This design comes from an exercise in tuning for small area on the open sky130 flow, not from production work. The RTL was checked by simulation tests, not by an equivalence proof against the original design. Not every run is shown, and edits may drop behaviour that the tests do not exercise. The clock cells of runs 7 to 10 come from the design's own scripts or RTL, not from TritonCTS. The clock port is modelled as an ideal driver, which makes a skipped or thinned clock tree look cheaper than it is; a real chip needs a root buffer or a tree. Power and IR drop assume default switching activity.

===== design/flow/design.v =====
module ir_gun(PCLK,ir_send,
                    PENABLE,
					PSEL,
					PRESETN,
					PWRITE,
					PREADY,
					PSLVERR,
					PADDR,
					PWDATA,
					PRDATA);
input PENABLE, PSEL, PRESETN, PWRITE;
input  [31:0] PWDATA;
input  [7:0] PADDR;
output reg [31:0] PRDATA;
output PREADY, PSLVERR;
wire BUS_WRITE_EN, BUS_READ_EN;
assign BUS_WRITE_EN = (PENABLE && PWRITE && PSEL);
assign BUS_READ_EN = (!PWRITE && PSEL);  
assign PREADY = 1'b1;
assign PSLVERR = 1'b0;
input PCLK;
output reg ir_send;
reg [10:0] DATA_TO_SEND;
reg [10:0] count1;    
reg [20:0] count2;    
reg [3:0] count3;     
always @(posedge PCLK) begin
  if (!PRESETN) begin
    DATA_TO_SEND <= 0;
    count1 <= 0;
    count2 <= 0;
    count3 <= 0;
    ir_send <= 0;
    PRDATA <= 0;
  end
  else begin
    if (BUS_READ_EN)
        PRDATA <= {count2[20:0], DATA_TO_SEND[10:0]};
    if (BUS_WRITE_EN) begin
        DATA_TO_SEND[10:0] <= PWDATA[10:0];
        count3 <= 0;
    end
    if (count3 == 10)
        DATA_TO_SEND[10:0] <= 0;
    else if (count3 > 10)
        count3 <= 0;
    if (count1 > 596*3)
        count1 <= 0;
    else
        count1 <= count1 + 1;
    if (count2 > 30*70*596) begin
        count2 <= 0;
        if (count3 < 10)
            count3 <= count3 + 1;
    end
    else
        count2 <= count2 + 1;
    if (count2 < 30*6*596) begin 
        if (count1 < 596)
            ir_send <= 1;
        else
            ir_send <= 0;
    end
    else if (count2 < 30*8*596) begin
        ir_send <= 0;
    end
    else if (count2 < 30*13*596) begin
        if (DATA_TO_SEND[10] == 0) begin
            if (count2 < 30*10*596) begin 
                if (count1 < 596)
                    ir_send <= 1;
                else
                    ir_send <= 0;
            end
            else begin
                 ir_send <= 0;
            end
        end
        else begin
            if (count2 < 30*11*596) begin 
                if (count1 < 596)
                    ir_send <= 1;
                else
                    ir_send <= 0;
            end
            else begin
                 ir_send <= 0;
            end
        end
    end
    else if (count2 < 30*18*596) begin
        if (DATA_TO_SEND[9] == 0) begin
            if (count2 < 30*15*596) begin 
                if (count1 < 596)
                    ir_send <= 1;
                else
                    ir_send <= 0;
            end
            else begin
                 ir_send <= 0;
            end
        end
        else begin
            if (count2 < 30*16*596) begin 
                if (count1 < 596)
                    ir_send <= 1;
                else
                    ir_send <= 0;
            end
            else begin
                 ir_send <= 0;
            end
        end
    end
    else if (count2 < 30*23*596) begin
        if (DATA_TO_SEND[8] == 0) begin
            if (count2 < 30*20*596) begin 
                if (count1 < 596)
                    ir_send <= 1;
                else
                    ir_send <= 0;
            end
            else begin
                 ir_send <= 0;
            end
        end
        else begin
            if (count2 < 30*21*596) begin 
                if (count1 < 596)
                    ir_send <= 1;
                else
                    ir_send <= 0;
            end
            else begin
                 ir_send <= 0;
            end
        end
    end
    else if (count2 < 30*28*596) begin
        if (DATA_TO_SEND[7] == 0) begin
            if (count2 < 30*25*596) begin 
                if (count1 < 596)
                    ir_send <= 1;
                else
                    ir_send <= 0;
            end
            else begin
                 ir_send <= 0;
            end
        end
        else begin
            if (count2 < 30*26*596) begin 
                if (count1 < 596)
                    ir_send <= 1;
                else
                    ir_send <= 0;
            end
            else begin
                 ir_send <= 0;
            end
        end
    end
    else if (count2 < 30*33*596) begin
        if (DATA_TO_SEND[6] == 0) begin
            if (count2 < 30*30*596) begin 
                if (count1 < 596)
                    ir_send <= 1;
                else
                    ir_send <= 0;
            end
            else begin
                 ir_send <= 0;
            end
        end
        else begin
            if (count2 < 30*31*596) begin 
                if (count1 < 596)
                    ir_send <= 1;
                else
                    ir_send <= 0;
            end
            else begin
                 ir_send <= 0;
            end
        end
    end
    else if (count2 < 30*38*596) begin
        if (DATA_TO_SEND[5] == 0) begin
            if (count2 < 30*35*596) begin 
                if (count1 < 596)
                    ir_send <= 1;
                else
                    ir_send <= 0;
            end
            else begin
                 ir_send <= 0;
            end
        end
        else begin
            if (count2 < 30*36*596) begin 
                if (count1 < 596)
                    ir_send <= 1;
                else
                    ir_send <= 0;
            end
            else begin
                 ir_send <= 0;
            end
        end
    end
    else if (count2 < 30*43*596) begin
        if (DATA_TO_SEND[4] == 0) begin
            if (count2 < 30*40*596) begin 
                if (count1 < 596)
                    ir_send <= 1;
                else
                    ir_send <= 0;
            end
            else begin
                 ir_send <= 0;
            end
        end
        else begin
            if (count2 < 30*41*596) begin 
                if (count1 < 596)
                    ir_send <= 1;
                else
                    ir_send <= 0;
            end
            else begin
                 ir_send <= 0;
            end
        end
    end
    else if (count2 < 30*48*596) begin
        if (DATA_TO_SEND[3] == 0) begin
            if (count2 < 30*45*596) begin 
                if (count1 < 596)
                    ir_send <= 1;
                else
                    ir_send <= 0;
            end
            else begin
                 ir_send <= 0;
            end
        end
        else begin
            if (count2 < 30*46*596) begin 
                if (count1 < 596)
                    ir_send <= 1;
                else
                    ir_send <= 0;
            end
            else begin
                 ir_send <= 0;
            end
        end
    end
    else if (count2 < 30*53*596) begin
        if (DATA_TO_SEND[2] == 0) begin
            if (count2 < 30*50*596) begin 
                if (count1 < 596)
                    ir_send <= 1;
                else
                    ir_send <= 0;
            end
            else begin
                 ir_send <= 0;
            end
        end
        else begin
            if (count2 < 30*51*596) begin 
                if (count1 < 596)
                    ir_send <= 1;
                else
                    ir_send <= 0;
            end
            else begin
                 ir_send <= 0;
            end
        end
    end
    else if (count2 < 30*58*596) begin
        if (DATA_TO_SEND[1] == 0) begin
            if (count2 < 30*55*596) begin 
                if (count1 < 596)
                    ir_send <= 1;
                else
                    ir_send <= 0;
            end
            else begin
                 ir_send <= 0;
            end
        end
        else begin
            if (count2 < 30*56*596) begin 
                if (count1 < 596)
                    ir_send <= 1;
                else
                    ir_send <= 0;
            end
            else begin
                 ir_send <= 0;
            end
        end
    end
    else if (count2 < 30*63*596) begin
        if (DATA_TO_SEND[0] == 0) begin
            if (count2 < 30*60*596) begin 
                if (count1 < 596)
                    ir_send <= 1;
                else
                    ir_send <= 0;
            end
            else begin
                 ir_send <= 0;
            end
        end
        else begin
            if (count2 < 30*61*596) begin 
                if (count1 < 596)
                    ir_send <= 1;
                else
                    ir_send <= 0;
            end
            else begin
                 ir_send <= 0;
            end
        end
    end
    else begin
        ir_send <= 0;
    end 
end
  end
endmodule

===== design/flow/run.sh =====
#!/bin/bash
# synth_recipe.tcl (not shown) runs the flow's synth.tcl, then flattens the netlist and writes it again
# the make line also repeats each setting of config.mk as NAME=value (left out here)
make -C /OpenROAD-flow-scripts/flow DESIGN_CONFIG=/design/flow/config.mk WORK_HOME=/design/flow/orfs CLKGATE_MAP_FILE= SYNTH_SCRIPT=/design/flow/synth_recipe.tcl finish

===== design/flow/config.mk =====
export PLATFORM = sky130hd
export DESIGN_NAME = ir_gun
export DESIGN_NICKNAME = ir_gun
export VERILOG_FILES = /design/flow/design.v
export SDC_FILE = /design/flow/constraint.sdc
export NUM_CORES = 4
export LEC_CHECK = 0
export CAP_MARGIN = 20
export CORE_MARGIN = 2
export CORE_UTILIZATION = 40
export SLEW_MARGIN = 20

===== design/flow/constraint.sdc =====
create_clock -name core_clock -period 10.0 [get_ports {PCLK}]
set_input_delay 2.0000 -clock core_clock [delete_from_list [all_inputs] [get_ports {PCLK}]]
set_output_delay 2.0000 -clock core_clock [all_outputs]
set_load 0.01 [all_outputs]

==> impl_metrics.py, run 1 <==
metrics = {
    "routing": {
        "wl_met3_um": 1060,
        "routed_via_density": 5.95,
        "final_antenna_net_count": 0,
    },
    "setup_path": {
        "max_stage_delay_ns": 0.52,
        "ff2ff_path_depth": 6,
        "endpoint": "count2[8]$_SDFF_PP0_",
        "regToRegSetupSlack_ns": 7.08,
        "endpoint_kind": "flop",
        "cpLargestDelayFamily": "buffers and inverters",
        "critical_path.max_fanout": 42,
        "path_cells": "clkdlybuf4s50_1 > buf_4 > nand2_1 > nor2_1",
        "path_class": "input pin to flop",
        "critPathRequiredTime_ns": 10.27,
    },
    "floorplan": {
        "taps": 143,
        "die_w_um": 113,
        "ios": 80,
    },
    "synth": {
        "syn_area_um2": 4790,
        "syn_inst": 651,
        "synth_most_common_cell": "nand2_1",
        "synth.distinct_cells": 67,
        "ys.flop_type": "dfxtp_1",
        "synth.top_cells.by_count": "nand2_1, dfxtp_1, nor2_1",
        "synth_top_family_by_area": "simple AND/OR/NAND/NOR gates",
        "synthMuxAreaShare": 0.00418,
        "yosysTopAreaCell": "dfxtp_1",
        "synth-xor-area-share": 0.0475,
        "ys_top_cells_by_area": "dfxtp_1, nand2_1, a21boi_0",
        "yosys_warnings": 1,
        "synth.avg_cell_area_um2": 7.36,
        "synth-async-reset-ratio": 0,
        "synth_edf_count": 0,
        "yosys.area_share.simple": 0.290,
    },
    "timing": {
        "post-route-period-util": 0.331,
        "min_period_ns": 3.31,
        "fmax_mhz": 302,
        "hold_ws_ns": 0.464,
        "hold_viol": 0,
        "clock_skew_ns": 0.0103,
        "relSlewSlack": 0.303,
        "drv_slew": 0,
        "tightest_slew_ns": 1.04,
        "rsz0062_at_grt": "false",
    },
    "placement": {
        "post-place-cells": 791,
        "gp_congestion": 0.946,
        "port_buffers": 48,
        "placed_area_um2": 5260,
        "place_hpwl_um": 9910,
    },
    "global_route": {
        "first_global_vias": 4516,
        "met2_usage": 0.337,
        "busiest_layer": "met2",
        "grt_overflow": 0,
        "grt_use_met1": 0.316,
    },
    "power": {
        "p_clk_frac": 0.499,
        "power.internal_mw": 0.557,
        "power.group.top": "the clock network",
        "p_seq_frac": 0.459,
        "pg_seq_mw": 0.328,
        "p_clk_mw": 0.357,
        "p_comb_mw": 0.0305,
        "p_leak_nw": 1.84,
        "swShare": 0.221,
    },
    "final_layout": {
        "drive_gt1_frac": 0.0527,
        "seq_share": 0.287,
        "regArea_um2": 1600,
        "fin_nets": 710,
        "layout.cells.non_filler": 807,
        "final_cell_area_um2": 5580,
        "reg_top3": "PRDATA (32), count2 (21)",
        "final_cell_mix": "nand2_1, dfxtp_1, nor2_1",
        "inverters": 11,
        "syn_to_final_growth_pct": 16.4,
        "clock_buffers": 10,
        "layout_commonest_cell": "nand2_1",
        "largest_reg_flops": 32,
        "dominant-cell-class": "multi-input gates",
    },
    "min_path": {
        "worstHoldPathCells": 2,
        "hold_path.class": "flop to flop",
        "worstHoldStart": "PRDATA[13]$_SDFFE_PN0P_",
        "holdPathEnd": "PRDATA[13]$_SDFFE_PN0P_",
    },
    "job": {
        "maxCapViolCount": 0,
    },
    "cts": {
        "ctsHoldBuffers": 0,
        "numCtsBuffers": 9,
        "cts.root.buffer_cell": "clkbuf_16",
        "h-tree-depth": 3,
        "cts_resized": 0,
        "cts_tree": "yes",
        "post_cts_buffers": 0,
    },
    "run_status": {
        "status": "complete, no violations",
    },
}
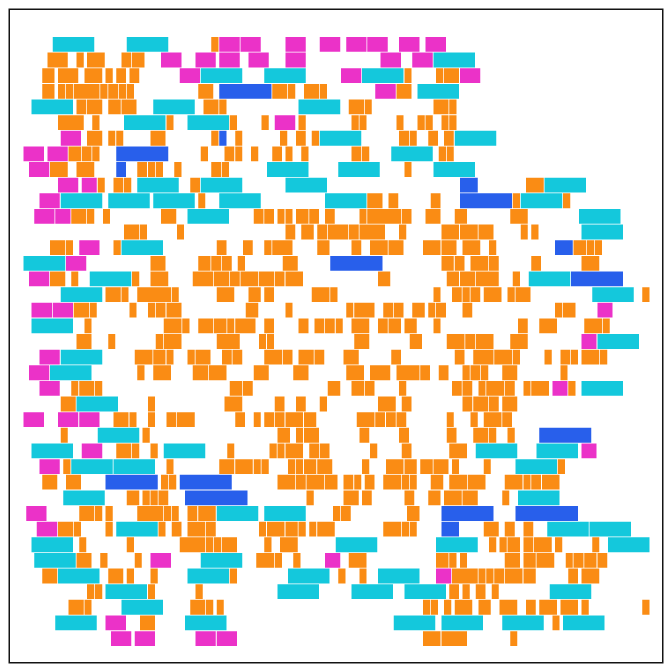
(run_1/placement_by_type.png)
Magenta is remaining buffers and delay cells, cells 56, share of their area 10%. Cyan is sequential cells, cells 80, share of their area 30%. Orange is combinational and other logic, cells 512, share of their area 54%. Blue is clock drivers and dummy loads, cells 16, share of their area 5.9%.

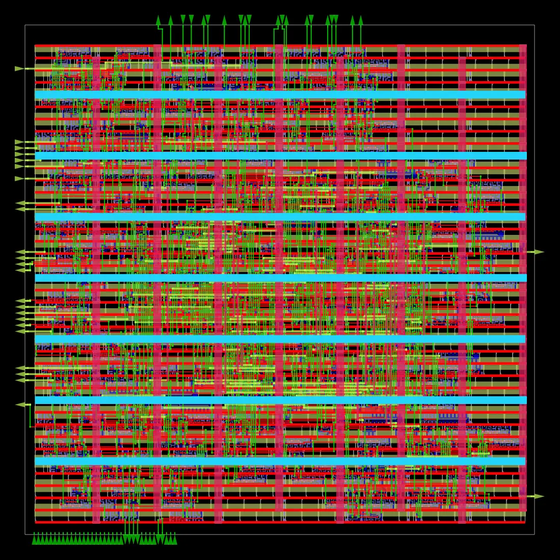
(run_1/chip.png)
Die Area: 12900 um^2
Die Y: 113 um
Routed Wire Length: 14300 um
Rows: 39

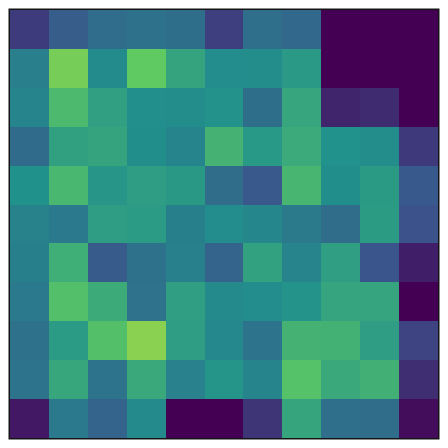
(run_1/cell_density.png)
The die is cut into 11 by 11 equal tiles; dark purple is low, yellow is high, 0 to 100% covered.
The mean over all tiles is 42%. The fullest tile reaches 82%. 2.5% of the tiles are over 75% full.
area of the core: 11600 um^2
fin util: 0.482
Initial Utilization: 0.414

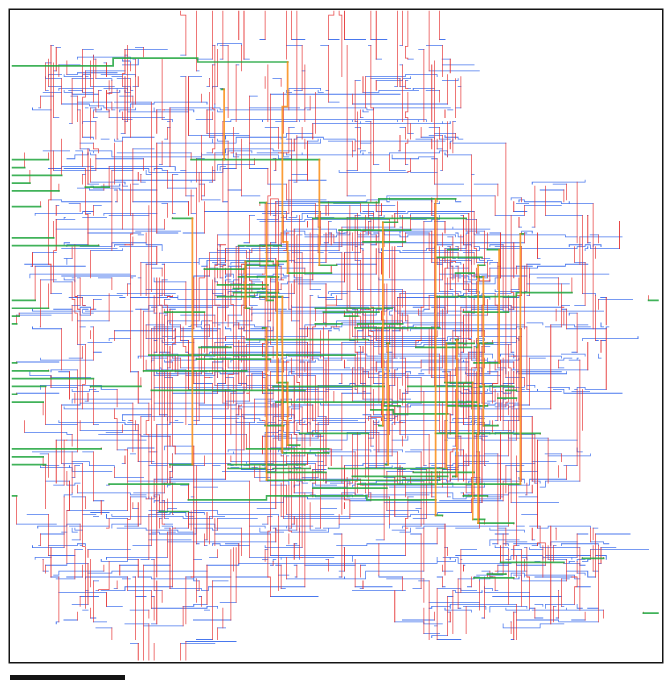
(run_1/wires.png)
Bar = 20 um.
Red is metal 2, wire length 6180 um. Orange is metal 4, wire length 538 um. Blue is metal 1, wire length 6550 um. Green is metal 3, wire length 1060 um.
drt wl/cell: 17.7 um
GRT Overall Usage: 0.232
Via Count: 4802

==> run_1/layer_met3.png <==
Bar = 20 um.
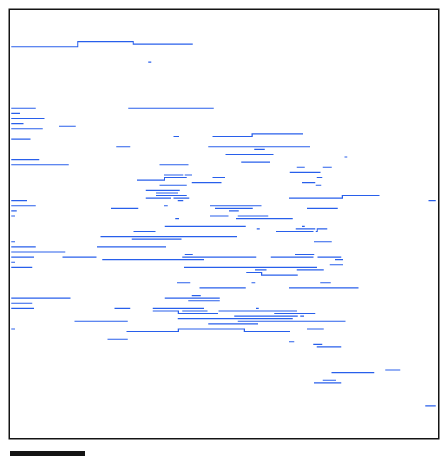

==> inputs of run 2 (changes only) <==
==> design/flow/design.v (replaced) <==
module ir_gun(PCLK,ir_send,
                    PENABLE,
					PSEL,
					PRESETN,
					PWRITE,
					PREADY,
					PSLVERR,
					PADDR,
					PWDATA,
					PRDATA);
input PENABLE, PSEL, PRESETN, PWRITE;
input  [31:0] PWDATA;
input  [7:0] PADDR;
output reg [31:0] PRDATA;
output PREADY, PSLVERR;
input PCLK;
output reg ir_send;
wire wr = PENABLE & PWRITE & PSEL;
wire rd = PSEL & ~PWRITE;
assign PREADY = 1'b1;
assign PSLVERR = 1'b0;
reg [10:0] DATA_TO_SEND;
reg [20:0] count2;    
reg [9:0]  count1h;   
reg [3:0]  count3;    
reg [11:0] ru;        
reg [2:0]  uj;        
reg [3:0]  ui;        
wire c2wrap = (count2 == 21'd1251601);
wire carrier = (count1h < 10'd298);
wire c7 = (count2[2:0] == 3'd7);
wire utick = c7 & (ru == 12'd2234);
reg bitv;
always @* begin
  case (ui)
    4'd2: bitv = DATA_TO_SEND[10];
    4'd3: bitv = DATA_TO_SEND[9];
    4'd4: bitv = DATA_TO_SEND[8];
    4'd5: bitv = DATA_TO_SEND[7];
    4'd6: bitv = DATA_TO_SEND[6];
    4'd7: bitv = DATA_TO_SEND[5];
    4'd8: bitv = DATA_TO_SEND[4];
    4'd9: bitv = DATA_TO_SEND[3];
    4'd10: bitv = DATA_TO_SEND[2];
    4'd11: bitv = DATA_TO_SEND[1];
    4'd12: bitv = DATA_TO_SEND[0];
    default: bitv = 1'b0;
  endcase
end
reg env;
always @* begin
  if (ui == 4'd0) env = 1'b1;
  else if (ui == 4'd1) env = (uj < 3'd3);
  else env = (uj < 3'd2) ? (ui < 4'd13) : (uj == 3'd2) & bitv;
end
always @(posedge PCLK) begin
  if (!PRESETN || c2wrap) begin
    count2 <= 0;
    ru <= 0;
    ui <= 0;
    uj <= 3'd2;
  end else begin
    count2 <= count2 + 1'b1;
    if (c7)
      ru <= (ru == 12'd2234) ? 12'd0 : ru + 1'b1;
    if (utick) begin
      if (uj == 3'd4) begin
        uj <= 0;
        ui <= ui + 1'b1;
      end else
        uj <= uj + 1'b1;
    end
  end
  if (!PRESETN) begin
    DATA_TO_SEND <= 0;
    count1h <= 0;
    count3 <= 0;
    ir_send <= 0;
    PRDATA <= 0;
  end else begin
    if (rd)
      PRDATA <= {count2, DATA_TO_SEND};
    if (count3 == 4'd10)
      DATA_TO_SEND <= 0;
    else if (wr)
      DATA_TO_SEND <= PWDATA[10:0];
    if (c2wrap && count3 != 4'd10)
      count3 <= count3 + 1'b1;
    else if (wr)
      count3 <= 0;
    if (count2[0])
      count1h <= (count1h == 10'd894) ? 10'd0 : count1h + 1'b1;
    ir_send <= env & carrier;
  end
end
endmodule
--- a/design/flow/config.mk
+++ b/design/flow/config.mk
@@ -5,7 +5,10 @@
 export SDC_FILE = /design/flow/constraint.sdc
 export NUM_CORES = 4
 export LEC_CHECK = 0
+export ABC_AREA = 1
 export CAP_MARGIN = 20
 export CORE_MARGIN = 2
-export CORE_UTILIZATION = 40
+export CORE_UTILIZATION = 70
+export CTS_BUF_LIST = sky130_fd_sc_hd__clkbuf_4 sky130_fd_sc_hd__clkbuf_8
+export PLACE_DENSITY = 0.8
 export SLEW_MARGIN = 20
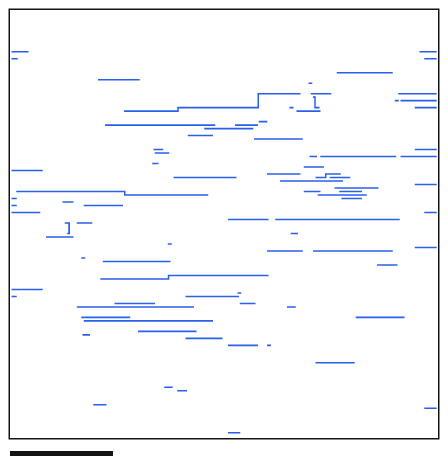
(run_2/layer_met3.png)
Bar = 20 um.
The layer holds 5.7% of the routed length. The longest straight run is 24.8 um. The wires run mostly horizontal. The layer carries 567 um of wire.
M3 GR Usage: 0.0746
Routed Wire Length: 9960 um
Via Count: 3922

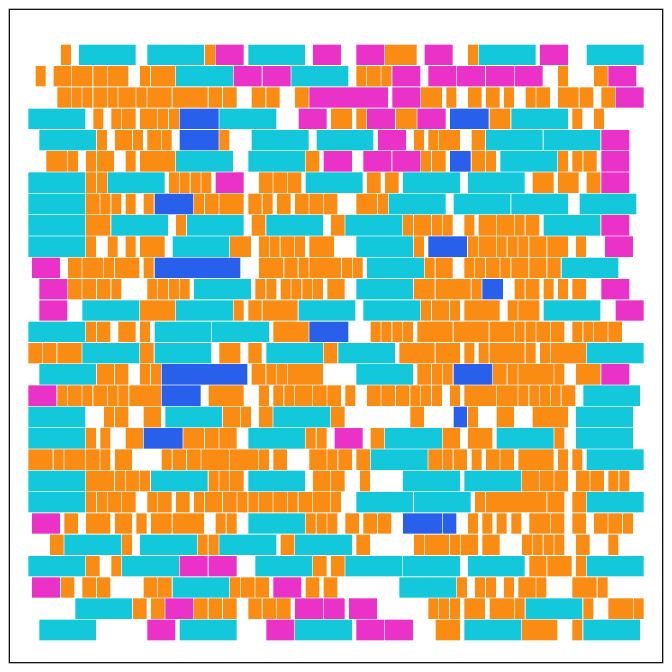
(run_2/placement_by_type.png)
Cyan is sequential cells, cells 98, share of their area 39%. Orange is combinational and other logic, cells 445, share of their area 47%. Blue is clock drivers and dummy loads, cells 16, share of their area 4.4%. Magenta is remaining buffers and delay cells, cells 50, share of their area 10%.

==> run 2 against run 1 <==
Clock power fell by 21%; via count is 18% lower; critical path depth grew 2; worst setup slack got worse by 0.18 ns; highest routed layer unchanged; critical endpoint is now ru[4]$_SDFFE_PP0N_.
==> impl_metrics.py, run 2 <==
metrics = {
    "run_status": {
        "status": "complete, no violations",
    },
    "synth": {
        "synth.distinct_cells": 37,
        "yosysTopAreaCell": "dfxtp_1",
        "synth.top_cells.by_count": "dfxtp_1, nand2_1, inv_1",
        "yosys_warnings": 1,
        "synth_top_family_by_area": "simple AND/OR/NAND/NOR gates",
        "synth.avg_cell_area_um2": 7.82,
        "ys_top_cells_by_area": "dfxtp_1, a21oi_1, nand2_1",
        "synth_edf_count": 0,
        "ys.flop_type": "dfxtp_1",
        "synth-xor-area-share": 0.0359,
        "yosys.area_share.simple": 0.243,
        "synthMuxAreaShare": 0,
    },
    "timing": {
        "post-route-period-util": 0.349,
        "hold_viol": 0,
        "tightest_slew_ns": 0.979,
        "fmax_mhz": 286,
        "clock_skew_ns": 0.0116,
        "relSlewSlack": 0.345,
    },
    "floorplan": {
        "core_um2": 5990,
        "ios": 80,
        "initial_core_util": 0.734,
        "taps": 75,
    },
    "min_path": {
        "worstHoldPathCells": 2,
        "holdPathEnd": "PRDATA[7]$_SDFFE_PN0P_",
        "worstHoldStart": "DATA_TO_SEND[7]$_SDFFE_PP0P_",
        "hold_path.class": "flop to flop",
    },
    "power": {
        "p_seq_frac": 0.547,
        "p_clk_mw": 0.283,
        "pg_seq_mw": 0.410,
        "p_comb_mw": 0.0570,
        "swShare": 0.228,
        "p_clk_frac": 0.377,
        "p_leak_nw": 1.91,
    },
    "final_layout": {
        "final_cell_mix": "dfxtp_1, nand2_1, inv_1",
        "clock_buffers": 11,
        "drive_gt1_frac": 0.0722,
        "largest_reg_flops": 32,
        "inverters": 70,
        "final_core_util": 0.860,
        "reg_top3": "PRDATA (32), count2 (21), ru (12)",
        "seq_share": 0.381,
        "syn_to_final_growth_pct": 17.1,
        "fin_nets": 666,
        "dominant-cell-class": "multi-input gates",
    },
    "cts": {
        "cts_tree": "yes",
        "cts.root.buffer_cell": "clkbuf_8",
        "post_cts_buffers": 0,
        "cts_resized": 0,
        "h-tree-depth": 3,
        "ctsHoldBuffers": 0,
    },
    "job": {
        "maxCapViolCount": 0,
    },
    "setup_path": {
        "r2r-end": "ru[4]$_SDFFE_PP0N_",
        "cpLargestDelayFamily": "buffers and inverters",
        "max_stage_delay_ns": 0.45,
        "path_cells": "clkdlybuf4s50_1 > buf_4 > nand2_2 > inv_2 > nand2_2 > nor3_1",
        "regToRegSetupSlack_ns": 7.66,
        "critical_path.max_fanout": 38,
        "critPathRequiredTime_ns": 10.28,
        "endpoint": "ru[4]$_SDFFE_PP0N_",
        "ff2ff_path_depth": 8,
    },
    "routing": {
        "routed_via_density": 5.73,
        "final_antenna_net_count": 0,
        "top_layer": "met4",
    },
    "placement": {
        "port_buffers": 48,
        "place_hpwl_um": 6820,
        "placed_area_um2": 4900,
    },
    "global_route": {
        "met2_usage": 0.508,
        "grt_use_met1": 0.339,
        "busiest_layer": "met2",
        "first_global_vias": 3811,
    },
}
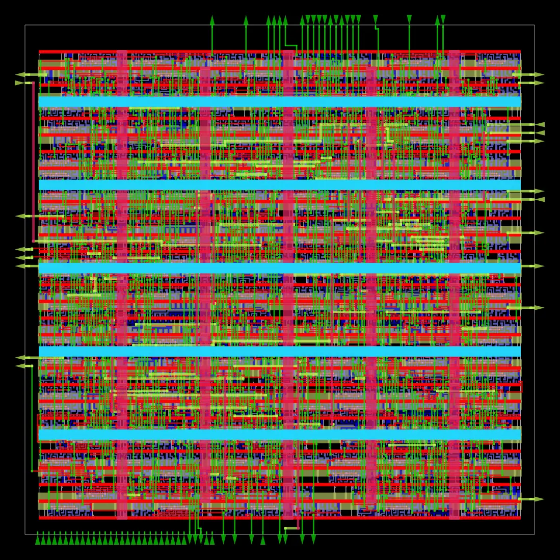
(run_2/chip.png)
non-filler instance count after layout: 684
Die Y: 83.3 um
Rows: 28
Die W: 83.3 um

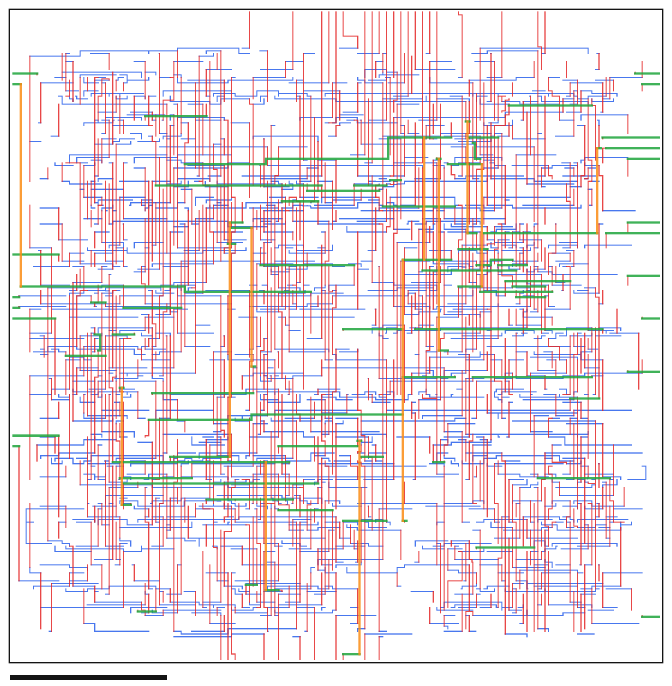
(run_2/wires.png)
Bar = 20 um.
Orange is metal 4, wire length 246 um. Green is metal 3, wire length 567 um. Blue is metal 1, wire length 4160 um. Red is metal 2, wire length 4980 um.
drt wl/cell: 14.6 um
GRT Overall Usage: 0.292

==> run_2/cell_density.png <==
The die is cut into 8 by 8 equal tiles; dark purple is low, yellow is high, 0 to 100% covered.
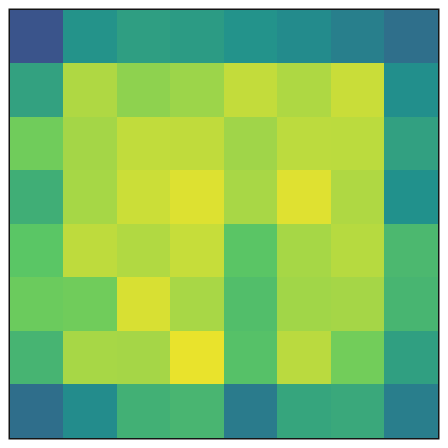

--- run 3 (changed files replaced; the others as in run 2) ---
removed: design/flow/run.sh
==> design/flow/flow/run.sh <==
#!/bin/bash
# Own layout flow: the standard synthesis, then an area-oriented re-mapping of the
# combinational logic (registers untouched), then the standard layout steps with
# small port buffers and small clock buffers.
set -euo pipefail
W=$(pwd)
R=$W/orfs/results/$FLOW_PLATFORM/ir_gun/base
LIB=$FLOW_HOME/platforms/$FLOW_PLATFORM/lib/sky130_fd_sc_hd__tt_025C_1v80.lib
YOSYS=$FLOW_HOME/../tools/install/yosys/bin/yosys
[[ -x $YOSYS ]] || YOSYS=yosys

# 1. standard synthesis (unchanged)
bash standard.sh synth > $W/flow_synth.log 2>&1
cp $R/1_2_yosys.v $W/std_synth.v

# 2. re-map the combinational logic for area; flip-flop instances are kept as they are
sed -e "s|@LIB@|$LIB|g" -e "s|@IN@|$W/std_synth.v|g" -e "s|@OUT@|$W/reopt.v|g" \
    -e "s|@SCR@|$W/flow/abc_area.scr|g" flow/reopt.ys > $W/reopt.ys
(cd $W && $YOSYS -s $W/reopt.ys > $W/reopt_yosys.log 2>&1)
cp $W/reopt.v $R/1_2_yosys.v
rm -f $R/1_synth.odb $R/1_synth.sdc

# 3. standard layout steps
bash standard.sh \
  "BUFFER_PORTS_ARGS=-buffer_cell sky130_fd_sc_hd__buf_1" \
  "CTS_ARGS=-sink_clustering_enable -repair_clock_nets -dont_use_dummy_load -sink_clustering_size 30 -sink_clustering_max_diameter 100 -buf_list {sky130_fd_sc_hd__clkbuf_4 sky130_fd_sc_hd__clkbuf_8}" \
  finish > $W/flow_layout.log 2>&1
==> design/flow/flow/abc_area.scr <==
strash
&get -n
&deepsyn -T 60
&put
dch -f
amap
topo
==> design/flow/flow/reopt.ys <==
read_liberty -ignore_miss_func @LIB@
read_verilog @IN@
hierarchy -top ir_gun
setattr -mod -set keep_hierarchy 1 sky130_fd_sc_hd__df* sky130_fd_sc_hd__edf* sky130_fd_sc_hd__sdf* sky130_fd_sc_hd__sedf*
flatten
opt_clean
tee -o reopt_stat_in.txt stat -liberty @LIB@
abc -liberty @LIB@ -dont_use sky130_fd_sc_hd__lpflow_bleeder_1 -dont_use sky130_fd_sc_hd__lpflow_clkbufkapwr_1 -dont_use sky130_fd_sc_hd__lpflow_clkbufkapwr_16 -dont_use sky130_fd_sc_hd__lpflow_clkbufkapwr_2 -dont_use sky130_fd_sc_hd__lpflow_clkbufkapwr_4 -dont_use sky130_fd_sc_hd__lpflow_clkbufkapwr_8 -dont_use sky130_fd_sc_hd__lpflow_clkinvkapwr_1 -dont_use sky130_fd_sc_hd__lpflow_clkinvkapwr_16 -dont_use sky130_fd_sc_hd__lpflow_clkinvkapwr_2 -dont_use sky130_fd_sc_hd__lpflow_clkinvkapwr_4 -dont_use sky130_fd_sc_hd__lpflow_clkinvkapwr_8 -dont_use sky130_fd_sc_hd__lpflow_decapkapwr_12 -dont_use sky130_fd_sc_hd__lpflow_decapkapwr_3 -dont_use sky130_fd_sc_hd__lpflow_decapkapwr_4 -dont_use sky130_fd_sc_hd__lpflow_decapkapwr_6 -dont_use sky130_fd_sc_hd__lpflow_decapkapwr_8 -dont_use sky130_fd_sc_hd__lpflow_inputiso0n_1 -dont_use sky130_fd_sc_hd__lpflow_inputiso0p_1 -dont_use sky130_fd_sc_hd__lpflow_inputiso1n_1 -dont_use sky130_fd_sc_hd__lpflow_inputiso1p_1 -dont_use sky130_fd_sc_hd__lpflow_inputisolatch_1 -dont_use sky130_fd_sc_hd__lpflow_isobufsrc_1 -dont_use sky130_fd_sc_hd__lpflow_isobufsrc_16 -dont_use sky130_fd_sc_hd__lpflow_isobufsrc_2 -dont_use sky130_fd_sc_hd__lpflow_isobufsrc_4 -dont_use sky130_fd_sc_hd__lpflow_isobufsrc_8 -dont_use sky130_fd_sc_hd__lpflow_isobufsrckapwr_16 -dont_use sky130_fd_sc_hd__lpflow_lsbuf_lh_hl_isowell_tap_1 -dont_use sky130_fd_sc_hd__lpflow_lsbuf_lh_hl_isowell_tap_2 -dont_use sky130_fd_sc_hd__lpflow_lsbuf_lh_hl_isowell_tap_4 -dont_use sky130_fd_sc_hd__lpflow_lsbuf_lh_isowell_4 -dont_use sky130_fd_sc_hd__lpflow_lsbuf_lh_isowell_tap_1 -dont_use sky130_fd_sc_hd__lpflow_lsbuf_lh_isowell_tap_2 -dont_use sky130_fd_sc_hd__lpflow_lsbuf_lh_isowell_tap_4 -dont_use sky130_fd_sc_hd__probe_p_8 -dont_use sky130_fd_sc_hd__probec_p_8  -script @SCR@
opt_clean -purge
hilomap -singleton -hicell sky130_fd_sc_hd__conb_1 HI -locell sky130_fd_sc_hd__conb_1 LO
tee -o reopt_stat_out.txt stat -liberty @LIB@
blackbox sky130_fd_sc_hd__df* sky130_fd_sc_hd__edf* sky130_fd_sc_hd__sdf* sky130_fd_sc_hd__sedf*
write_verilog -noattr -nohex -nodec @OUT@
==> design/flow/standard.sh <==
#!/bin/bash
# synth_recipe.tcl (not shown) runs the flow's synth.tcl, then flattens the netlist and writes it again
# the make line also repeats each setting of config.mk as NAME=value (left out here)
make -C /OpenROAD-flow-scripts/flow DESIGN_CONFIG=/design/flow/config.mk WORK_HOME=/design/flow/orfs CLKGATE_MAP_FILE= SYNTH_SCRIPT=/design/flow/synth_recipe.tcl "${@:-finish}"
==> design/flow/config.mk <==
export PLATFORM = sky130hd
export DESIGN_NAME = ir_gun
export DESIGN_NICKNAME = ir_gun
export VERILOG_FILES = /design/flow/design.v
export SDC_FILE = /design/flow/constraint.sdc
export NUM_CORES = 4
export LEC_CHECK = 0
export CAP_MARGIN = 20
export CORE_MARGIN = 2
export CORE_UTILIZATION = 70
export CTS_BUF_LIST = sky130_fd_sc_hd__clkbuf_2 sky130_fd_sc_hd__clkbuf_4 sky130_fd_sc_hd__clkbuf_8
export PLACE_DENSITY = 0.8
export SLEW_MARGIN = 20
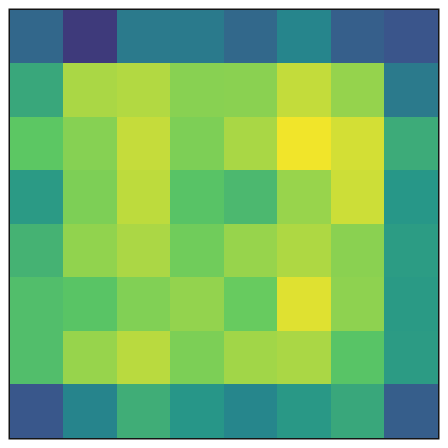
(run_3/cell_density.png)
The die is cut into 8 by 8 equal tiles; dark purple is low, yellow is high, 0 to 100% covered.
50% of the tiles are over 75% full. The fullest tile reaches 98%. The mean over all tiles is 68%.
Initial Utilization: 0.739
fin util: 0.822
area of the core: 4820 um^2

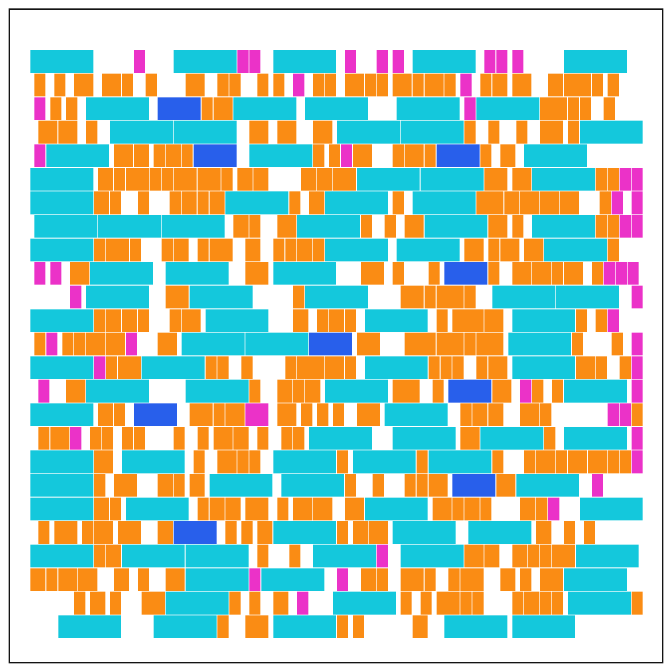
(run_3/placement_by_type.png)
Blue is clock drivers, cells 9, share of their area 3.2%. Magenta is remaining buffers and delay cells, cells 49, share of their area 4.8%. Orange is combinational and other logic, cells 327, share of their area 41%. Cyan is sequential cells, cells 98, share of their area 51%.

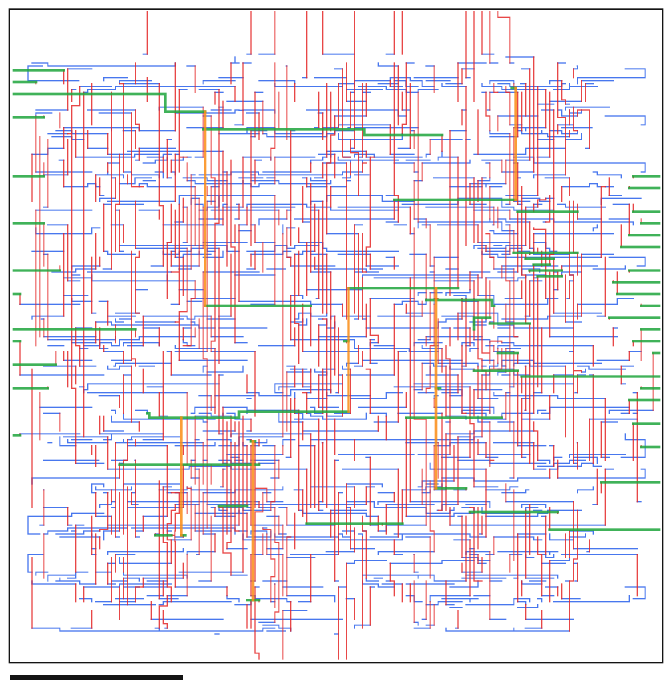
(run_3/wires.png)
Bar = 20 um.
Green is metal 3, wire length 365 um. Red is metal 2, wire length 3370 um. Blue is metal 1, wire length 3350 um. Orange is metal 4, wire length 105 um.
Via Count: 3057
drt wl/cell: 13.1 um
GRT Overall Usage: 0.270
Routed Wire Length: 7190 um

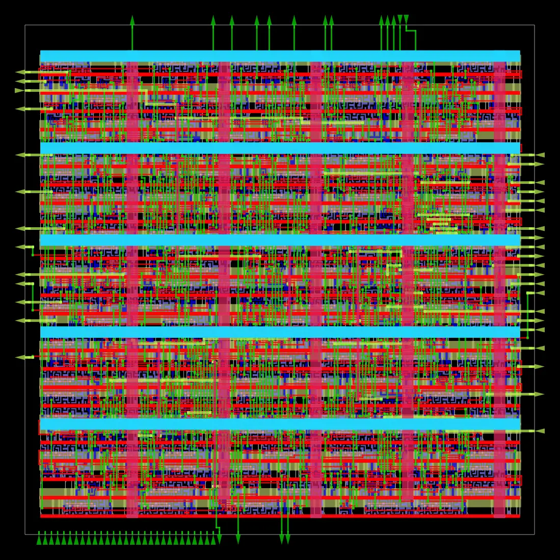
(run_3/chip.png)
non-filler instance count after layout: 550
Final Cell Area: 3960 um^2
Die Area: 5670 um^2
Die Y: 75.3 um

==> run 3 against run 2 <==
Still clean on timing, DRC and antenna; register-to-register slack worse by 1.8 ns; first-iteration DRC count is 29% lower; non-clock buffer count decreased by 1; clock power is 31% lower; synthesized cell count shrank 24%; design area is 23% lower; power shrank 18%; combinational power down 56%; highest routed layer unchanged.
==> impl_metrics.py, run 3 <==
metrics = {
    "placement": {
        "gp_congestion": 0.802,
        "post-place-cells": 541,
        "port_buffers": 48,
        "placed_area_um2": 3830,
        "place_hpwl_um": 5150,
    },
    "job": {
        "maxCapViolCount": 0,
    },
    "setup_path": {
        "regToRegSetupSlack_ns": 5.84,
        "critical_path.max_fanout": 6,
        "max_stage_delay_ns": 0.40,
        "ff2ff_path_depth": 22,
        "cp-start-kind": "flop",
        "r2r-end": "count2[20]$_SDFF_PP0_",
        "endpoint": "count2[20]$_SDFF_PP0_",
        "path_class": "flop to flop",
        "endpoint_kind": "flop",
        "path_cells": "clkinv_1 > nor2_1 > nand2_1 > nor2_1 > nand2_1 > nor2_1 > nand2_1 > nor2_1 > nand2_1 > nor2_1 > nand2_1 > nor2_1 > nand2_1 > nor2_1 > nand2_1 > nor2_1 > clkinv_1 > nor3_1 > nand2_1 > nor2_1 > nor2_1 > a211oi_1",
        "critPathRequiredTime_ns": 10.25,
        "cpLargestDelayFamily": "simple AND/OR/NAND/NOR gates",
    },
    "cts": {
        "ctsHoldBuffers": 0,
        "numCtsBuffers": 9,
        "post_cts_buffers": 0,
        "cts_tree": "yes",
        "cts_resized": 0,
        "insertion_delay_ns": 0.36,
        "cts.root.buffer_cell": "clkbuf_8",
    },
    "timing": {
        "fmax_mhz": 240,
        "hold_viol": 0,
        "tightest_slew_ns": 0.764,
        "relSlewSlack": 0.490,
        "clock_skew_ns": 0.0253,
        "post-route-period-util": 0.417,
        "min_period_ns": 4.17,
        "hold_ws_ns": 0.459,
        "drv_slew": 0,
        "rsz0062_at_grt": "false",
    },
    "global_route": {
        "grt_overflow": 0,
        "busiest_layer": "met2",
        "met2_usage": 0.442,
        "met3_usage": 0.0569,
        "first_global_vias": 2767,
        "grt_use_met1": 0.345,
    },
    "floorplan": {
        "taps": 67,
        "die_w_um": 75.3,
        "ios": 80,
        "fp-row-count": 25,
    },
    "synth": {
        "yosys_warnings": 1,
        "syn_inst": 425,
        "syn_area_um2": 3560,
        "synth.avg_cell_area_um2": 8.38,
    },
    "power": {
        "p_seq_frac": 0.642,
        "swShare": 0.219,
        "p_clk_mw": 0.196,
        "cellPowerDensity_nw_per_um2": 156,
        "p_clk_frac": 0.318,
        "pg_seq_mw": 0.396,
        "power.internal_mw": 0.482,
        "p_leak_nw": 1.21,
        "p_comb_mw": 0.0249,
        "power.group.top": "registers",
    },
    "final_layout": {
        "largest_reg_flops": 32,
        "regArea_um2": 1960,
        "fin_nets": 530,
        "final_cell_mix": "dfxtp_1, clkinv_1, nor2_1",
        "dominant-cell-class": "sequential cells",
        "seq_share": 0.495,
        "reg_top3": "PRDATA (32), count2 (21), ru (12)",
        "drive_gt1_frac": 0.0248,
        "inverters": 98,
        "syn_to_final_growth_pct": 11.2,
        "clock_buffers": 9,
    },
    "min_path": {
        "worstHoldPathCells": 2,
        "hold_path.class": "flop to flop",
        "holdPathEnd": "PRDATA[5]$_SDFFE_PN0P_",
        "worstHoldStart": "PRDATA[5]$_SDFFE_PN0P_",
    },
    "routing": {
        "routed_via_density": 5.56,
        "final_antenna_net_count": 0,
        "drt_first_iter_violations": 153,
        "wl_met3_um": 364,
        "top_layer": "met4",
    },
    "run_status": {
        "status": "complete, no violations",
    },
}
==> run_3/layer_met3.png <==
Bar = 20 um.
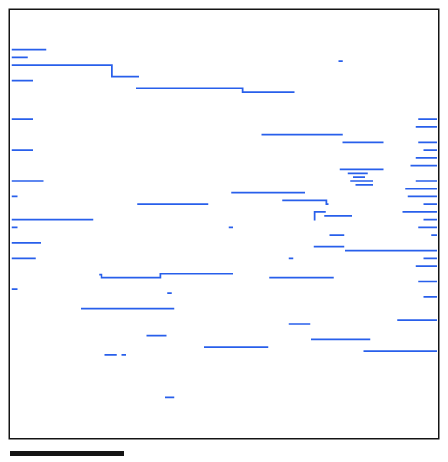

==> inputs of run 4 (changes only) <==
--- a/design/flow/flow/run.sh
+++ b/design/flow/flow/run.sh
@@ -23,5 +23,4 @@
 # 3. standard layout steps
 bash standard.sh \
   "BUFFER_PORTS_ARGS=-buffer_cell sky130_fd_sc_hd__buf_1" \
-  "CTS_ARGS=-sink_clustering_enable -repair_clock_nets -dont_use_dummy_load -sink_clustering_size 30 -sink_clustering_max_diameter 100 -buf_list {sky130_fd_sc_hd__clkbuf_4 sky130_fd_sc_hd__clkbuf_8}" \
   finish > $W/flow_layout.log 2>&1
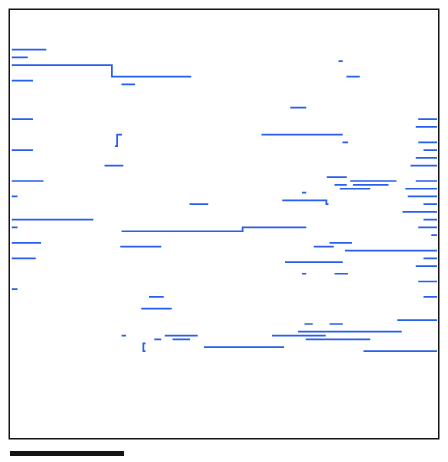
(run_4/layer_met3.png)
Bar = 20 um.
The longest straight run is 21.2 um. The layer carries 370 um of wire. The layer holds 5.0% of the routed length. 56 nets have wire on it.

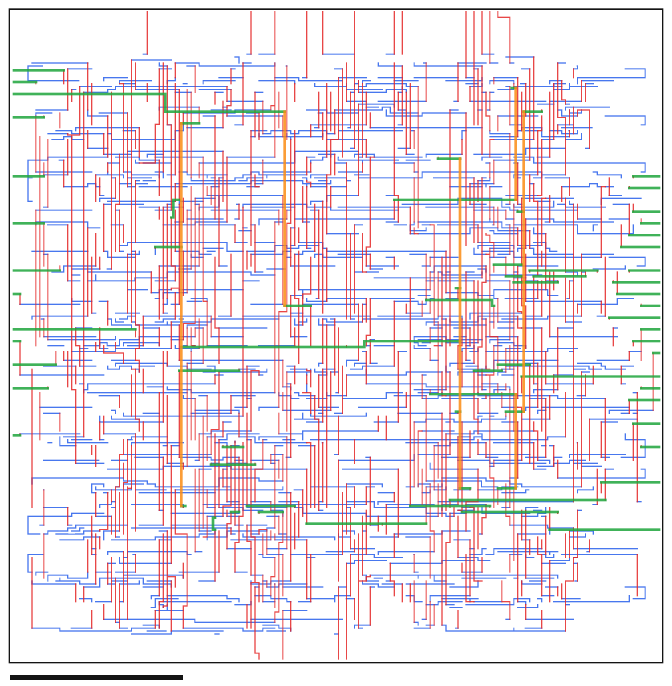
(run_4/wires.png)
Bar = 20 um.
Orange is metal 4, wire length 163 um. Red is metal 2, wire length 3500 um. Green is metal 3, wire length 370 um. Blue is metal 1, wire length 3450 um.
GRT Overall Usage: 0.280
Via Count: 3086
Routed Wire Length: 7480 um
drt wl/cell: 13.4 um

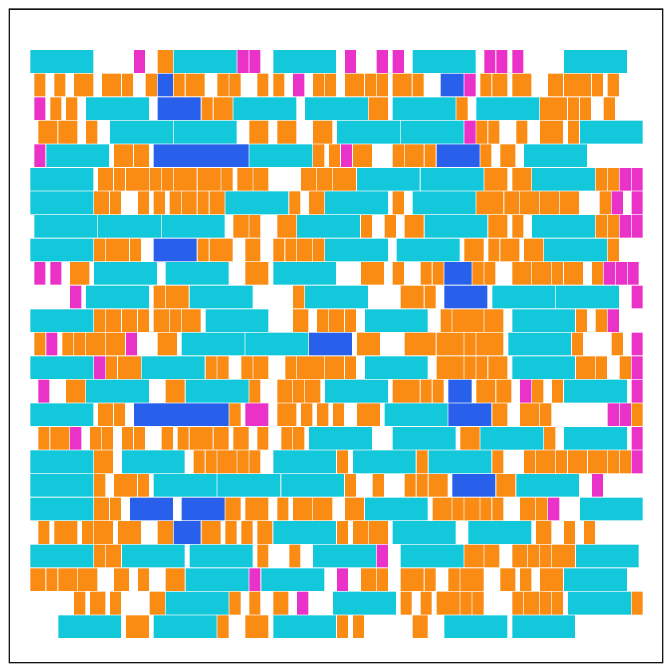
(run_4/placement_by_type.png)
Blue is clock drivers and dummy loads, cells 16, share of their area 5.6%. Magenta is remaining buffers and delay cells, cells 49, share of their area 4.7%. Cyan is sequential cells, cells 98, share of their area 49%. Orange is combinational and other logic, cells 327, share of their area 40%.

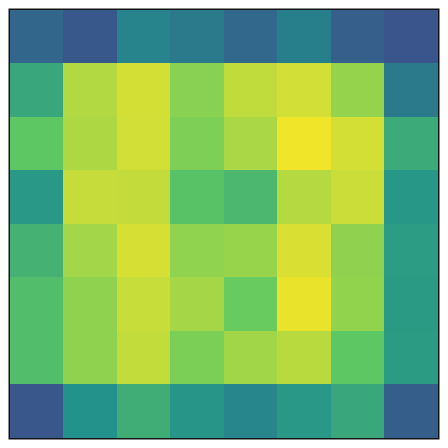
(run_4/cell_density.png)
The die is cut into 8 by 8 equal tiles; dark purple is low, yellow is high, 0 to 100% covered.
52% of the tiles are over 75% full. The fullest tile reaches 98%. The mean over all tiles is 70%.
fin util: 0.842

==> run 4 against run 3 <==
Global-route usage is 0.92 points higher; cell count is 1.3% higher; sequential share of layout area is 1.2 points lower; via count is 0.95% higher; design area is 2.5% higher; clock skew is 0.013 ns lower; combinational power hardly changed; wire length is 4.1% higher.
==> impl_metrics.py, run 4 <==
metrics = {
    "routing": {
        "top_layer": "met4",
        "routed_via_density": 5.54,
        "drt_first_iter_violations": 150,
        "final_antenna_net_count": 0,
        "wl_met3_um": 370,
    },
    "final_layout": {
        "fin_nets": 530,
        "dominant-cell-class": "sequential cells",
        "drive_gt1_frac": 0.0388,
        "layout.cells.non_filler": 557,
        "seq_share": 0.484,
        "largest_reg_flops": 32,
        "clock_buffers": 10,
        "reg_top3": "PRDATA (32), count2 (21), ru (12)",
        "final_cell_mix": "dfxtp_1, clkinv_1, nor2_1",
        "syn_to_final_growth_pct": 14.0,
        "inverters": 98,
        "regArea_um2": 1960,
        "final_cell_area_um2": 4060,
    },
    "placement": {
        "port_buffers": 48,
        "gp_congestion": 0.802,
        "place_hpwl_um": 5150,
        "post-place-cells": 541,
        "placed_area_um2": 3830,
    },
    "floorplan": {
        "taps": 67,
        "ios": 80,
        "die_h_um": 75.3,
        "core_um2": 4820,
        "die_w_um": 75.3,
        "fp-row-count": 25,
    },
    "min_path": {
        "worstHoldStart": "PRDATA[14]$_SDFFE_PN0P_",
        "hold_path.class": "flop to flop",
        "worstHoldPathCells": 2,
        "holdPathEnd": "PRDATA[14]$_SDFFE_PN0P_",
    },
    "timing": {
        "tightest_slew_ns": 0.752,
        "min_period_ns": 4.27,
        "rsz0062_at_grt": "false",
        "clock_skew_ns": 0.0119,
        "hold_ws_ns": 0.462,
        "hold_viol": 0,
        "fin_ws_ns": 5.73,
        "relSlewSlack": 0.497,
        "post-route-period-util": 0.427,
        "fmax_mhz": 234,
    },
    "setup_path": {
        "path_class": "flop to flop",
        "max_stage_delay_ns": 0.40,
        "arrival_ns": 4.53,
        "critPathRequiredTime_ns": 10.26,
        "ff2ff_path_depth": 22,
        "regToRegSetupSlack_ns": 5.73,
        "critical_path.max_fanout": 6,
        "endpoint_kind": "flop",
        "cpLargestDelayFamily": "simple AND/OR/NAND/NOR gates",
        "path_cells": "clkinv_1 > nor2_1 > nand2_1 > nor2_1 > nand2_1 > nor2_1 > nand2_1 > nor2_1 > nand2_1 > nor2_1 > nand2_1 > nor2_1 > nand2_1 > nor2_1 > nand2_1 > nor2_1 > clkinv_1 > nor3_1 > nand2_1 > nor2_1 > nor2_1 > a211oi_1",
        "r2r-end": "count2[20]$_SDFF_PP0_",
    },
    "synth": {
        "syn_inst": 425,
        "syn_area_um2": 3560,
        "synth.avg_cell_area_um2": 8.38,
        "yosys_warnings": 1,
    },
    "cts": {
        "h-tree-depth": 3,
        "cts.root.buffer_cell": "clkbuf_8",
        "cts_resized": 0,
        "ctsHoldBuffers": 0,
        "numCtsBuffers": 9,
    },
    "power": {
        "p_comb_mw": 0.0251,
        "swShare": 0.221,
        "power.group.top": "registers",
        "p_seq_frac": 0.566,
        "p_clk_mw": 0.279,
        "p_clk_frac": 0.398,
        "pg_seq_mw": 0.397,
        "cellPowerDensity_nw_per_um2": 173,
    },
    "global_route": {
        "grt_use_met1": 0.351,
        "met3_usage": 0.0582,
        "busiest_layer": "met2",
        "first_global_vias": 2866,
        "met2_usage": 0.457,
    },
    "job": {
        "maxCapViolCount": 0,
    },
    "run_status": {
        "status": "complete, no violations",
    },
}
==> run_4/chip.png <==
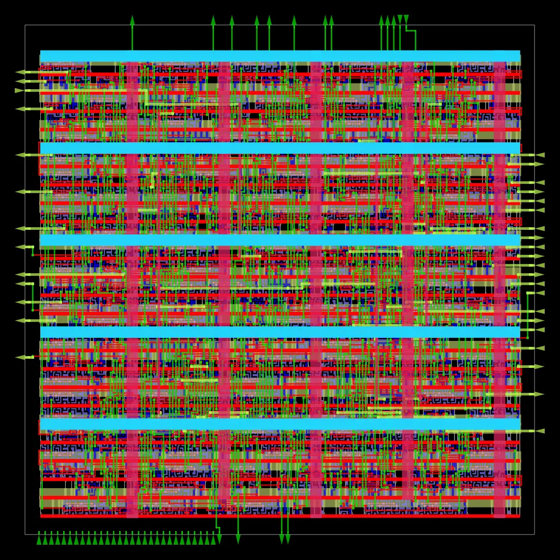

==> inputs of run 5 (changes only) <==
==> design/flow/flow/run.sh (replaced) <==
#!/bin/bash
# Own layout flow: the standard synthesis, then an area-oriented re-mapping of the
# combinational logic (flip-flops kept as they are: same instances, names and cells), then
# the standard layout steps with the smallest port buffers and no CTS dummy loads.
set -euo pipefail
W=$(pwd)
R=$W/orfs/results/$FLOW_PLATFORM/ir_gun/base
LIB=$FLOW_HOME/platforms/$FLOW_PLATFORM/lib/sky130_fd_sc_hd__tt_025C_1v80.lib
YOSYS=$FLOW_HOME/../tools/install/yosys/bin/yosys
[[ -x $YOSYS ]] || YOSYS=yosys

# 1. standard synthesis (unchanged)
bash standard.sh synth > $W/flow_synth.log 2>&1
cp $R/1_2_yosys.v $W/std_synth.v

# 2. re-map the combinational logic for area with a few ABC scripts in parallel; keep the smallest
best=""; bestarea=""
for k in 1 2 3 4; do
  mkdir -p $W/reopt$k
  sed -e "s|@LIB@|$LIB|g" -e "s|@IN@|$W/std_synth.v|g" -e "s|@OUT@|$W/reopt$k/reopt.v|g" \
      -e "s|@SCR@|$W/flow/abc$k.scr|g" flow/reopt.ys > $W/reopt$k/reopt.ys
  (cd $W/reopt$k && $YOSYS -s $W/reopt$k/reopt.ys > $W/reopt$k/yosys.log 2>&1 || true) &
done
wait
for k in 1 2 3 4; do
  f=$W/reopt$k/reopt_stat_out.txt
  [[ -s $W/reopt$k/reopt.v && -f $f ]] || continue
  a=$(grep -i "chip area for top module" $f | awk '{print $NF}')
  echo "abc$k area $a" >> $W/reopt_choice.log
  if [[ -z $bestarea ]] || awk "BEGIN{exit !($a < $bestarea)}"; then best=$k; bestarea=$a; fi
done
echo "chosen abc$best area $bestarea" >> $W/reopt_choice.log
cp $W/reopt$best/reopt.v $R/1_2_yosys.v
rm -f $R/1_synth.odb $R/1_synth.sdc

# 3. standard layout steps
bash standard.sh \
  "BUFFER_PORTS_ARGS=-buffer_cell sky130_fd_sc_hd__buf_1" \
  "CTS_ARGS=-sink_clustering_enable -repair_clock_nets -dont_use_dummy_load -buf_list {sky130_fd_sc_hd__clkbuf_4 sky130_fd_sc_hd__clkbuf_8}" \
  finish > $W/flow_layout.log 2>&1
==> design/flow/flow/abc1.scr (new file) <==
strash
&get -n
&deepsyn -T 60
&put
&get -n
&dch -f
&nf -R 1000 -a
&put
topo
==> design/flow/flow/abc2.scr (new file) <==
strash
&get -n
&deepsyn -T 60 -S 5
&put
&get -n
&dch -f
&nf -R 1000 -a
&put
topo
==> design/flow/flow/abc3.scr (new file) <==
strash
&get -n
&deepsyn -T 60 -S 7
&put
&get -n
&dch -f
&nf -R 1000 -a
&put
topo
==> design/flow/flow/abc4.scr (new file) <==
strash
&get -n
&deepsyn -T 60
&put
dch -f
amap
topo
removed: design/flow/flow/abc_area.scr
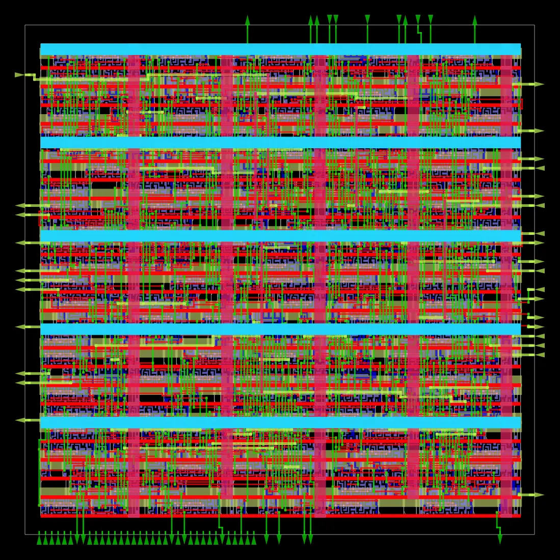
(run_5/chip.png)
Rows: 25
Die W: 74.3 um
Die Y: 74.3 um
fin util: 0.812
non-filler instance count after layout: 473

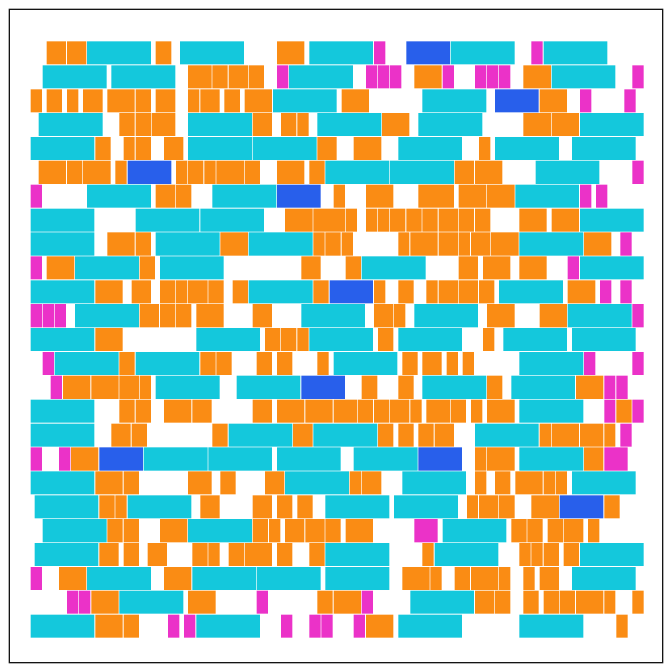
(run_5/placement_by_type.png)
Blue is clock drivers, cells 9, share of their area 3.3%. Magenta is remaining buffers and delay cells, cells 50, share of their area 5.2%. Cyan is sequential cells, cells 98, share of their area 52%. Orange is combinational and other logic, cells 249, share of their area 40%.

==> run 5 against run 4 <==
Still clean; cell count fell by 15%; synthesized area down 3.0%; clock-buffer cell count decreased by 1; first-iteration DRC count rose by 2.7%; maximum frequency increased by 11%; via count fell by 8.0%.
==> impl_metrics.py, run 5 <==
metrics = {
    "run_status": {
        "status": "complete, no violations",
    },
    "final_layout": {
        "dominant-cell-class": "sequential cells",
        "reg_top3": "PRDATA (32), count2 (21), ru (12)",
        "fin_nets": 453,
        "regArea_um2": 1960,
        "final_cell_mix": "dfxtp_1, buf_1, a22o_1",
        "syn_to_final_growth_pct": 11.8,
        "fill_cells": 309,
        "clock_buffers": 9,
        "layout_commonest_cell": "dfxtp_1",
        "seq_share": 0.508,
        "largest_reg_flops": 32,
        "drive_gt1_frac": 0.0320,
        "inverters": 5,
        "final_cell_area_um2": 3860,
    },
    "power": {
        "p_seq_frac": 0.648,
        "cellPowerDensity_nw_per_um2": 159,
        "pg_seq_mw": 0.399,
        "swShare": 0.216,
        "p_comb_frac": 0.036,
        "power.internal_mw": 0.482,
        "p_leak_nw": 1.45,
        "peakVddDrop_mv": 0.129,
        "p_clk_mw": 0.195,
        "p_clk_frac": 0.317,
        "switching_power_mw": 0.133,
        "p_comb_mw": 0.0219,
        "power.group.top": "registers",
    },
    "floorplan": {
        "fp.dieArea_um2": 5510,
        "initial_core_util": 0.727,
        "taps": 67,
        "ios": 80,
        "core_um2": 4750,
    },
    "global_route": {
        "grt_use_met1": 0.358,
        "met3_usage": 0.0949,
        "busiest_layer": "met2",
        "grt_overflow": 0,
        "met2_usage": 0.438,
        "grt_usage": 0.276,
        "grt_pass1_wl_um": 11600,
        "antenna_found_initial": 0,
        "first_global_vias": 2574,
    },
    "setup_path": {
        "path_cells": "and3_1 > and3_1 > and2_0 > and3_1 > and2_0 > and3_1 > and2_0 > and3_1 > and2_0 > and4_1 > and2_0 > and3_1 > nor3_1",
        "r2r-end": "count2[20]$_SDFF_PP0_",
        "endpoint_kind": "flop",
        "worst_path_max_delay_cell": "dfxtp_1",
        "path_class": "flop to flop",
        "arrival_ns": 4.07,
        "cpLargestDelayFamily": "simple AND/OR/NAND/NOR gates",
        "regToRegSetupSlack_ns": 6.16,
        "path_depth": 13,
        "cp-start-kind": "flop",
        "cp_common_cell": "and3_1",
        "critPathRequiredTime_ns": 10.23,
        "critical_path.max_fanout": 11,
        "ff2ff_path_depth": 13,
        "endpoint": "count2[20]$_SDFF_PP0_",
        "max_stage_delay_ns": 0.60,
    },
    "cts": {
        "ctsHoldBuffers": 0,
        "cts.root.buffer_cell": "clkbuf_8",
        "post_cts_buffers": 0,
        "cts_resized": 0,
        "cts_num_sinks": 98,
        "h-tree-depth": 3,
        "clk_path_buf_depth": 2,
        "insertion_delay_ns": 0.36,
        "numCtsBuffers": 9,
        "cts_tree": "yes",
        "clkTransAtPathRegs_ns": 0.09,
    },
    "routing": {
        "wl_um": 7090,
        "final_antenna_net_count": 0,
        "routed_via_density": 6.00,
        "top_layer": "met4",
        "drt-met1-wl_um": 3180,
        "wire_per_inst_um": 15.0,
        "vias": 2838,
        "drt_first_iter_violations": 154,
        "wl_met3_um": 441,
    },
    "placement": {
        "place_hpwl_um": 4820,
        "post-place-cells": 464,
        "placed_area_um2": 3740,
        "port_buffers": 48,
        "gp_congestion": 0.858,
    },
    "timing": {
        "setup_tns_ns": 0,
        "relSlewSlack": 0.455,
        "post-route-period-util": 0.384,
        "clock_skew_ns": 0.0202,
        "tightest_slew_ns": 0.809,
        "hold_viol": 0,
        "fmax_mhz": 260,
        "min_period_ns": 3.84,
        "rsz0062_at_grt": "false",
        "fin_ws_ns": 6.16,
        "drv_slew": 0,
        "hold_ws_ns": 0.474,
    },
    "min_path": {
        "hold_path.class": "flop to flop",
        "worstHoldStart": "PRDATA[1]$_SDFFE_PN0P_",
        "worstHoldPathCells": 1,
        "holdPathEnd": "PRDATA[1]$_SDFFE_PN0P_",
    },
    "synth": {
        "synth.avg_cell_area_um2": 9.96,
        "syn_inst": 347,
        "syn-num-nets": 392,
        "syn_area_um2": 3450,
        "yosys_warnings": 1,
    },
    "job": {
        "maxCapViolCount": 0,
    },
}
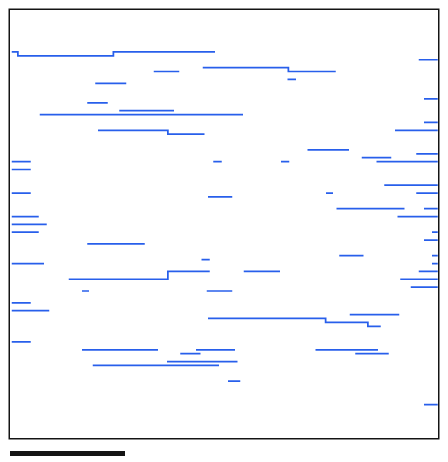
(run_5/layer_met3.png)
Bar = 20 um.
The longest straight run is 35.0 um. The layer carries 441 um of wire.

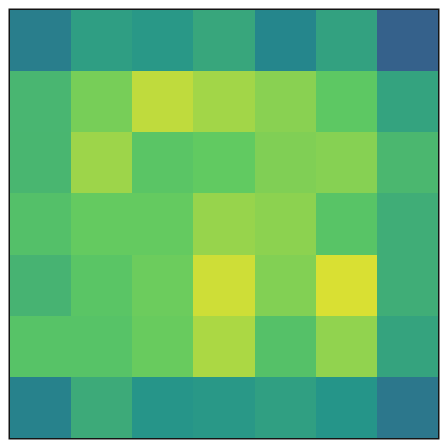
(run_5/cell_density.png)
The die is cut into 7 by 7 equal tiles; dark purple is low, yellow is high, 0 to 100% covered.
The mean over all tiles is 69%. The fullest tile reaches 94%. 39% of the tiles are over 75% full. The densest ninth of the die: middle.

==> run_5/wires.png <==
Bar = 20 um.
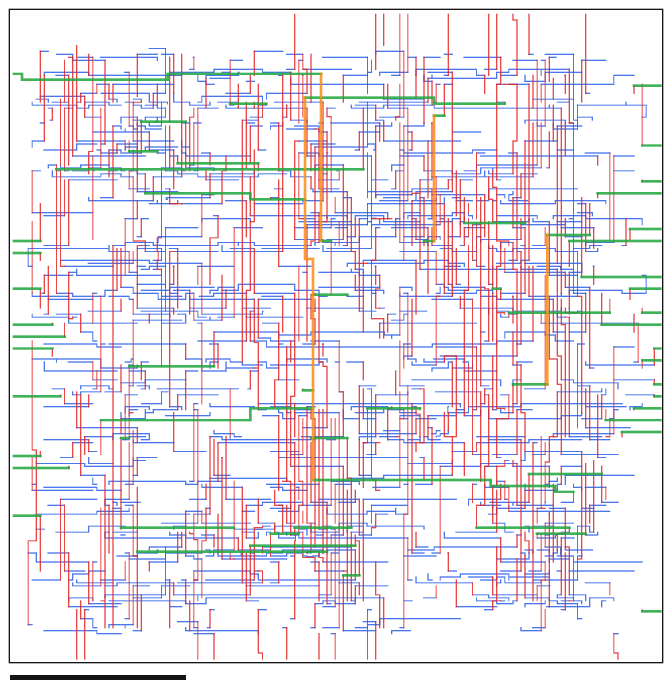

==> inputs of run 6 (changes only) <==
--- a/design/flow/design.v
+++ b/design/flow/design.v
@@ -26,10 +26,13 @@
 reg [11:0] ru;        
 reg [2:0]  uj;        
 reg [3:0]  ui;        
-wire c2wrap = (count2 == 21'd1251601);
-wire carrier = (count1h < 10'd298);
-wire c7 = (count2[2:0] == 3'd7);
-wire utick = c7 & (ru == 12'd2234);
+wire c2wrap = &(count2 | ~21'd1251601);        
+wire c1wrap = &(count1h | ~10'd980);           
+wire ruwrap = ru[11] & ru[8];                  
+wire is10   = count3[3] & count3[1];           
+wire carrier = ~count1h[9] & ~(count1h[8] & count1h[7]);    
+wire c7 = &count2[2:0];
+wire utick = c7 & ruwrap;
 reg bitv;
 always @* begin
   case (ui)
@@ -44,27 +47,23 @@
     4'd10: bitv = DATA_TO_SEND[2];
     4'd11: bitv = DATA_TO_SEND[1];
     4'd12: bitv = DATA_TO_SEND[0];
-    default: bitv = 1'b0;
+    default: bitv = 1'b1;
   endcase
 end
-reg env;
-always @* begin
-  if (ui == 4'd0) env = 1'b1;
-  else if (ui == 4'd1) env = (uj < 3'd3);
-  else env = (uj < 3'd2) ? (ui < 4'd13) : (uj == 3'd2) & bitv;
-end
+wire tail = (ui > 4'd12);
+wire env = (ui == 4'd0) | (~tail & ((~uj[2] & ~uj[1]) | (uj[1] & ~uj[0] & bitv)));
 always @(posedge PCLK) begin
   if (!PRESETN || c2wrap) begin
     count2 <= 0;
-    ru <= 0;
+    ru <= 12'd70;
     ui <= 0;
     uj <= 3'd2;
   end else begin
     count2 <= count2 + 1'b1;
     if (c7)
-      ru <= (ru == 12'd2234) ? 12'd0 : ru + 1'b1;
+      ru <= ruwrap ? 12'd70 : ru + 1'b1;
     if (utick) begin
-      if (uj == 3'd4) begin
+      if (uj[2]) begin
         uj <= 0;
         ui <= ui + 1'b1;
       end else
@@ -73,23 +72,23 @@
   end
   if (!PRESETN) begin
     DATA_TO_SEND <= 0;
-    count1h <= 0;
+    count1h <= 10'd86;
     count3 <= 0;
     ir_send <= 0;
     PRDATA <= 0;
   end else begin
     if (rd)
       PRDATA <= {count2, DATA_TO_SEND};
-    if (count3 == 4'd10)
+    if (is10)
       DATA_TO_SEND <= 0;
     else if (wr)
       DATA_TO_SEND <= PWDATA[10:0];
-    if (c2wrap && count3 != 4'd10)
+    if (c2wrap && !is10)
       count3 <= count3 + 1'b1;
     else if (wr)
       count3 <= 0;
     if (count2[0])
-      count1h <= (count1h == 10'd894) ? 10'd0 : count1h + 1'b1;
+      count1h <= c1wrap ? 10'd86 : count1h + 1'b1;
     ir_send <= env & carrier;
   end
 end
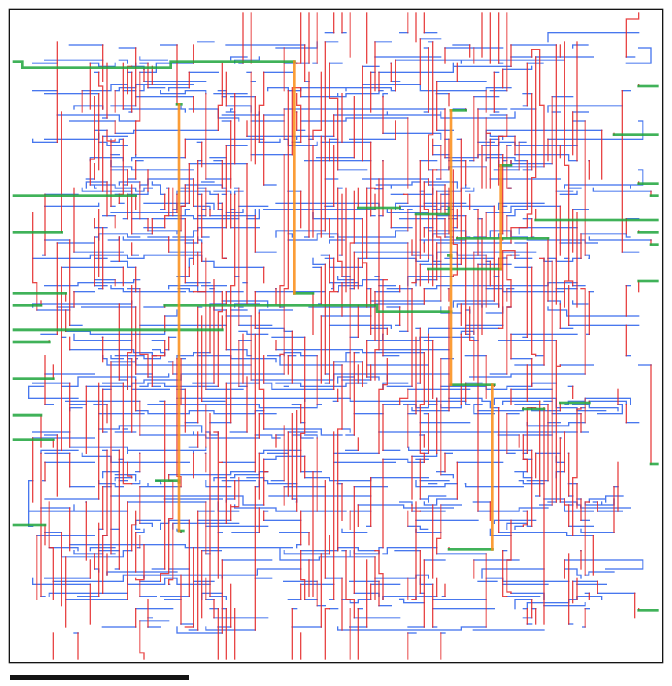
(run_6/wires.png)
Bar = 20 um.
Orange is metal 4, wire length 134 um. Blue is metal 1, wire length 3090 um. Green is metal 3, wire length 217 um. Red is metal 2, wire length 3200 um.

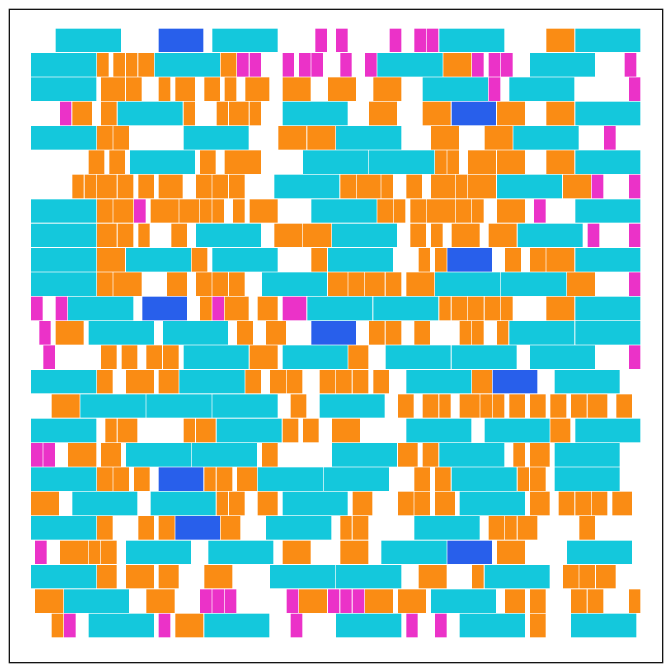
(run_6/placement_by_type.png)
Magenta is remaining buffers and delay cells, cells 49, share of their area 5.2%. Orange is combinational and other logic, cells 229, share of their area 37%. Cyan is sequential cells, cells 98, share of their area 54%. Blue is clock drivers, cells 9, share of their area 3.4%.
area of the core: 4630 um^2
register share of the cell area: 0.531
fin util: 0.798
Final Cell Area: 3690 um^2

==> run 6 against run 5 <==
Still clean on timing, DRC and antenna; register-to-register slack improved by 0.23 ns; flip-flop and latch count stayed put; clock skew shrank 0.0044 ns; clock power about the same; critical path type unchanged; critical endpoint unchanged.
==> impl_metrics.py, run 6 <==
metrics = {
    "run_status": {
        "status": "complete, no violations",
    },
    "synth": {
        "syn_area_um2": 3310,
        "syn-num-nets": 372,
        "syn_inst": 327,
    },
    "routing": {
        "wl_met3_um": 216,
        "top_layer": "met4",
        "routed_via_density": 6.02,
    },
    "setup_path": {
        "endpoint_kind": "flop",
        "r2r-end": "count2[20]$_SDFF_PP0_",
        "cp_common_cell": "and3_1",
        "path_cells": "and3_1 > and3_1 > and3_1 > and2_0 > and3_1 > and3_1 > and3_1 > and2_0 > and3_1 > and2_0 > and3_1 > nor2_1 > nor2_1",
        "critical_path.max_fanout": 12,
        "endpoint": "count2[20]$_SDFF_PP0_",
        "arrival_ns": 3.88,
        "cp-start-kind": "flop",
        "path_depth": 13,
    },
    "min_path": {
        "hold_path.class": "flop to flop",
        "holdPathEnd": "ru[3]$_SDFFE_PP0P_",
        "worstHoldPathCells": 1,
    },
    "timing": {
        "drv_slew": 0,
        "min_period_ns": 3.61,
        "hold_ws_ns": 0.470,
        "clock_skew_ns": 0.0158,
        "hold_viol": 0,
        "fmax_mhz": 277,
    },
    "floorplan": {
        "taps": 54,
        "initial_core_util": 0.715,
        "fp.dieArea_um2": 5290,
        "fp-row-count": 25,
    },
    "placement": {
        "place_hpwl_um": 4480,
        "port_buffers": 48,
        "placed_area_um2": 3570,
    },
    "global_route": {
        "grt_use_met1": 0.340,
        "antenna_found_initial": 0,
        "grt_overflow": 0,
        "met2_usage": 0.413,
    },
    "final_layout": {
        "regArea_um2": 1960,
        "drive_gt1_frac": 0.0312,
        "fill_cells": 315,
        "fin_nets": 432,
    },
    "power": {
        "switching_power_mw": 0.130,
        "cellPowerDensity_nw_per_um2": 166,
    },
    "job": {
        "maxCapViolCount": 0,
    },
    "cts": {
        "insertion_delay_ns": 0.35,
        "clkTransAtPathRegs_ns": 0.08,
        "h-tree-depth": 3,
        "cts.root.buffer_cell": "clkbuf_8",
        "ctsHoldBuffers": 0,
        "cts_resized": 0,
    },
}
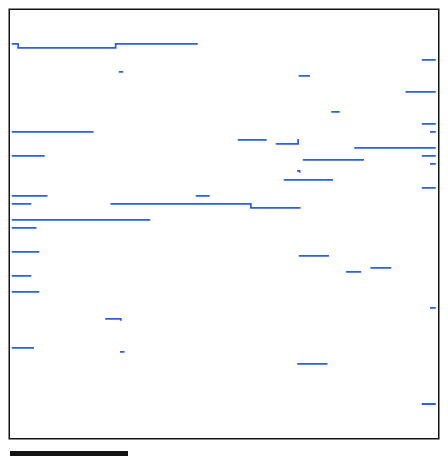
(run_6/layer_met3.png)
Bar = 20 um.
The wires run mostly horizontal. The layer holds 3.3% of the routed length. 28 nets have wire on it.

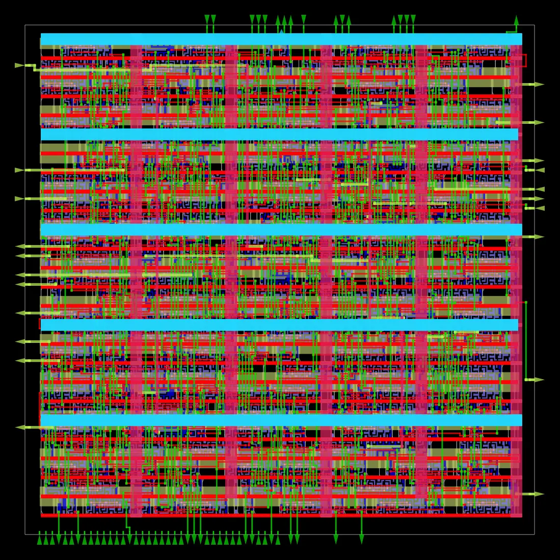
(run_6/chip.png)
IO Count: 80
non-filler instance count after layout: 439

==> run_6/cell_density.png <==
The die is cut into 7 by 7 equal tiles; dark purple is low, yellow is high, 0 to 100% covered.
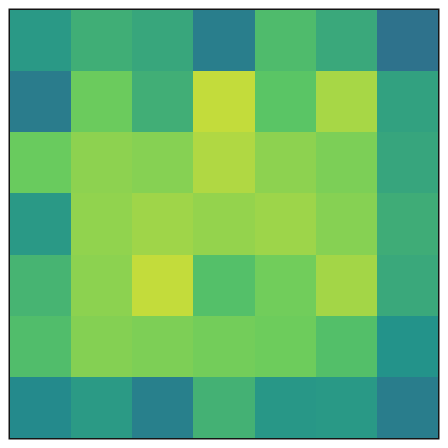

==> inputs of run 7 (changes only) <==
--- a/design/flow/flow/run.sh
+++ b/design/flow/flow/run.sh
@@ -1,7 +1,7 @@
 #!/bin/bash
 # Own layout flow: the standard synthesis, then an area-oriented re-mapping of the
 # combinational logic (flip-flops kept as they are: same instances, names and cells), then
-# the standard layout steps with the smallest port buffers and no CTS dummy loads.
+# the standard layout steps with the smallest port buffers and a small clock tree of its own.
 set -euo pipefail
 W=$(pwd)
 R=$W/orfs/results/$FLOW_PLATFORM/ir_gun/base
@@ -33,8 +33,17 @@
 cp $W/reopt$best/reopt.v $R/1_2_yosys.v
 rm -f $R/1_synth.odb $R/1_synth.sdc
 
-# 3. standard layout steps
-bash standard.sh \
-  "BUFFER_PORTS_ARGS=-buffer_cell sky130_fd_sc_hd__buf_1" \
-  "CTS_ARGS=-sink_clustering_enable -repair_clock_nets -dont_use_dummy_load -buf_list {sky130_fd_sc_hd__clkbuf_4 sky130_fd_sc_hd__clkbuf_8}" \
-  finish > $W/flow_layout.log 2>&1
+# 3. standard layout steps up to placement
+ARGS=("BUFFER_PORTS_ARGS=-buffer_cell sky130_fd_sc_hd__buf_1")
+bash standard.sh "${ARGS[@]}" place > $W/flow_place.log 2>&1
+
+# 4. clock buffering in place of ORFS's CTS step: the clock port drives one root buffer,
+#    which drives a few leaf buffers, each driving the flip-flops of one region
+RESULTS_DIR=$R PLATFORM_DIR=$FLOW_HOME/platforms/$FLOW_PLATFORM \
+  MYCLK_NLEAF=6 MYCLK_NCOL=2 MYCLK_BUF=sky130_fd_sc_hd__buf_6 MYCLK_ROOT=sky130_fd_sc_hd__clkbuf_4 \
+  openroad -no_init -exit flow/myclock.tcl > $W/flow_clock.log 2>&1
+cp $R/4_1_cts.odb $R/4_cts.odb
+touch $R/4_cts.sdc
+
+# 5. standard layout steps from global routing to the end
+bash standard.sh "${ARGS[@]}" finish > $W/flow_layout.log 2>&1
==> design/flow/flow/myclock.tcl (new file) <==
# Clock buffering: the clock port drives NLEAF clock buffers, each driving a group of
# flip-flops split by position. Replaces ORFS's CTS step (writes 4_1_cts.odb, 4_cts.sdc).
set R $::env(RESULTS_DIR)
set P $::env(PLATFORM_DIR)
read_liberty $P/lib/sky130_fd_sc_hd__tt_025C_1v80.lib
read_db $R/3_place.odb
read_sdc $R/3_place.sdc
source $P/setRC.tcl
set nleaf $::env(MYCLK_NLEAF)
set bufcell $::env(MYCLK_BUF)
set block [ord::get_db_block]
set clknet [$block findNet PCLK]
set sinks {}
foreach it [$clknet getITerms] {
  if {[$it isInputSignal] || [$it getIoType] == "INPUT"} { lappend sinks $it }
}
puts "clock sinks: [llength $sinks]"
# sort sinks by x then split into nleaf groups
set pts {}
foreach it $sinks {
  set inst [$it getInst]
  set loc [$inst getLocation]
  lappend pts [list [lindex $loc 0] [lindex $loc 1] $it]
}
# split into columns by x, then each column into rows by y
set ncol $::env(MYCLK_NCOL)
set nrow [expr {$nleaf / $ncol}]
set pts [lsort -integer -index 0 $pts]
set n [llength $pts]
set groups {}
for {set c 0} {$c < $ncol} {incr c} {
  set col [lsort -integer -index 1 [lrange $pts [expr {$c * $n / $ncol}] [expr {($c + 1) * $n / $ncol - 1}]]]
  set m [llength $col]
  for {set r 0} {$r < $nrow} {incr r} {
    lappend groups [lrange $col [expr {$r * $m / $nrow}] [expr {($r + 1) * $m / $nrow - 1}]]
  }
}
set master [[ord::get_db] findMaster $bufcell]
set rootnet $clknet
if {[llength $groups] > 4} {
  set rootnet [odb::dbNet_create $block "clknet_root"]
  $rootnet setSigType CLOCK
  set rinst [odb::dbInst_create $block [[ord::get_db] findMaster $::env(MYCLK_ROOT)] "clkbuf_root"]
  set rx 0; set ry 0
  foreach e $pts { set rx [expr {$rx + [lindex $e 0]}]; set ry [expr {$ry + [lindex $e 1]}] }
  $rinst setLocation [expr {$rx / [llength $pts]}] [expr {$ry / [llength $pts]}]
  $rinst setPlacementStatus PLACED
  [$rinst findITerm A] connect $clknet
  [$rinst findITerm X] connect $rootnet
}
set g 0
foreach grp $groups {
  set net [odb::dbNet_create $block "clknet_leaf_$g"]
  $net setSigType CLOCK
  set inst [odb::dbInst_create $block $master "clkbuf_leaf_$g"]
  set sx 0; set sy 0
  foreach e $grp {
    set it [lindex $e 2]
    $it disconnect
    $it connect $net
    set sx [expr {$sx + [lindex $e 0]}]; set sy [expr {$sy + [lindex $e 1]}]
  }
  set cnt [llength $grp]
  $inst setLocation [expr {$sx / $cnt}] [expr {$sy / $cnt}]
  $inst setPlacementStatus PLACED
  [$inst findITerm A] connect $rootnet
  [$inst findITerm X] connect $net
  incr g
}
detailed_placement
check_placement -verbose
set_propagated_clock [all_clocks]
estimate_parasitics -placement
report_worst_slack -min
report_worst_slack -max
set mx 0
foreach p [get_pins -hierarchical */CLK] { set s [get_property $p slew_max]; if {$s > $mx} {set mx $s} }
puts "MAXCLKSLEW $mx"
write_db $R/4_1_cts.odb
write_sdc $R/4_cts.sdc
==> design/flow/config.mk (replaced) <==
export PLATFORM = sky130hd
export DESIGN_NAME = ir_gun
export DESIGN_NICKNAME = ir_gun
export VERILOG_FILES = /design/flow/design.v
export SDC_FILE = /design/flow/constraint.sdc
export NUM_CORES = 4
export LEC_CHECK = 0
export CAP_MARGIN = 0
export CORE_MARGIN = 2
export CORE_UTILIZATION = 70
export PLACE_DENSITY = 0.8
export SLEW_MARGIN = 0
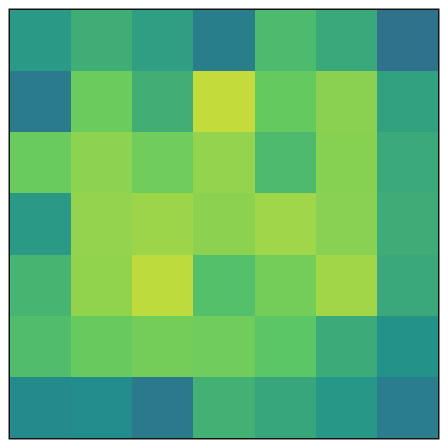
(run_7/cell_density.png)
The die is cut into 7 by 7 equal tiles; dark purple is low, yellow is high, 0 to 100% covered.
43% of the tiles are over 75% full. The fullest tile reaches 91%. The mean over all tiles is 68%.
Initial Utilization: 0.715
fin util: 0.787

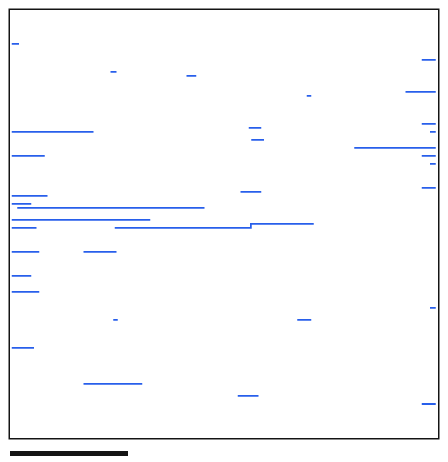
(run_7/layer_met3.png)
Bar = 20 um.
The layer holds 3.1% of the routed length. 28 nets have wire on it. The layer carries 197 um of wire.
Via Count: 2636
M3 GR Usage: 0.0235
Routed Wire Length: 6360 um

==> run 7 against run 6 <==
Highest routed layer unchanged; design area decreased by 1.4%; clock power decreased by 16%; synthesized area unchanged; largest power group unchanged.
==> impl_metrics.py, run 7 <==
metrics = {
    "final_layout": {
        "regArea_um2": 1960,
        "reg_top3": "PRDATA (32), count2 (21), ru (12)",
        "layout_commonest_cell": "dfxtp_1",
        "fin_nets": 430,
        "seq_share": 0.539,
        "drive_gt1_frac": 0.0235,
        "dominant-cell-class": "sequential cells",
        "largest_reg_flops": 32,
        "inverters": 6,
        "fill_cells": 316,
    },
    "power": {
        "cellPowerDensity_nw_per_um2": 160,
        "power.internal_mw": 0.453,
        "p_leak_nw": 1.39,
        "p_comb_frac": 0.036,
        "peakVddDrop_mv": 0.120,
        "power.group.top": "registers",
        "switching_power_mw": 0.128,
        "p_seq_frac": 0.686,
        "p_comb_mw": 0.0211,
        "p_clk_mw": 0.161,
        "p_clk_frac": 0.278,
    },
    "timing": {
        "relSlewSlack": 0.214,
        "setup_tns_ns": 0,
        "post-route-period-util": 0.356,
        "min_period_ns": 3.56,
        "fmax_mhz": 281,
        "tightest_slew_ns": 1.18,
        "hold_viol": 0,
        "drv_slew": 0,
        "clock_skew_ns": 0.0103,
        "fin_ws_ns": 6.44,
        "rsz0062_at_grt": "false",
    },
    "global_route": {
        "antenna_found_initial": 0,
        "grt_use_met1": 0.327,
        "grt_overflow": 0,
        "grt_usage": 0.236,
        "busiest_layer": "met2",
        "first_global_vias": 2373,
    },
    "routing": {
        "top_layer": "met4",
        "wire_per_inst_um": 14.5,
        "wl_met3_um": 196,
        "drt_first_iter_violations": 145,
        "routed_via_density": 6.03,
        "drt-met1-wl_um": 2980,
        "final_antenna_net_count": 0,
    },
    "setup_path": {
        "path_class": "flop to flop",
        "cp-start-kind": "flop",
        "path_depth": 13,
        "endpoint": "count2[20]$_SDFF_PP0_",
        "regToRegSetupSlack_ns": 6.44,
        "critPathRequiredTime_ns": 10.32,
        "path_cells": "and3_1 > and3_1 > and3_1 > and2_0 > and3_1 > and3_1 > and3_1 > and2_0 > and3_1 > and2_0 > and3_1 > nor2_1 > nor2_1",
        "critical_path.max_fanout": 12,
        "endpoint_kind": "flop",
        "worst_path_max_delay_cell": "dfxtp_1",
        "ff2ff_path_depth": 13,
    },
    "cts": {
        "insertion_delay_ns": 0.39,
        "clkTransAtPathRegs_ns": 0.10,
    },
    "synth": {
        "syn_inst": 327,
        "syn_area_um2": 3310,
        "syn-num-nets": 372,
    },
    "placement": {
        "place_hpwl_um": 4480,
        "placed_area_um2": 3570,
        "gp_congestion": 0.821,
        "post-place-cells": 430,
        "port_buffers": 48,
    },
    "job": {
        "maxCapViolCount": 0,
    },
    "min_path": {
        "worstHoldPathCells": 1,
    },
    "floorplan": {
        "taps": 54,
        "core_um2": 4630,
    },
    "run_status": {
        "status": "complete, no violations",
    },
}
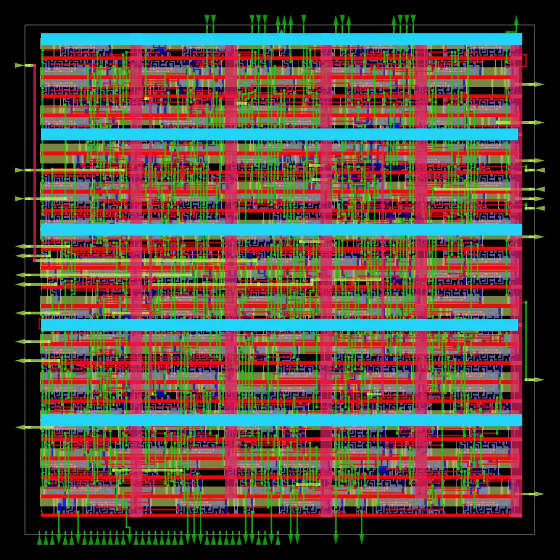
(run_7/chip.png)
non-filler instance count after layout: 437
Die Area: 5290 um^2
Final Cell Area: 3640 um^2
Die W: 72.7 um

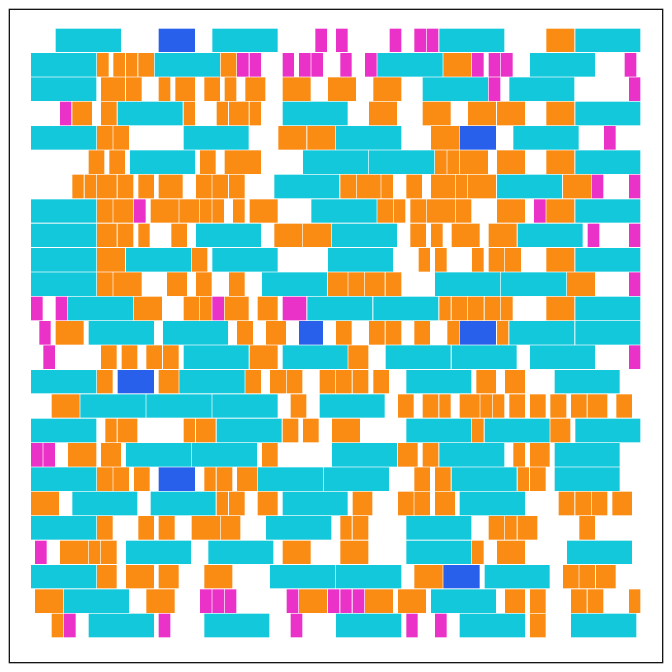
(run_7/placement_by_type.png)
Blue is clock drivers, cells 7, share of their area 2.1%. Magenta is remaining buffers and delay cells, cells 49, share of their area 5.3%. Orange is combinational and other logic, cells 229, share of their area 38%. Cyan is sequential cells, cells 98, share of their area 55%.

==> run_7/wires.png <==
Bar = 20 um.
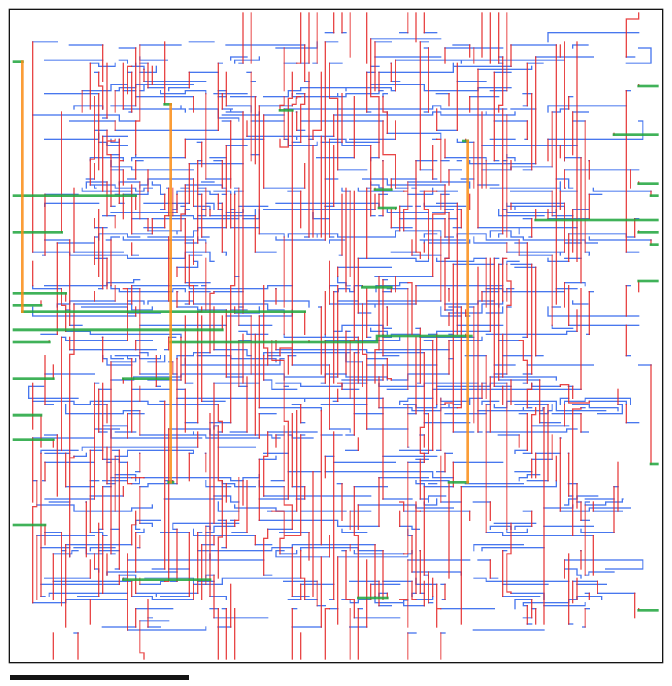

==> inputs of run 8 (changes only) <==
==> design/flow/config.mk (replaced) <==
export PLATFORM = sky130hd
export DESIGN_NAME = ir_gun
export DESIGN_NICKNAME = ir_gun
export VERILOG_FILES = /design/flow/design.v
export SDC_FILE = /design/flow/constraint.sdc
export NUM_CORES = 4
export LEC_CHECK = 0
export CAP_MARGIN = 20
export CORE_MARGIN = 2
export CORE_UTILIZATION = 80
export PLACE_DENSITY = 0.9
export SLEW_MARGIN = 20
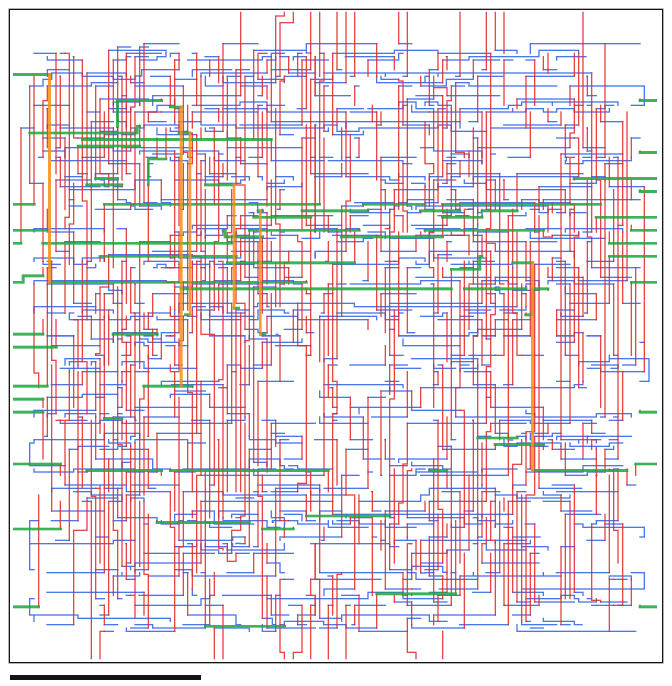
(run_8/wires.png)
Bar = 20 um.
Orange is metal 4, wire length 118 um. Red is metal 2, wire length 3960 um. Green is metal 3, wire length 470 um. Blue is metal 1, wire length 3090 um.

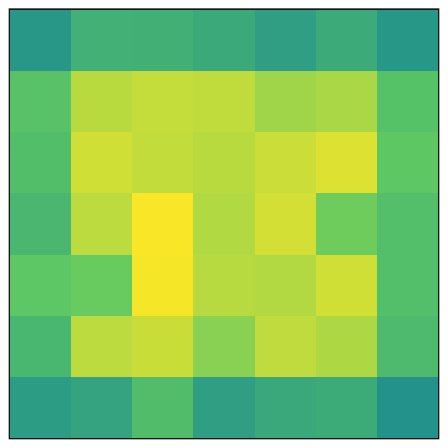
(run_8/cell_density.png)
The die is cut into 7 by 7 equal tiles; dark purple is low, yellow is high, 0 to 100% covered.
The fullest tile reaches 99%. The densest ninth of the die: middle. The mean over all tiles is 77%. 51% of the tiles are over 75% full.
fin util: 0.911
Initial Utilization: 0.827

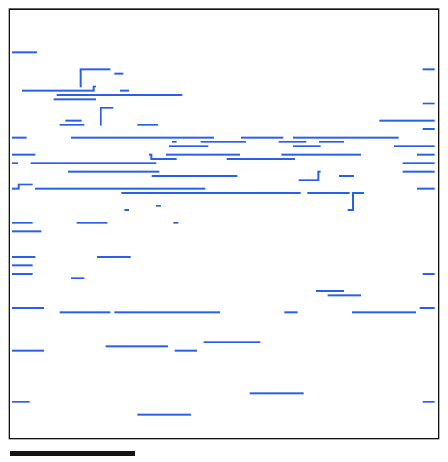
(run_8/layer_met3.png)
Bar = 20 um.
The layer holds 6.2% of the routed length. The layer carries 470 um of wire. The wires run mostly horizontal. The longest straight run is 28.3 um. 59 nets have wire on it.
M3 GR Usage: 0.0280
Routed Wire Length: 7650 um
Via Count: 2816

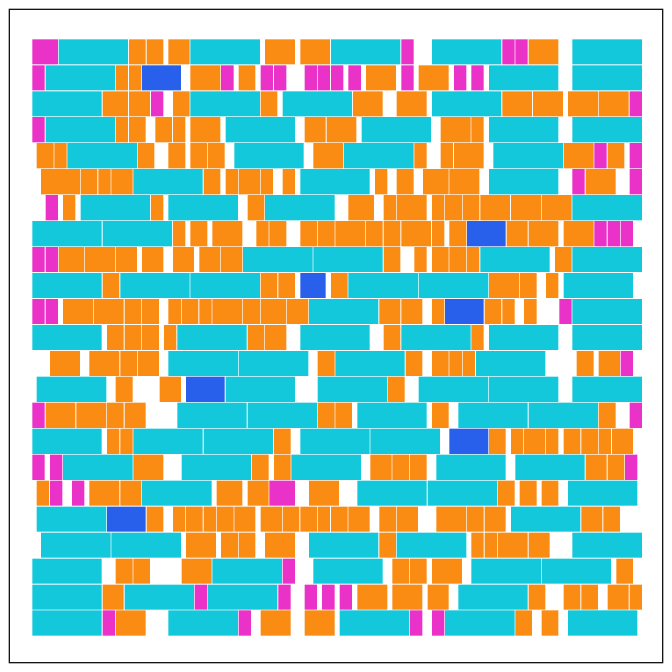
(run_8/placement_by_type.png)
Blue is clock drivers, cells 7, share of their area 2.1%. Cyan is sequential cells, cells 98, share of their area 55%. Orange is combinational and other logic, cells 229, share of their area 38%. Magenta is remaining buffers and delay cells, cells 50, share of their area 5.4%.

==> run 8 against run 7 <==
Sequential share of layout area is 0.056 points lower; combinational power up 7%; global-route usage rose by 9.4 points; cell count shrank 0.69%; clock skew fell by 0.0018 ns; power up 0.33%; via count increased by 6.8%; synthesized cell count did not move; register-to-register slack worse by 0.05 ns; critical endpoint unchanged.
==> impl_metrics.py, run 8 <==
metrics = {
    "setup_path": {
        "cp-start-kind": "flop",
        "cp_common_cell": "and3_1",
        "endpoint": "count2[20]$_SDFF_PP0_",
        "path_cells": "and3_1 > and3_1 > and3_1 > and2_0 > and3_1 > and3_1 > and3_1 > and2_0 > and3_1 > and2_0 > and3_1 > nor2_1 > nor2_1",
        "critPathRequiredTime_ns": 10.33,
        "regToRegSetupSlack_ns": 6.39,
        "r2r-end": "count2[20]$_SDFF_PP0_",
        "arrival_ns": 3.94,
    },
    "power": {
        "power.internal_mw": 0.453,
        "p_clk_mw": 0.161,
        "p_clk_frac": 0.277,
        "power.group.top": "registers",
        "cellPowerDensity_nw_per_um2": 160,
        "p_comb_frac": 0.039,
        "peakVddDrop_mv": 0.129,
    },
    "final_layout": {
        "seq_share": 0.538,
        "layout_commonest_cell": "dfxtp_1",
        "layout.cells.non_filler": 434,
        "final_cell_area_um2": 3650,
        "fill_cells": 182,
        "final_cell_mix": "dfxtp_1, buf_1, a22o_1",
        "dominant-cell-class": "sequential cells",
    },
    "global_route": {
        "grt_use_met1": 0.418,
        "met2_usage": 0.600,
        "busiest_layer": "met2",
        "grt_usage": 0.330,
    },
    "synth": {
        "synth.avg_cell_area_um2": 10.1,
        "syn_inst": 327,
    },
    "placement": {
        "port_buffers": 48,
        "post-place-cells": 427,
        "gp_congestion": 0.791,
        "place_hpwl_um": 5110,
    },
    "cts": {
        "insertion_delay_ns": 0.39,
        "clkTransAtPathRegs_ns": 0.10,
    },
    "timing": {
        "drv_slew": 0,
        "relSlewSlack": 0.475,
        "min_period_ns": 3.61,
        "post-route-period-util": 0.361,
        "clock_skew_ns": 0.00855,
        "hold_viol": 0,
    },
    "routing": {
        "final_antenna_net_count": 0,
        "wl_met3_um": 469,
        "top_layer": "met4",
        "routed_via_density": 6.49,
        "drt-met1-wl_um": 3090,
    },
    "run_status": {
        "status": "complete, no violations",
    },
    "min_path": {
        "hold_path.class": "flop to flop",
        "worstHoldPathCells": 1,
    },
    "job": {
        "maxCapViolCount": 0,
    },
    "floorplan": {
        "ios": 80,
    },
}
==> run_8/chip.png <==
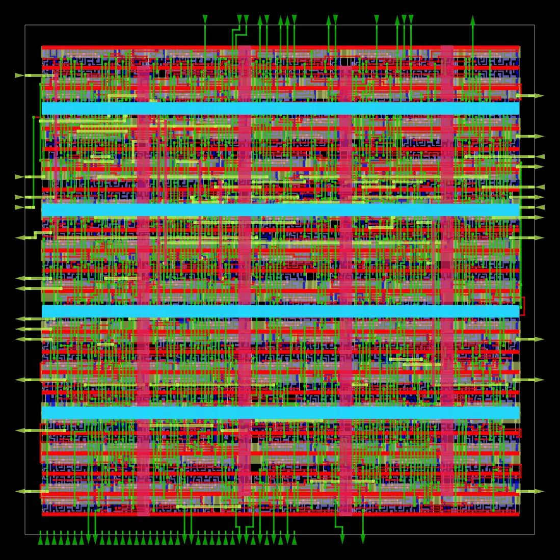

==> inputs of run 9 (changes only) <==
--- a/design/flow/flow/run.sh
+++ b/design/flow/flow/run.sh
@@ -40,7 +40,7 @@
 # 4. clock buffering in place of ORFS's CTS step: the clock port drives one root buffer,
 #    which drives a few leaf buffers, each driving the flip-flops of one region
 RESULTS_DIR=$R PLATFORM_DIR=$FLOW_HOME/platforms/$FLOW_PLATFORM \
-  MYCLK_NLEAF=6 MYCLK_NCOL=2 MYCLK_BUF=sky130_fd_sc_hd__buf_6 MYCLK_ROOT=sky130_fd_sc_hd__clkbuf_4 \
+  MYCLK_NLEAF=8 MYCLK_NCOL=2 MYCLK_BUF=sky130_fd_sc_hd__buf_4 MYCLK_ROOT=sky130_fd_sc_hd__clkbuf_4 \
   openroad -no_init -exit flow/myclock.tcl > $W/flow_clock.log 2>&1
 cp $R/4_1_cts.odb $R/4_cts.odb
 touch $R/4_cts.sdc
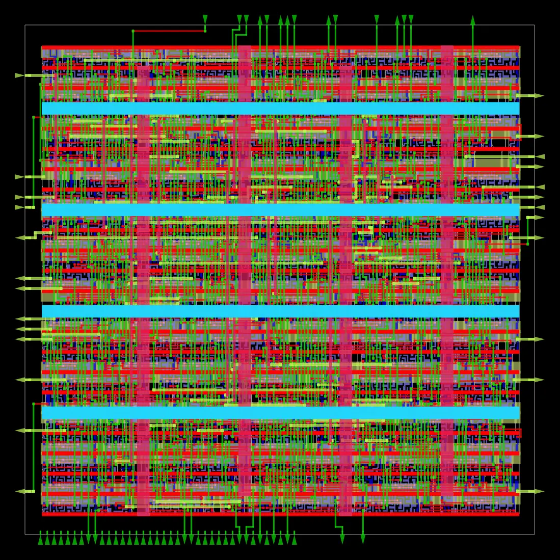
(run_9/chip.png)
Final Cell Area: 3640 um^2
non-filler instance count after layout: 436
Routed Wire Length: 8010 um
Die W: 68.3 um

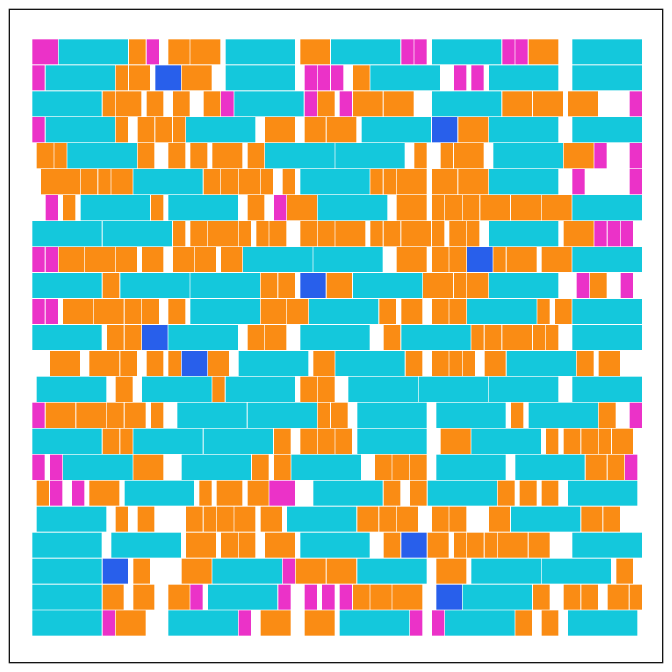
(run_9/placement_by_type.png)
Magenta is remaining buffers and delay cells, cells 50, share of their area 5.5%. Orange is combinational and other logic, cells 229, share of their area 38%. Blue is clock drivers, cells 9, share of their area 1.9%. Cyan is sequential cells, cells 98, share of their area 55%.

==> run 9 against run 8 <==
Register-to-register slack lost 0.14 ns; worst setup slack lost 0.14 ns; global-route usage grew 1.4 points; combinational power grew 3%; highest routed layer unchanged; first-iteration DRC count shrank 9.4%; utilization shrank 0.19 points; cell count grew 0.46%; hold slack lost 0.0014 ns; flip-flop and latch count is the same; maximum frequency shrank 3.6%; clock skew grew 0.0033 ns.
==> impl_metrics.py, run 9 <==
metrics = {
    "final_layout": {
        "drive_gt1_frac": 0.0337,
        "dominant-cell-class": "sequential cells",
        "syn_to_final_growth_pct": 9.98,
        "layout_commonest_cell": "dfxtp_1",
        "seq_share": 0.539,
        "fill_cells": 186,
        "fin_nets": 433,
        "regArea_um2": 1960,
        "largest_reg_flops": 32,
        "reg_top3": "PRDATA (32), count2 (21), ru (12)",
        "inverters": 6,
        "final_cell_mix": "dfxtp_1, buf_1, a22o_1",
    },
    "placement": {
        "post-place-cells": 427,
        "gp_congestion": 0.791,
        "place_hpwl_um": 5110,
        "placed_area_um2": 3570,
        "port_buffers": 48,
    },
    "setup_path": {
        "worst_path_max_delay_cell": "dfxtp_1",
        "cp_common_cell": "and3_1",
        "max_stage_delay_ns": 0.60,
        "regToRegSetupSlack_ns": 6.25,
        "cpLargestDelayFamily": "simple AND/OR/NAND/NOR gates",
        "path_class": "flop to flop",
        "ff2ff_path_depth": 13,
        "path_cells": "and3_1 > and3_1 > and3_1 > and2_0 > and3_1 > and3_1 > and3_1 > and2_0 > and3_1 > and2_0 > and3_1 > nor2_1 > nor2_1",
        "endpoint_kind": "flop",
        "cp-start-kind": "flop",
        "endpoint": "count2[20]$_SDFF_PP0_",
        "path_depth": 13,
        "r2r-end": "count2[20]$_SDFF_PP0_",
        "arrival_ns": 4.09,
        "critPathRequiredTime_ns": 10.35,
        "critical_path.max_fanout": 12,
    },
    "power": {
        "pg_seq_mw": 0.399,
        "cellPowerDensity_nw_per_um2": 160,
        "peakVddDrop_mv": 0.146,
        "power.internal_mw": 0.448,
        "power.group.top": "registers",
        "p_comb_frac": 0.040,
        "p_seq_frac": 0.686,
        "p_clk_mw": 0.159,
        "swShare": 0.230,
        "switching_power_mw": 0.134,
        "p_leak_nw": 1.39,
        "p_clk_frac": 0.274,
        "p_comb_mw": 0.0231,
    },
    "cts": {
        "insertion_delay_ns": 0.41,
        "clkTransAtPathRegs_ns": 0.11,
    },
    "timing": {
        "fmax_mhz": 267,
        "rsz0062_at_grt": "false",
        "post-route-period-util": 0.375,
        "relSlewSlack": 0.512,
        "clock_skew_ns": 0.0119,
        "setup_tns_ns": 0,
        "fin_ws_ns": 6.25,
        "min_period_ns": 3.75,
        "hold_ws_ns": 0.485,
        "setup_violations": 0,
        "drv_slew": 0,
        "tightest_slew_ns": 0.729,
        "hold_viol": 0,
    },
    "synth": {
        "syn_inst": 327,
        "syn_area_um2": 3310,
        "synth.avg_cell_area_um2": 10.1,
        "syn-num-nets": 372,
        "yosys_warnings": 1,
    },
    "floorplan": {
        "fp-row-count": 23,
        "initial_core_util": 0.827,
        "fp.dieArea_um2": 4670,
        "taps": 50,
        "ios": 80,
    },
    "routing": {
        "routed_via_density": 6.67,
        "drt_first_iter_violations": 252,
        "final_antenna_net_count": 0,
        "wl_met3_um": 548,
        "top_layer": "met4",
        "drt-met1-wl_um": 3160,
    },
    "global_route": {
        "antenna_found_initial": 0,
        "grt_pass1_wl_um": 12400,
        "grt_use_met1": 0.433,
        "grt_overflow": 0,
        "first_global_vias": 2676,
        "met2_usage": 0.604,
        "met3_usage": 0.0362,
        "busiest_layer": "met2",
    },
    "min_path": {
        "worstHoldPathCells": 1,
        "holdPathEnd": "PRDATA[8]$_SDFFE_PN0P_",
        "hold_path.class": "flop to flop",
    },
    "run_status": {
        "status": "complete, no violations",
    },
    "job": {
        "maxCapViolCount": 0,
    },
}
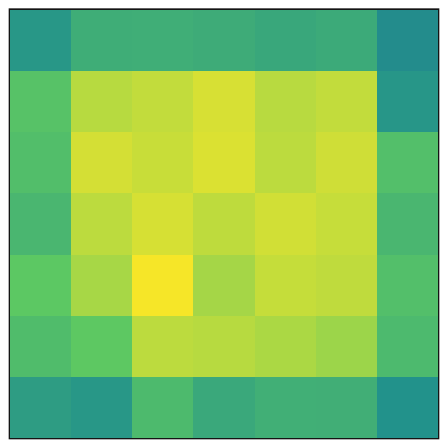
(run_9/cell_density.png)
The die is cut into 7 by 7 equal tiles; dark purple is low, yellow is high, 0 to 100% covered.
49% of the tiles are over 75% full. The densest ninth of the die: middle. The fullest tile reaches 99%. The mean over all tiles is 77%.
fin util: 0.910
area of the core: 4000 um^2

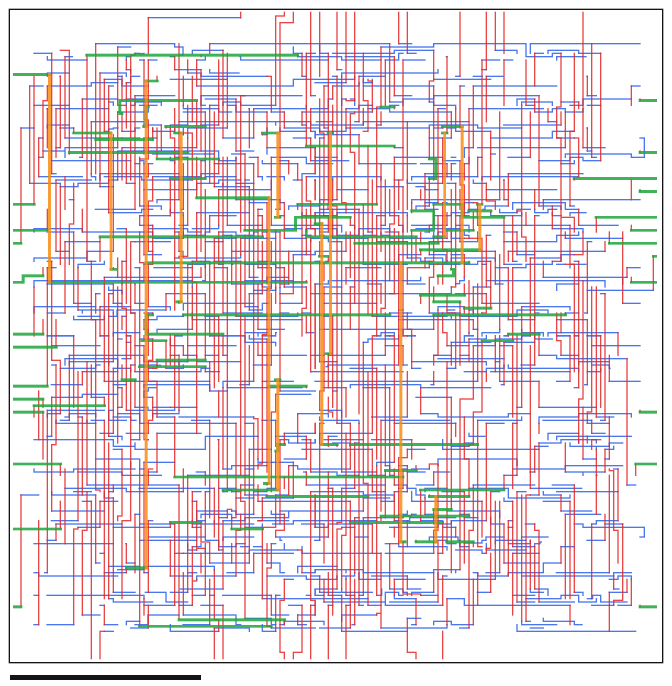
(run_9/wires.png)
Bar = 20 um.
Orange is metal 4, wire length 265 um. Red is metal 2, wire length 4030 um. Blue is metal 1, wire length 3160 um. Green is metal 3, wire length 549 um.
GRT Overall Usage: 0.344
Via Count: 2908
drt wl/cell: 18.4 um

==> run_9/layer_met3.png <==
Bar = 20 um.
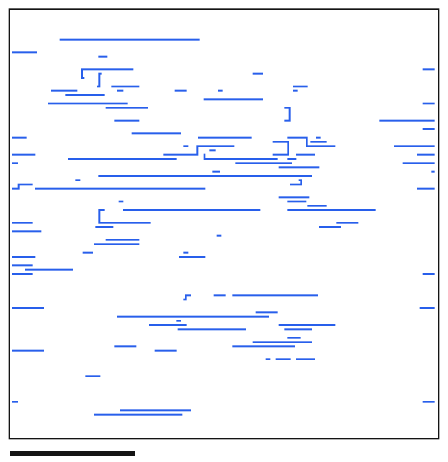

==> inputs of run 10 (changes only) <==
--- a/design/flow/flow/run.sh
+++ b/design/flow/flow/run.sh
@@ -40,7 +40,7 @@
 # 4. clock buffering in place of ORFS's CTS step: the clock port drives one root buffer,
 #    which drives a few leaf buffers, each driving the flip-flops of one region
 RESULTS_DIR=$R PLATFORM_DIR=$FLOW_HOME/platforms/$FLOW_PLATFORM \
-  MYCLK_NLEAF=8 MYCLK_NCOL=2 MYCLK_BUF=sky130_fd_sc_hd__buf_4 MYCLK_ROOT=sky130_fd_sc_hd__clkbuf_4 \
+  MYCLK_NLEAF=6 MYCLK_NCOL=2 MYCLK_BUF=sky130_fd_sc_hd__buf_6 MYCLK_ROOT=sky130_fd_sc_hd__clkbuf_4 \
   openroad -no_init -exit flow/myclock.tcl > $W/flow_clock.log 2>&1
 cp $R/4_1_cts.odb $R/4_cts.odb
 touch $R/4_cts.sdc
--- a/design/flow/config.mk
+++ b/design/flow/config.mk
@@ -7,6 +7,7 @@
 export LEC_CHECK = 0
 export CAP_MARGIN = 20
 export CORE_MARGIN = 2
-export CORE_UTILIZATION = 80
-export PLACE_DENSITY = 0.9
+export CORE_UTILIZATION = 70
+export CTS_BUF_LIST = sky130_fd_sc_hd__clkbuf_2 sky130_fd_sc_hd__clkbuf_4 sky130_fd_sc_hd__clkbuf_8
+export PLACE_DENSITY = 0.8
 export SLEW_MARGIN = 20
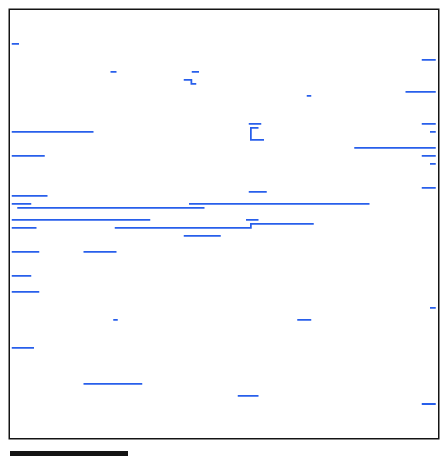
(run_10/layer_met3.png)
Bar = 20 um.
The layer carries 240 um of wire. The wires run mostly horizontal. The layer holds 3.8% of the routed length.

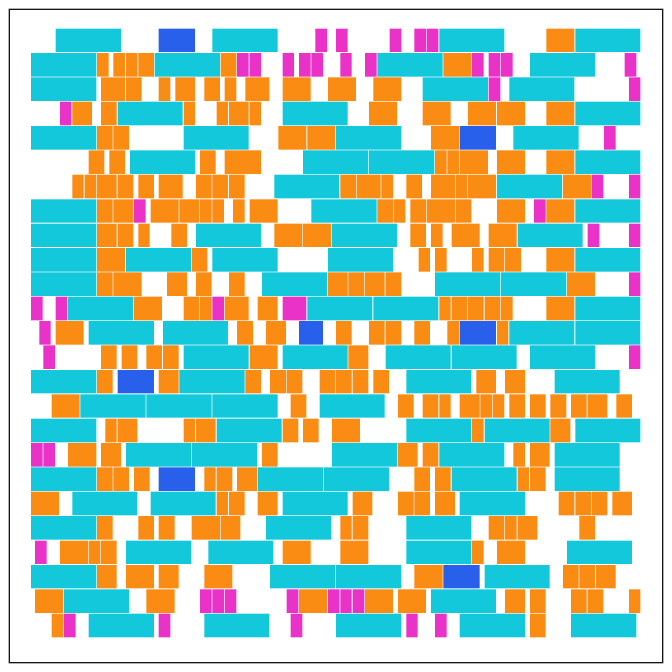
(run_10/placement_by_type.png)
Magenta is remaining buffers and delay cells, cells 49, share of their area 5.2%. Orange is combinational and other logic, cells 229, share of their area 38%. Blue is clock drivers, cells 7, share of their area 2.1%. Cyan is sequential cells, cells 98, share of their area 55%.
Final Cell Area: 3640 um^2
register share of the cell area: 0.538

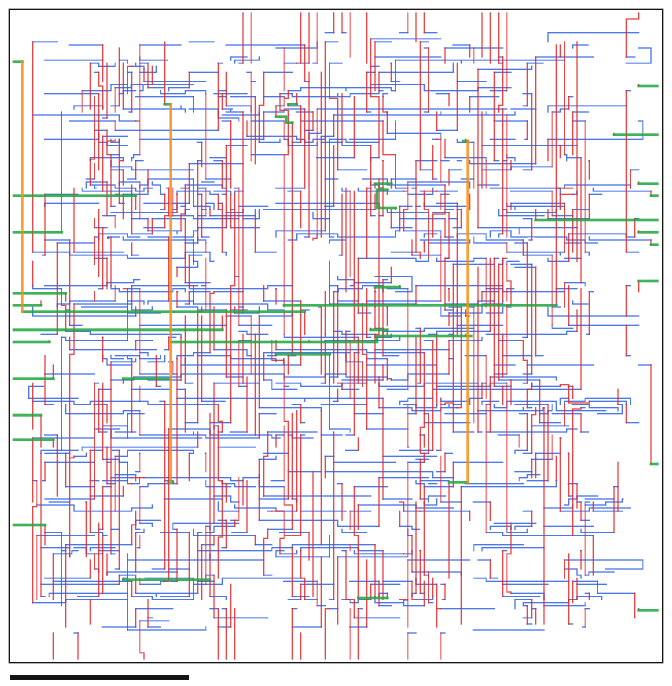
(run_10/wires.png)
Bar = 20 um.
Orange is metal 4, wire length 108 um. Red is metal 2, wire length 3070 um. Green is metal 3, wire length 240 um. Blue is metal 1, wire length 2960 um.

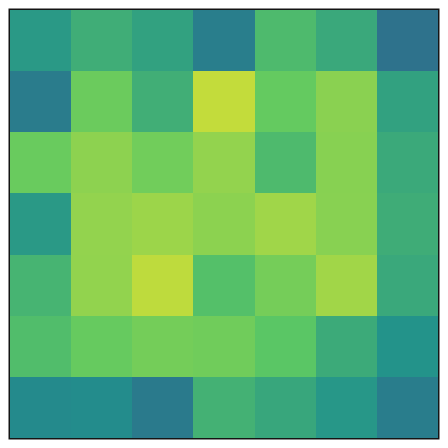
(run_10/cell_density.png)
The die is cut into 7 by 7 equal tiles; dark purple is low, yellow is high, 0 to 100% covered.
43% of the tiles are over 75% full. The fullest tile reaches 91%. The mean over all tiles is 68%.
fin util: 0.787
area of the core: 4630 um^2

==> run 10 against run 9 <==
Still clean on timing, DRC and antenna; utilization shrank 12 points; critical path depth is the same; cell count rose by 0.23%; wire length shrank 20%; power is essentially flat.
==> impl_metrics.py, run 10 <==
metrics = {
    "run_status": {
        "status": "complete, no violations",
    },
    "final_layout": {
        "regArea_um2": 1960,
        "layout_commonest_cell": "dfxtp_1",
        "largest_reg_flops": 32,
        "reg_top3": "PRDATA (32), count2 (21), ru (12)",
        "syn_to_final_growth_pct": 10.1,
        "fill_cells": 317,
        "final_cell_mix": "dfxtp_1, buf_1, a22o_1",
        "layout.cells.non_filler": 437,
        "inverters": 6,
    },
    "power": {
        "peakVddDrop_mv": 0.120,
        "p_clk_mw": 0.161,
        "p_leak_nw": 1.39,
        "power.internal_mw": 0.453,
        "p_comb_frac": 0.037,
        "p_comb_mw": 0.0212,
        "cellPowerDensity_nw_per_um2": 159,
        "power.group.top": "registers",
        "pg_seq_mw": 0.398,
        "p_total_mw": 0.581,
        "p_clk_frac": 0.278,
        "swShare": 0.220,
    },
    "routing": {
        "drt-met1-wl_um": 2960,
        "top_layer": "met4",
        "vias": 2640,
        "wl_met3_um": 239,
        "wl_um": 6370,
    },
    "setup_path": {
        "path_depth": 13,
        "cpLargestDelayFamily": "simple AND/OR/NAND/NOR gates",
        "regToRegSetupSlack_ns": 6.44,
        "critical_path.max_fanout": 12,
        "path_cells": "and3_1 > and3_1 > and3_1 > and2_0 > and3_1 > and3_1 > and3_1 > and2_0 > and3_1 > and2_0 > and3_1 > nor2_1 > nor2_1",
        "cp_common_cell": "and3_1",
        "worst_path_max_delay_cell": "dfxtp_1",
        "ff2ff_path_depth": 13,
        "cp-start-kind": "flop",
        "critPathRequiredTime_ns": 10.32,
        "arrival_ns": 3.88,
        "endpoint": "count2[20]$_SDFF_PP0_",
        "r2r-end": "count2[20]$_SDFF_PP0_",
    },
    "global_route": {
        "grt_usage": 0.236,
        "grt_pass1_wl_um": 10400,
        "antenna_found_initial": 0,
        "met3_usage": 0.0235,
        "grt_overflow": 0,
        "grt_use_met1": 0.327,
        "busiest_layer": "met2",
        "first_global_vias": 2373,
    },
    "synth": {
        "syn_area_um2": 3310,
        "syn_inst": 327,
        "syn-num-nets": 372,
        "yosys_warnings": 1,
    },
    "timing": {
        "hold_viol": 0,
        "fin_ws_ns": 6.44,
        "fmax_mhz": 281,
        "drv_slew": 0,
        "setup_violations": 0,
        "setup_tns_ns": 0,
        "tightest_slew_ns": 0.928,
        "relSlewSlack": 0.377,
        "clock_skew_ns": 0.00994,
        "rsz0062_at_grt": "false",
        "hold_ws_ns": 0.474,
        "min_period_ns": 3.56,
    },
    "floorplan": {
        "ios": 80,
        "fp.dieArea_um2": 5290,
        "fp-row-count": 25,
        "die_w_um": 72.7,
        "initial_core_util": 0.715,
    },
    "cts": {
        "clkTransAtPathRegs_ns": 0.10,
    },
    "placement": {
        "placed_area_um2": 3570,
        "port_buffers": 48,
        "place_hpwl_um": 4480,
        "post-place-cells": 430,
    },
    "job": {
        "maxCapViolCount": 0,
    },
    "min_path": {
        "worstHoldStart": "ru[3]$_SDFFE_PP0P_",
        "worstHoldPathCells": 1,
        "hold_path.class": "flop to flop",
        "holdPathEnd": "ru[3]$_SDFFE_PP0P_",
    },
}

==> re-timing with driven ports <==
How much do the figures lean on ideal ports? The routed layouts below were timed once more, with nothing changed but the port constraints.
Step 1 assumes that a clkbuf_16 drives the clock port and a buf_2 every other input.
Step 2 adds t to the input delays and takes it off the output delays; t is the mean of the earliest and latest rising clock arrival at the registers after step 1. Input paths then give back, and output paths get back, about the clock's delay inside the block.
Three values: no drivers, after step 1, after step 2; two values: the first two.
run | t (ns) | slack for setup (ns) | worst slew at a driven data input, ns | cell pins on the clock port's net
run 1 | 0.387 | 6.686 / 6.702 / 6.315 | 0.04 | 1
run 2 | 0.385 | 6.506 / 6.509 / 6.124 | 0.04 | 1
run 3 | 0.378 | 5.835 / 5.835 / 5.835 | 0.04 | 1
run 4 | 0.381 | 5.732 / 5.732 / 5.732 | 0.04 | 1
run 5 | 0.374 | 6.160 / 6.160 / 6.160 | 0.04 | 1
run 6 | 0.374 | 6.393 / 6.393 / 6.393 | 0.03 | 1
run 7 | 0.413 | 6.442 / 6.442 / 6.295 | 0.03 | 1
run 8 | 0.409 | 6.389 / 6.389 / 6.277 | 0.04 | 1
run 9 | 0.428 | 6.252 / 6.252 / 6.242 | 0.04 | 1
run 10 | 0.413 | 6.439 / 6.439 / 6.419 | 0.03 | 1
After both steps setup and hold are still met in every run listed. The setup slack of run 2, which loses most, moves by +0.003 ns with the drivers and by -0.382 ns with both steps.
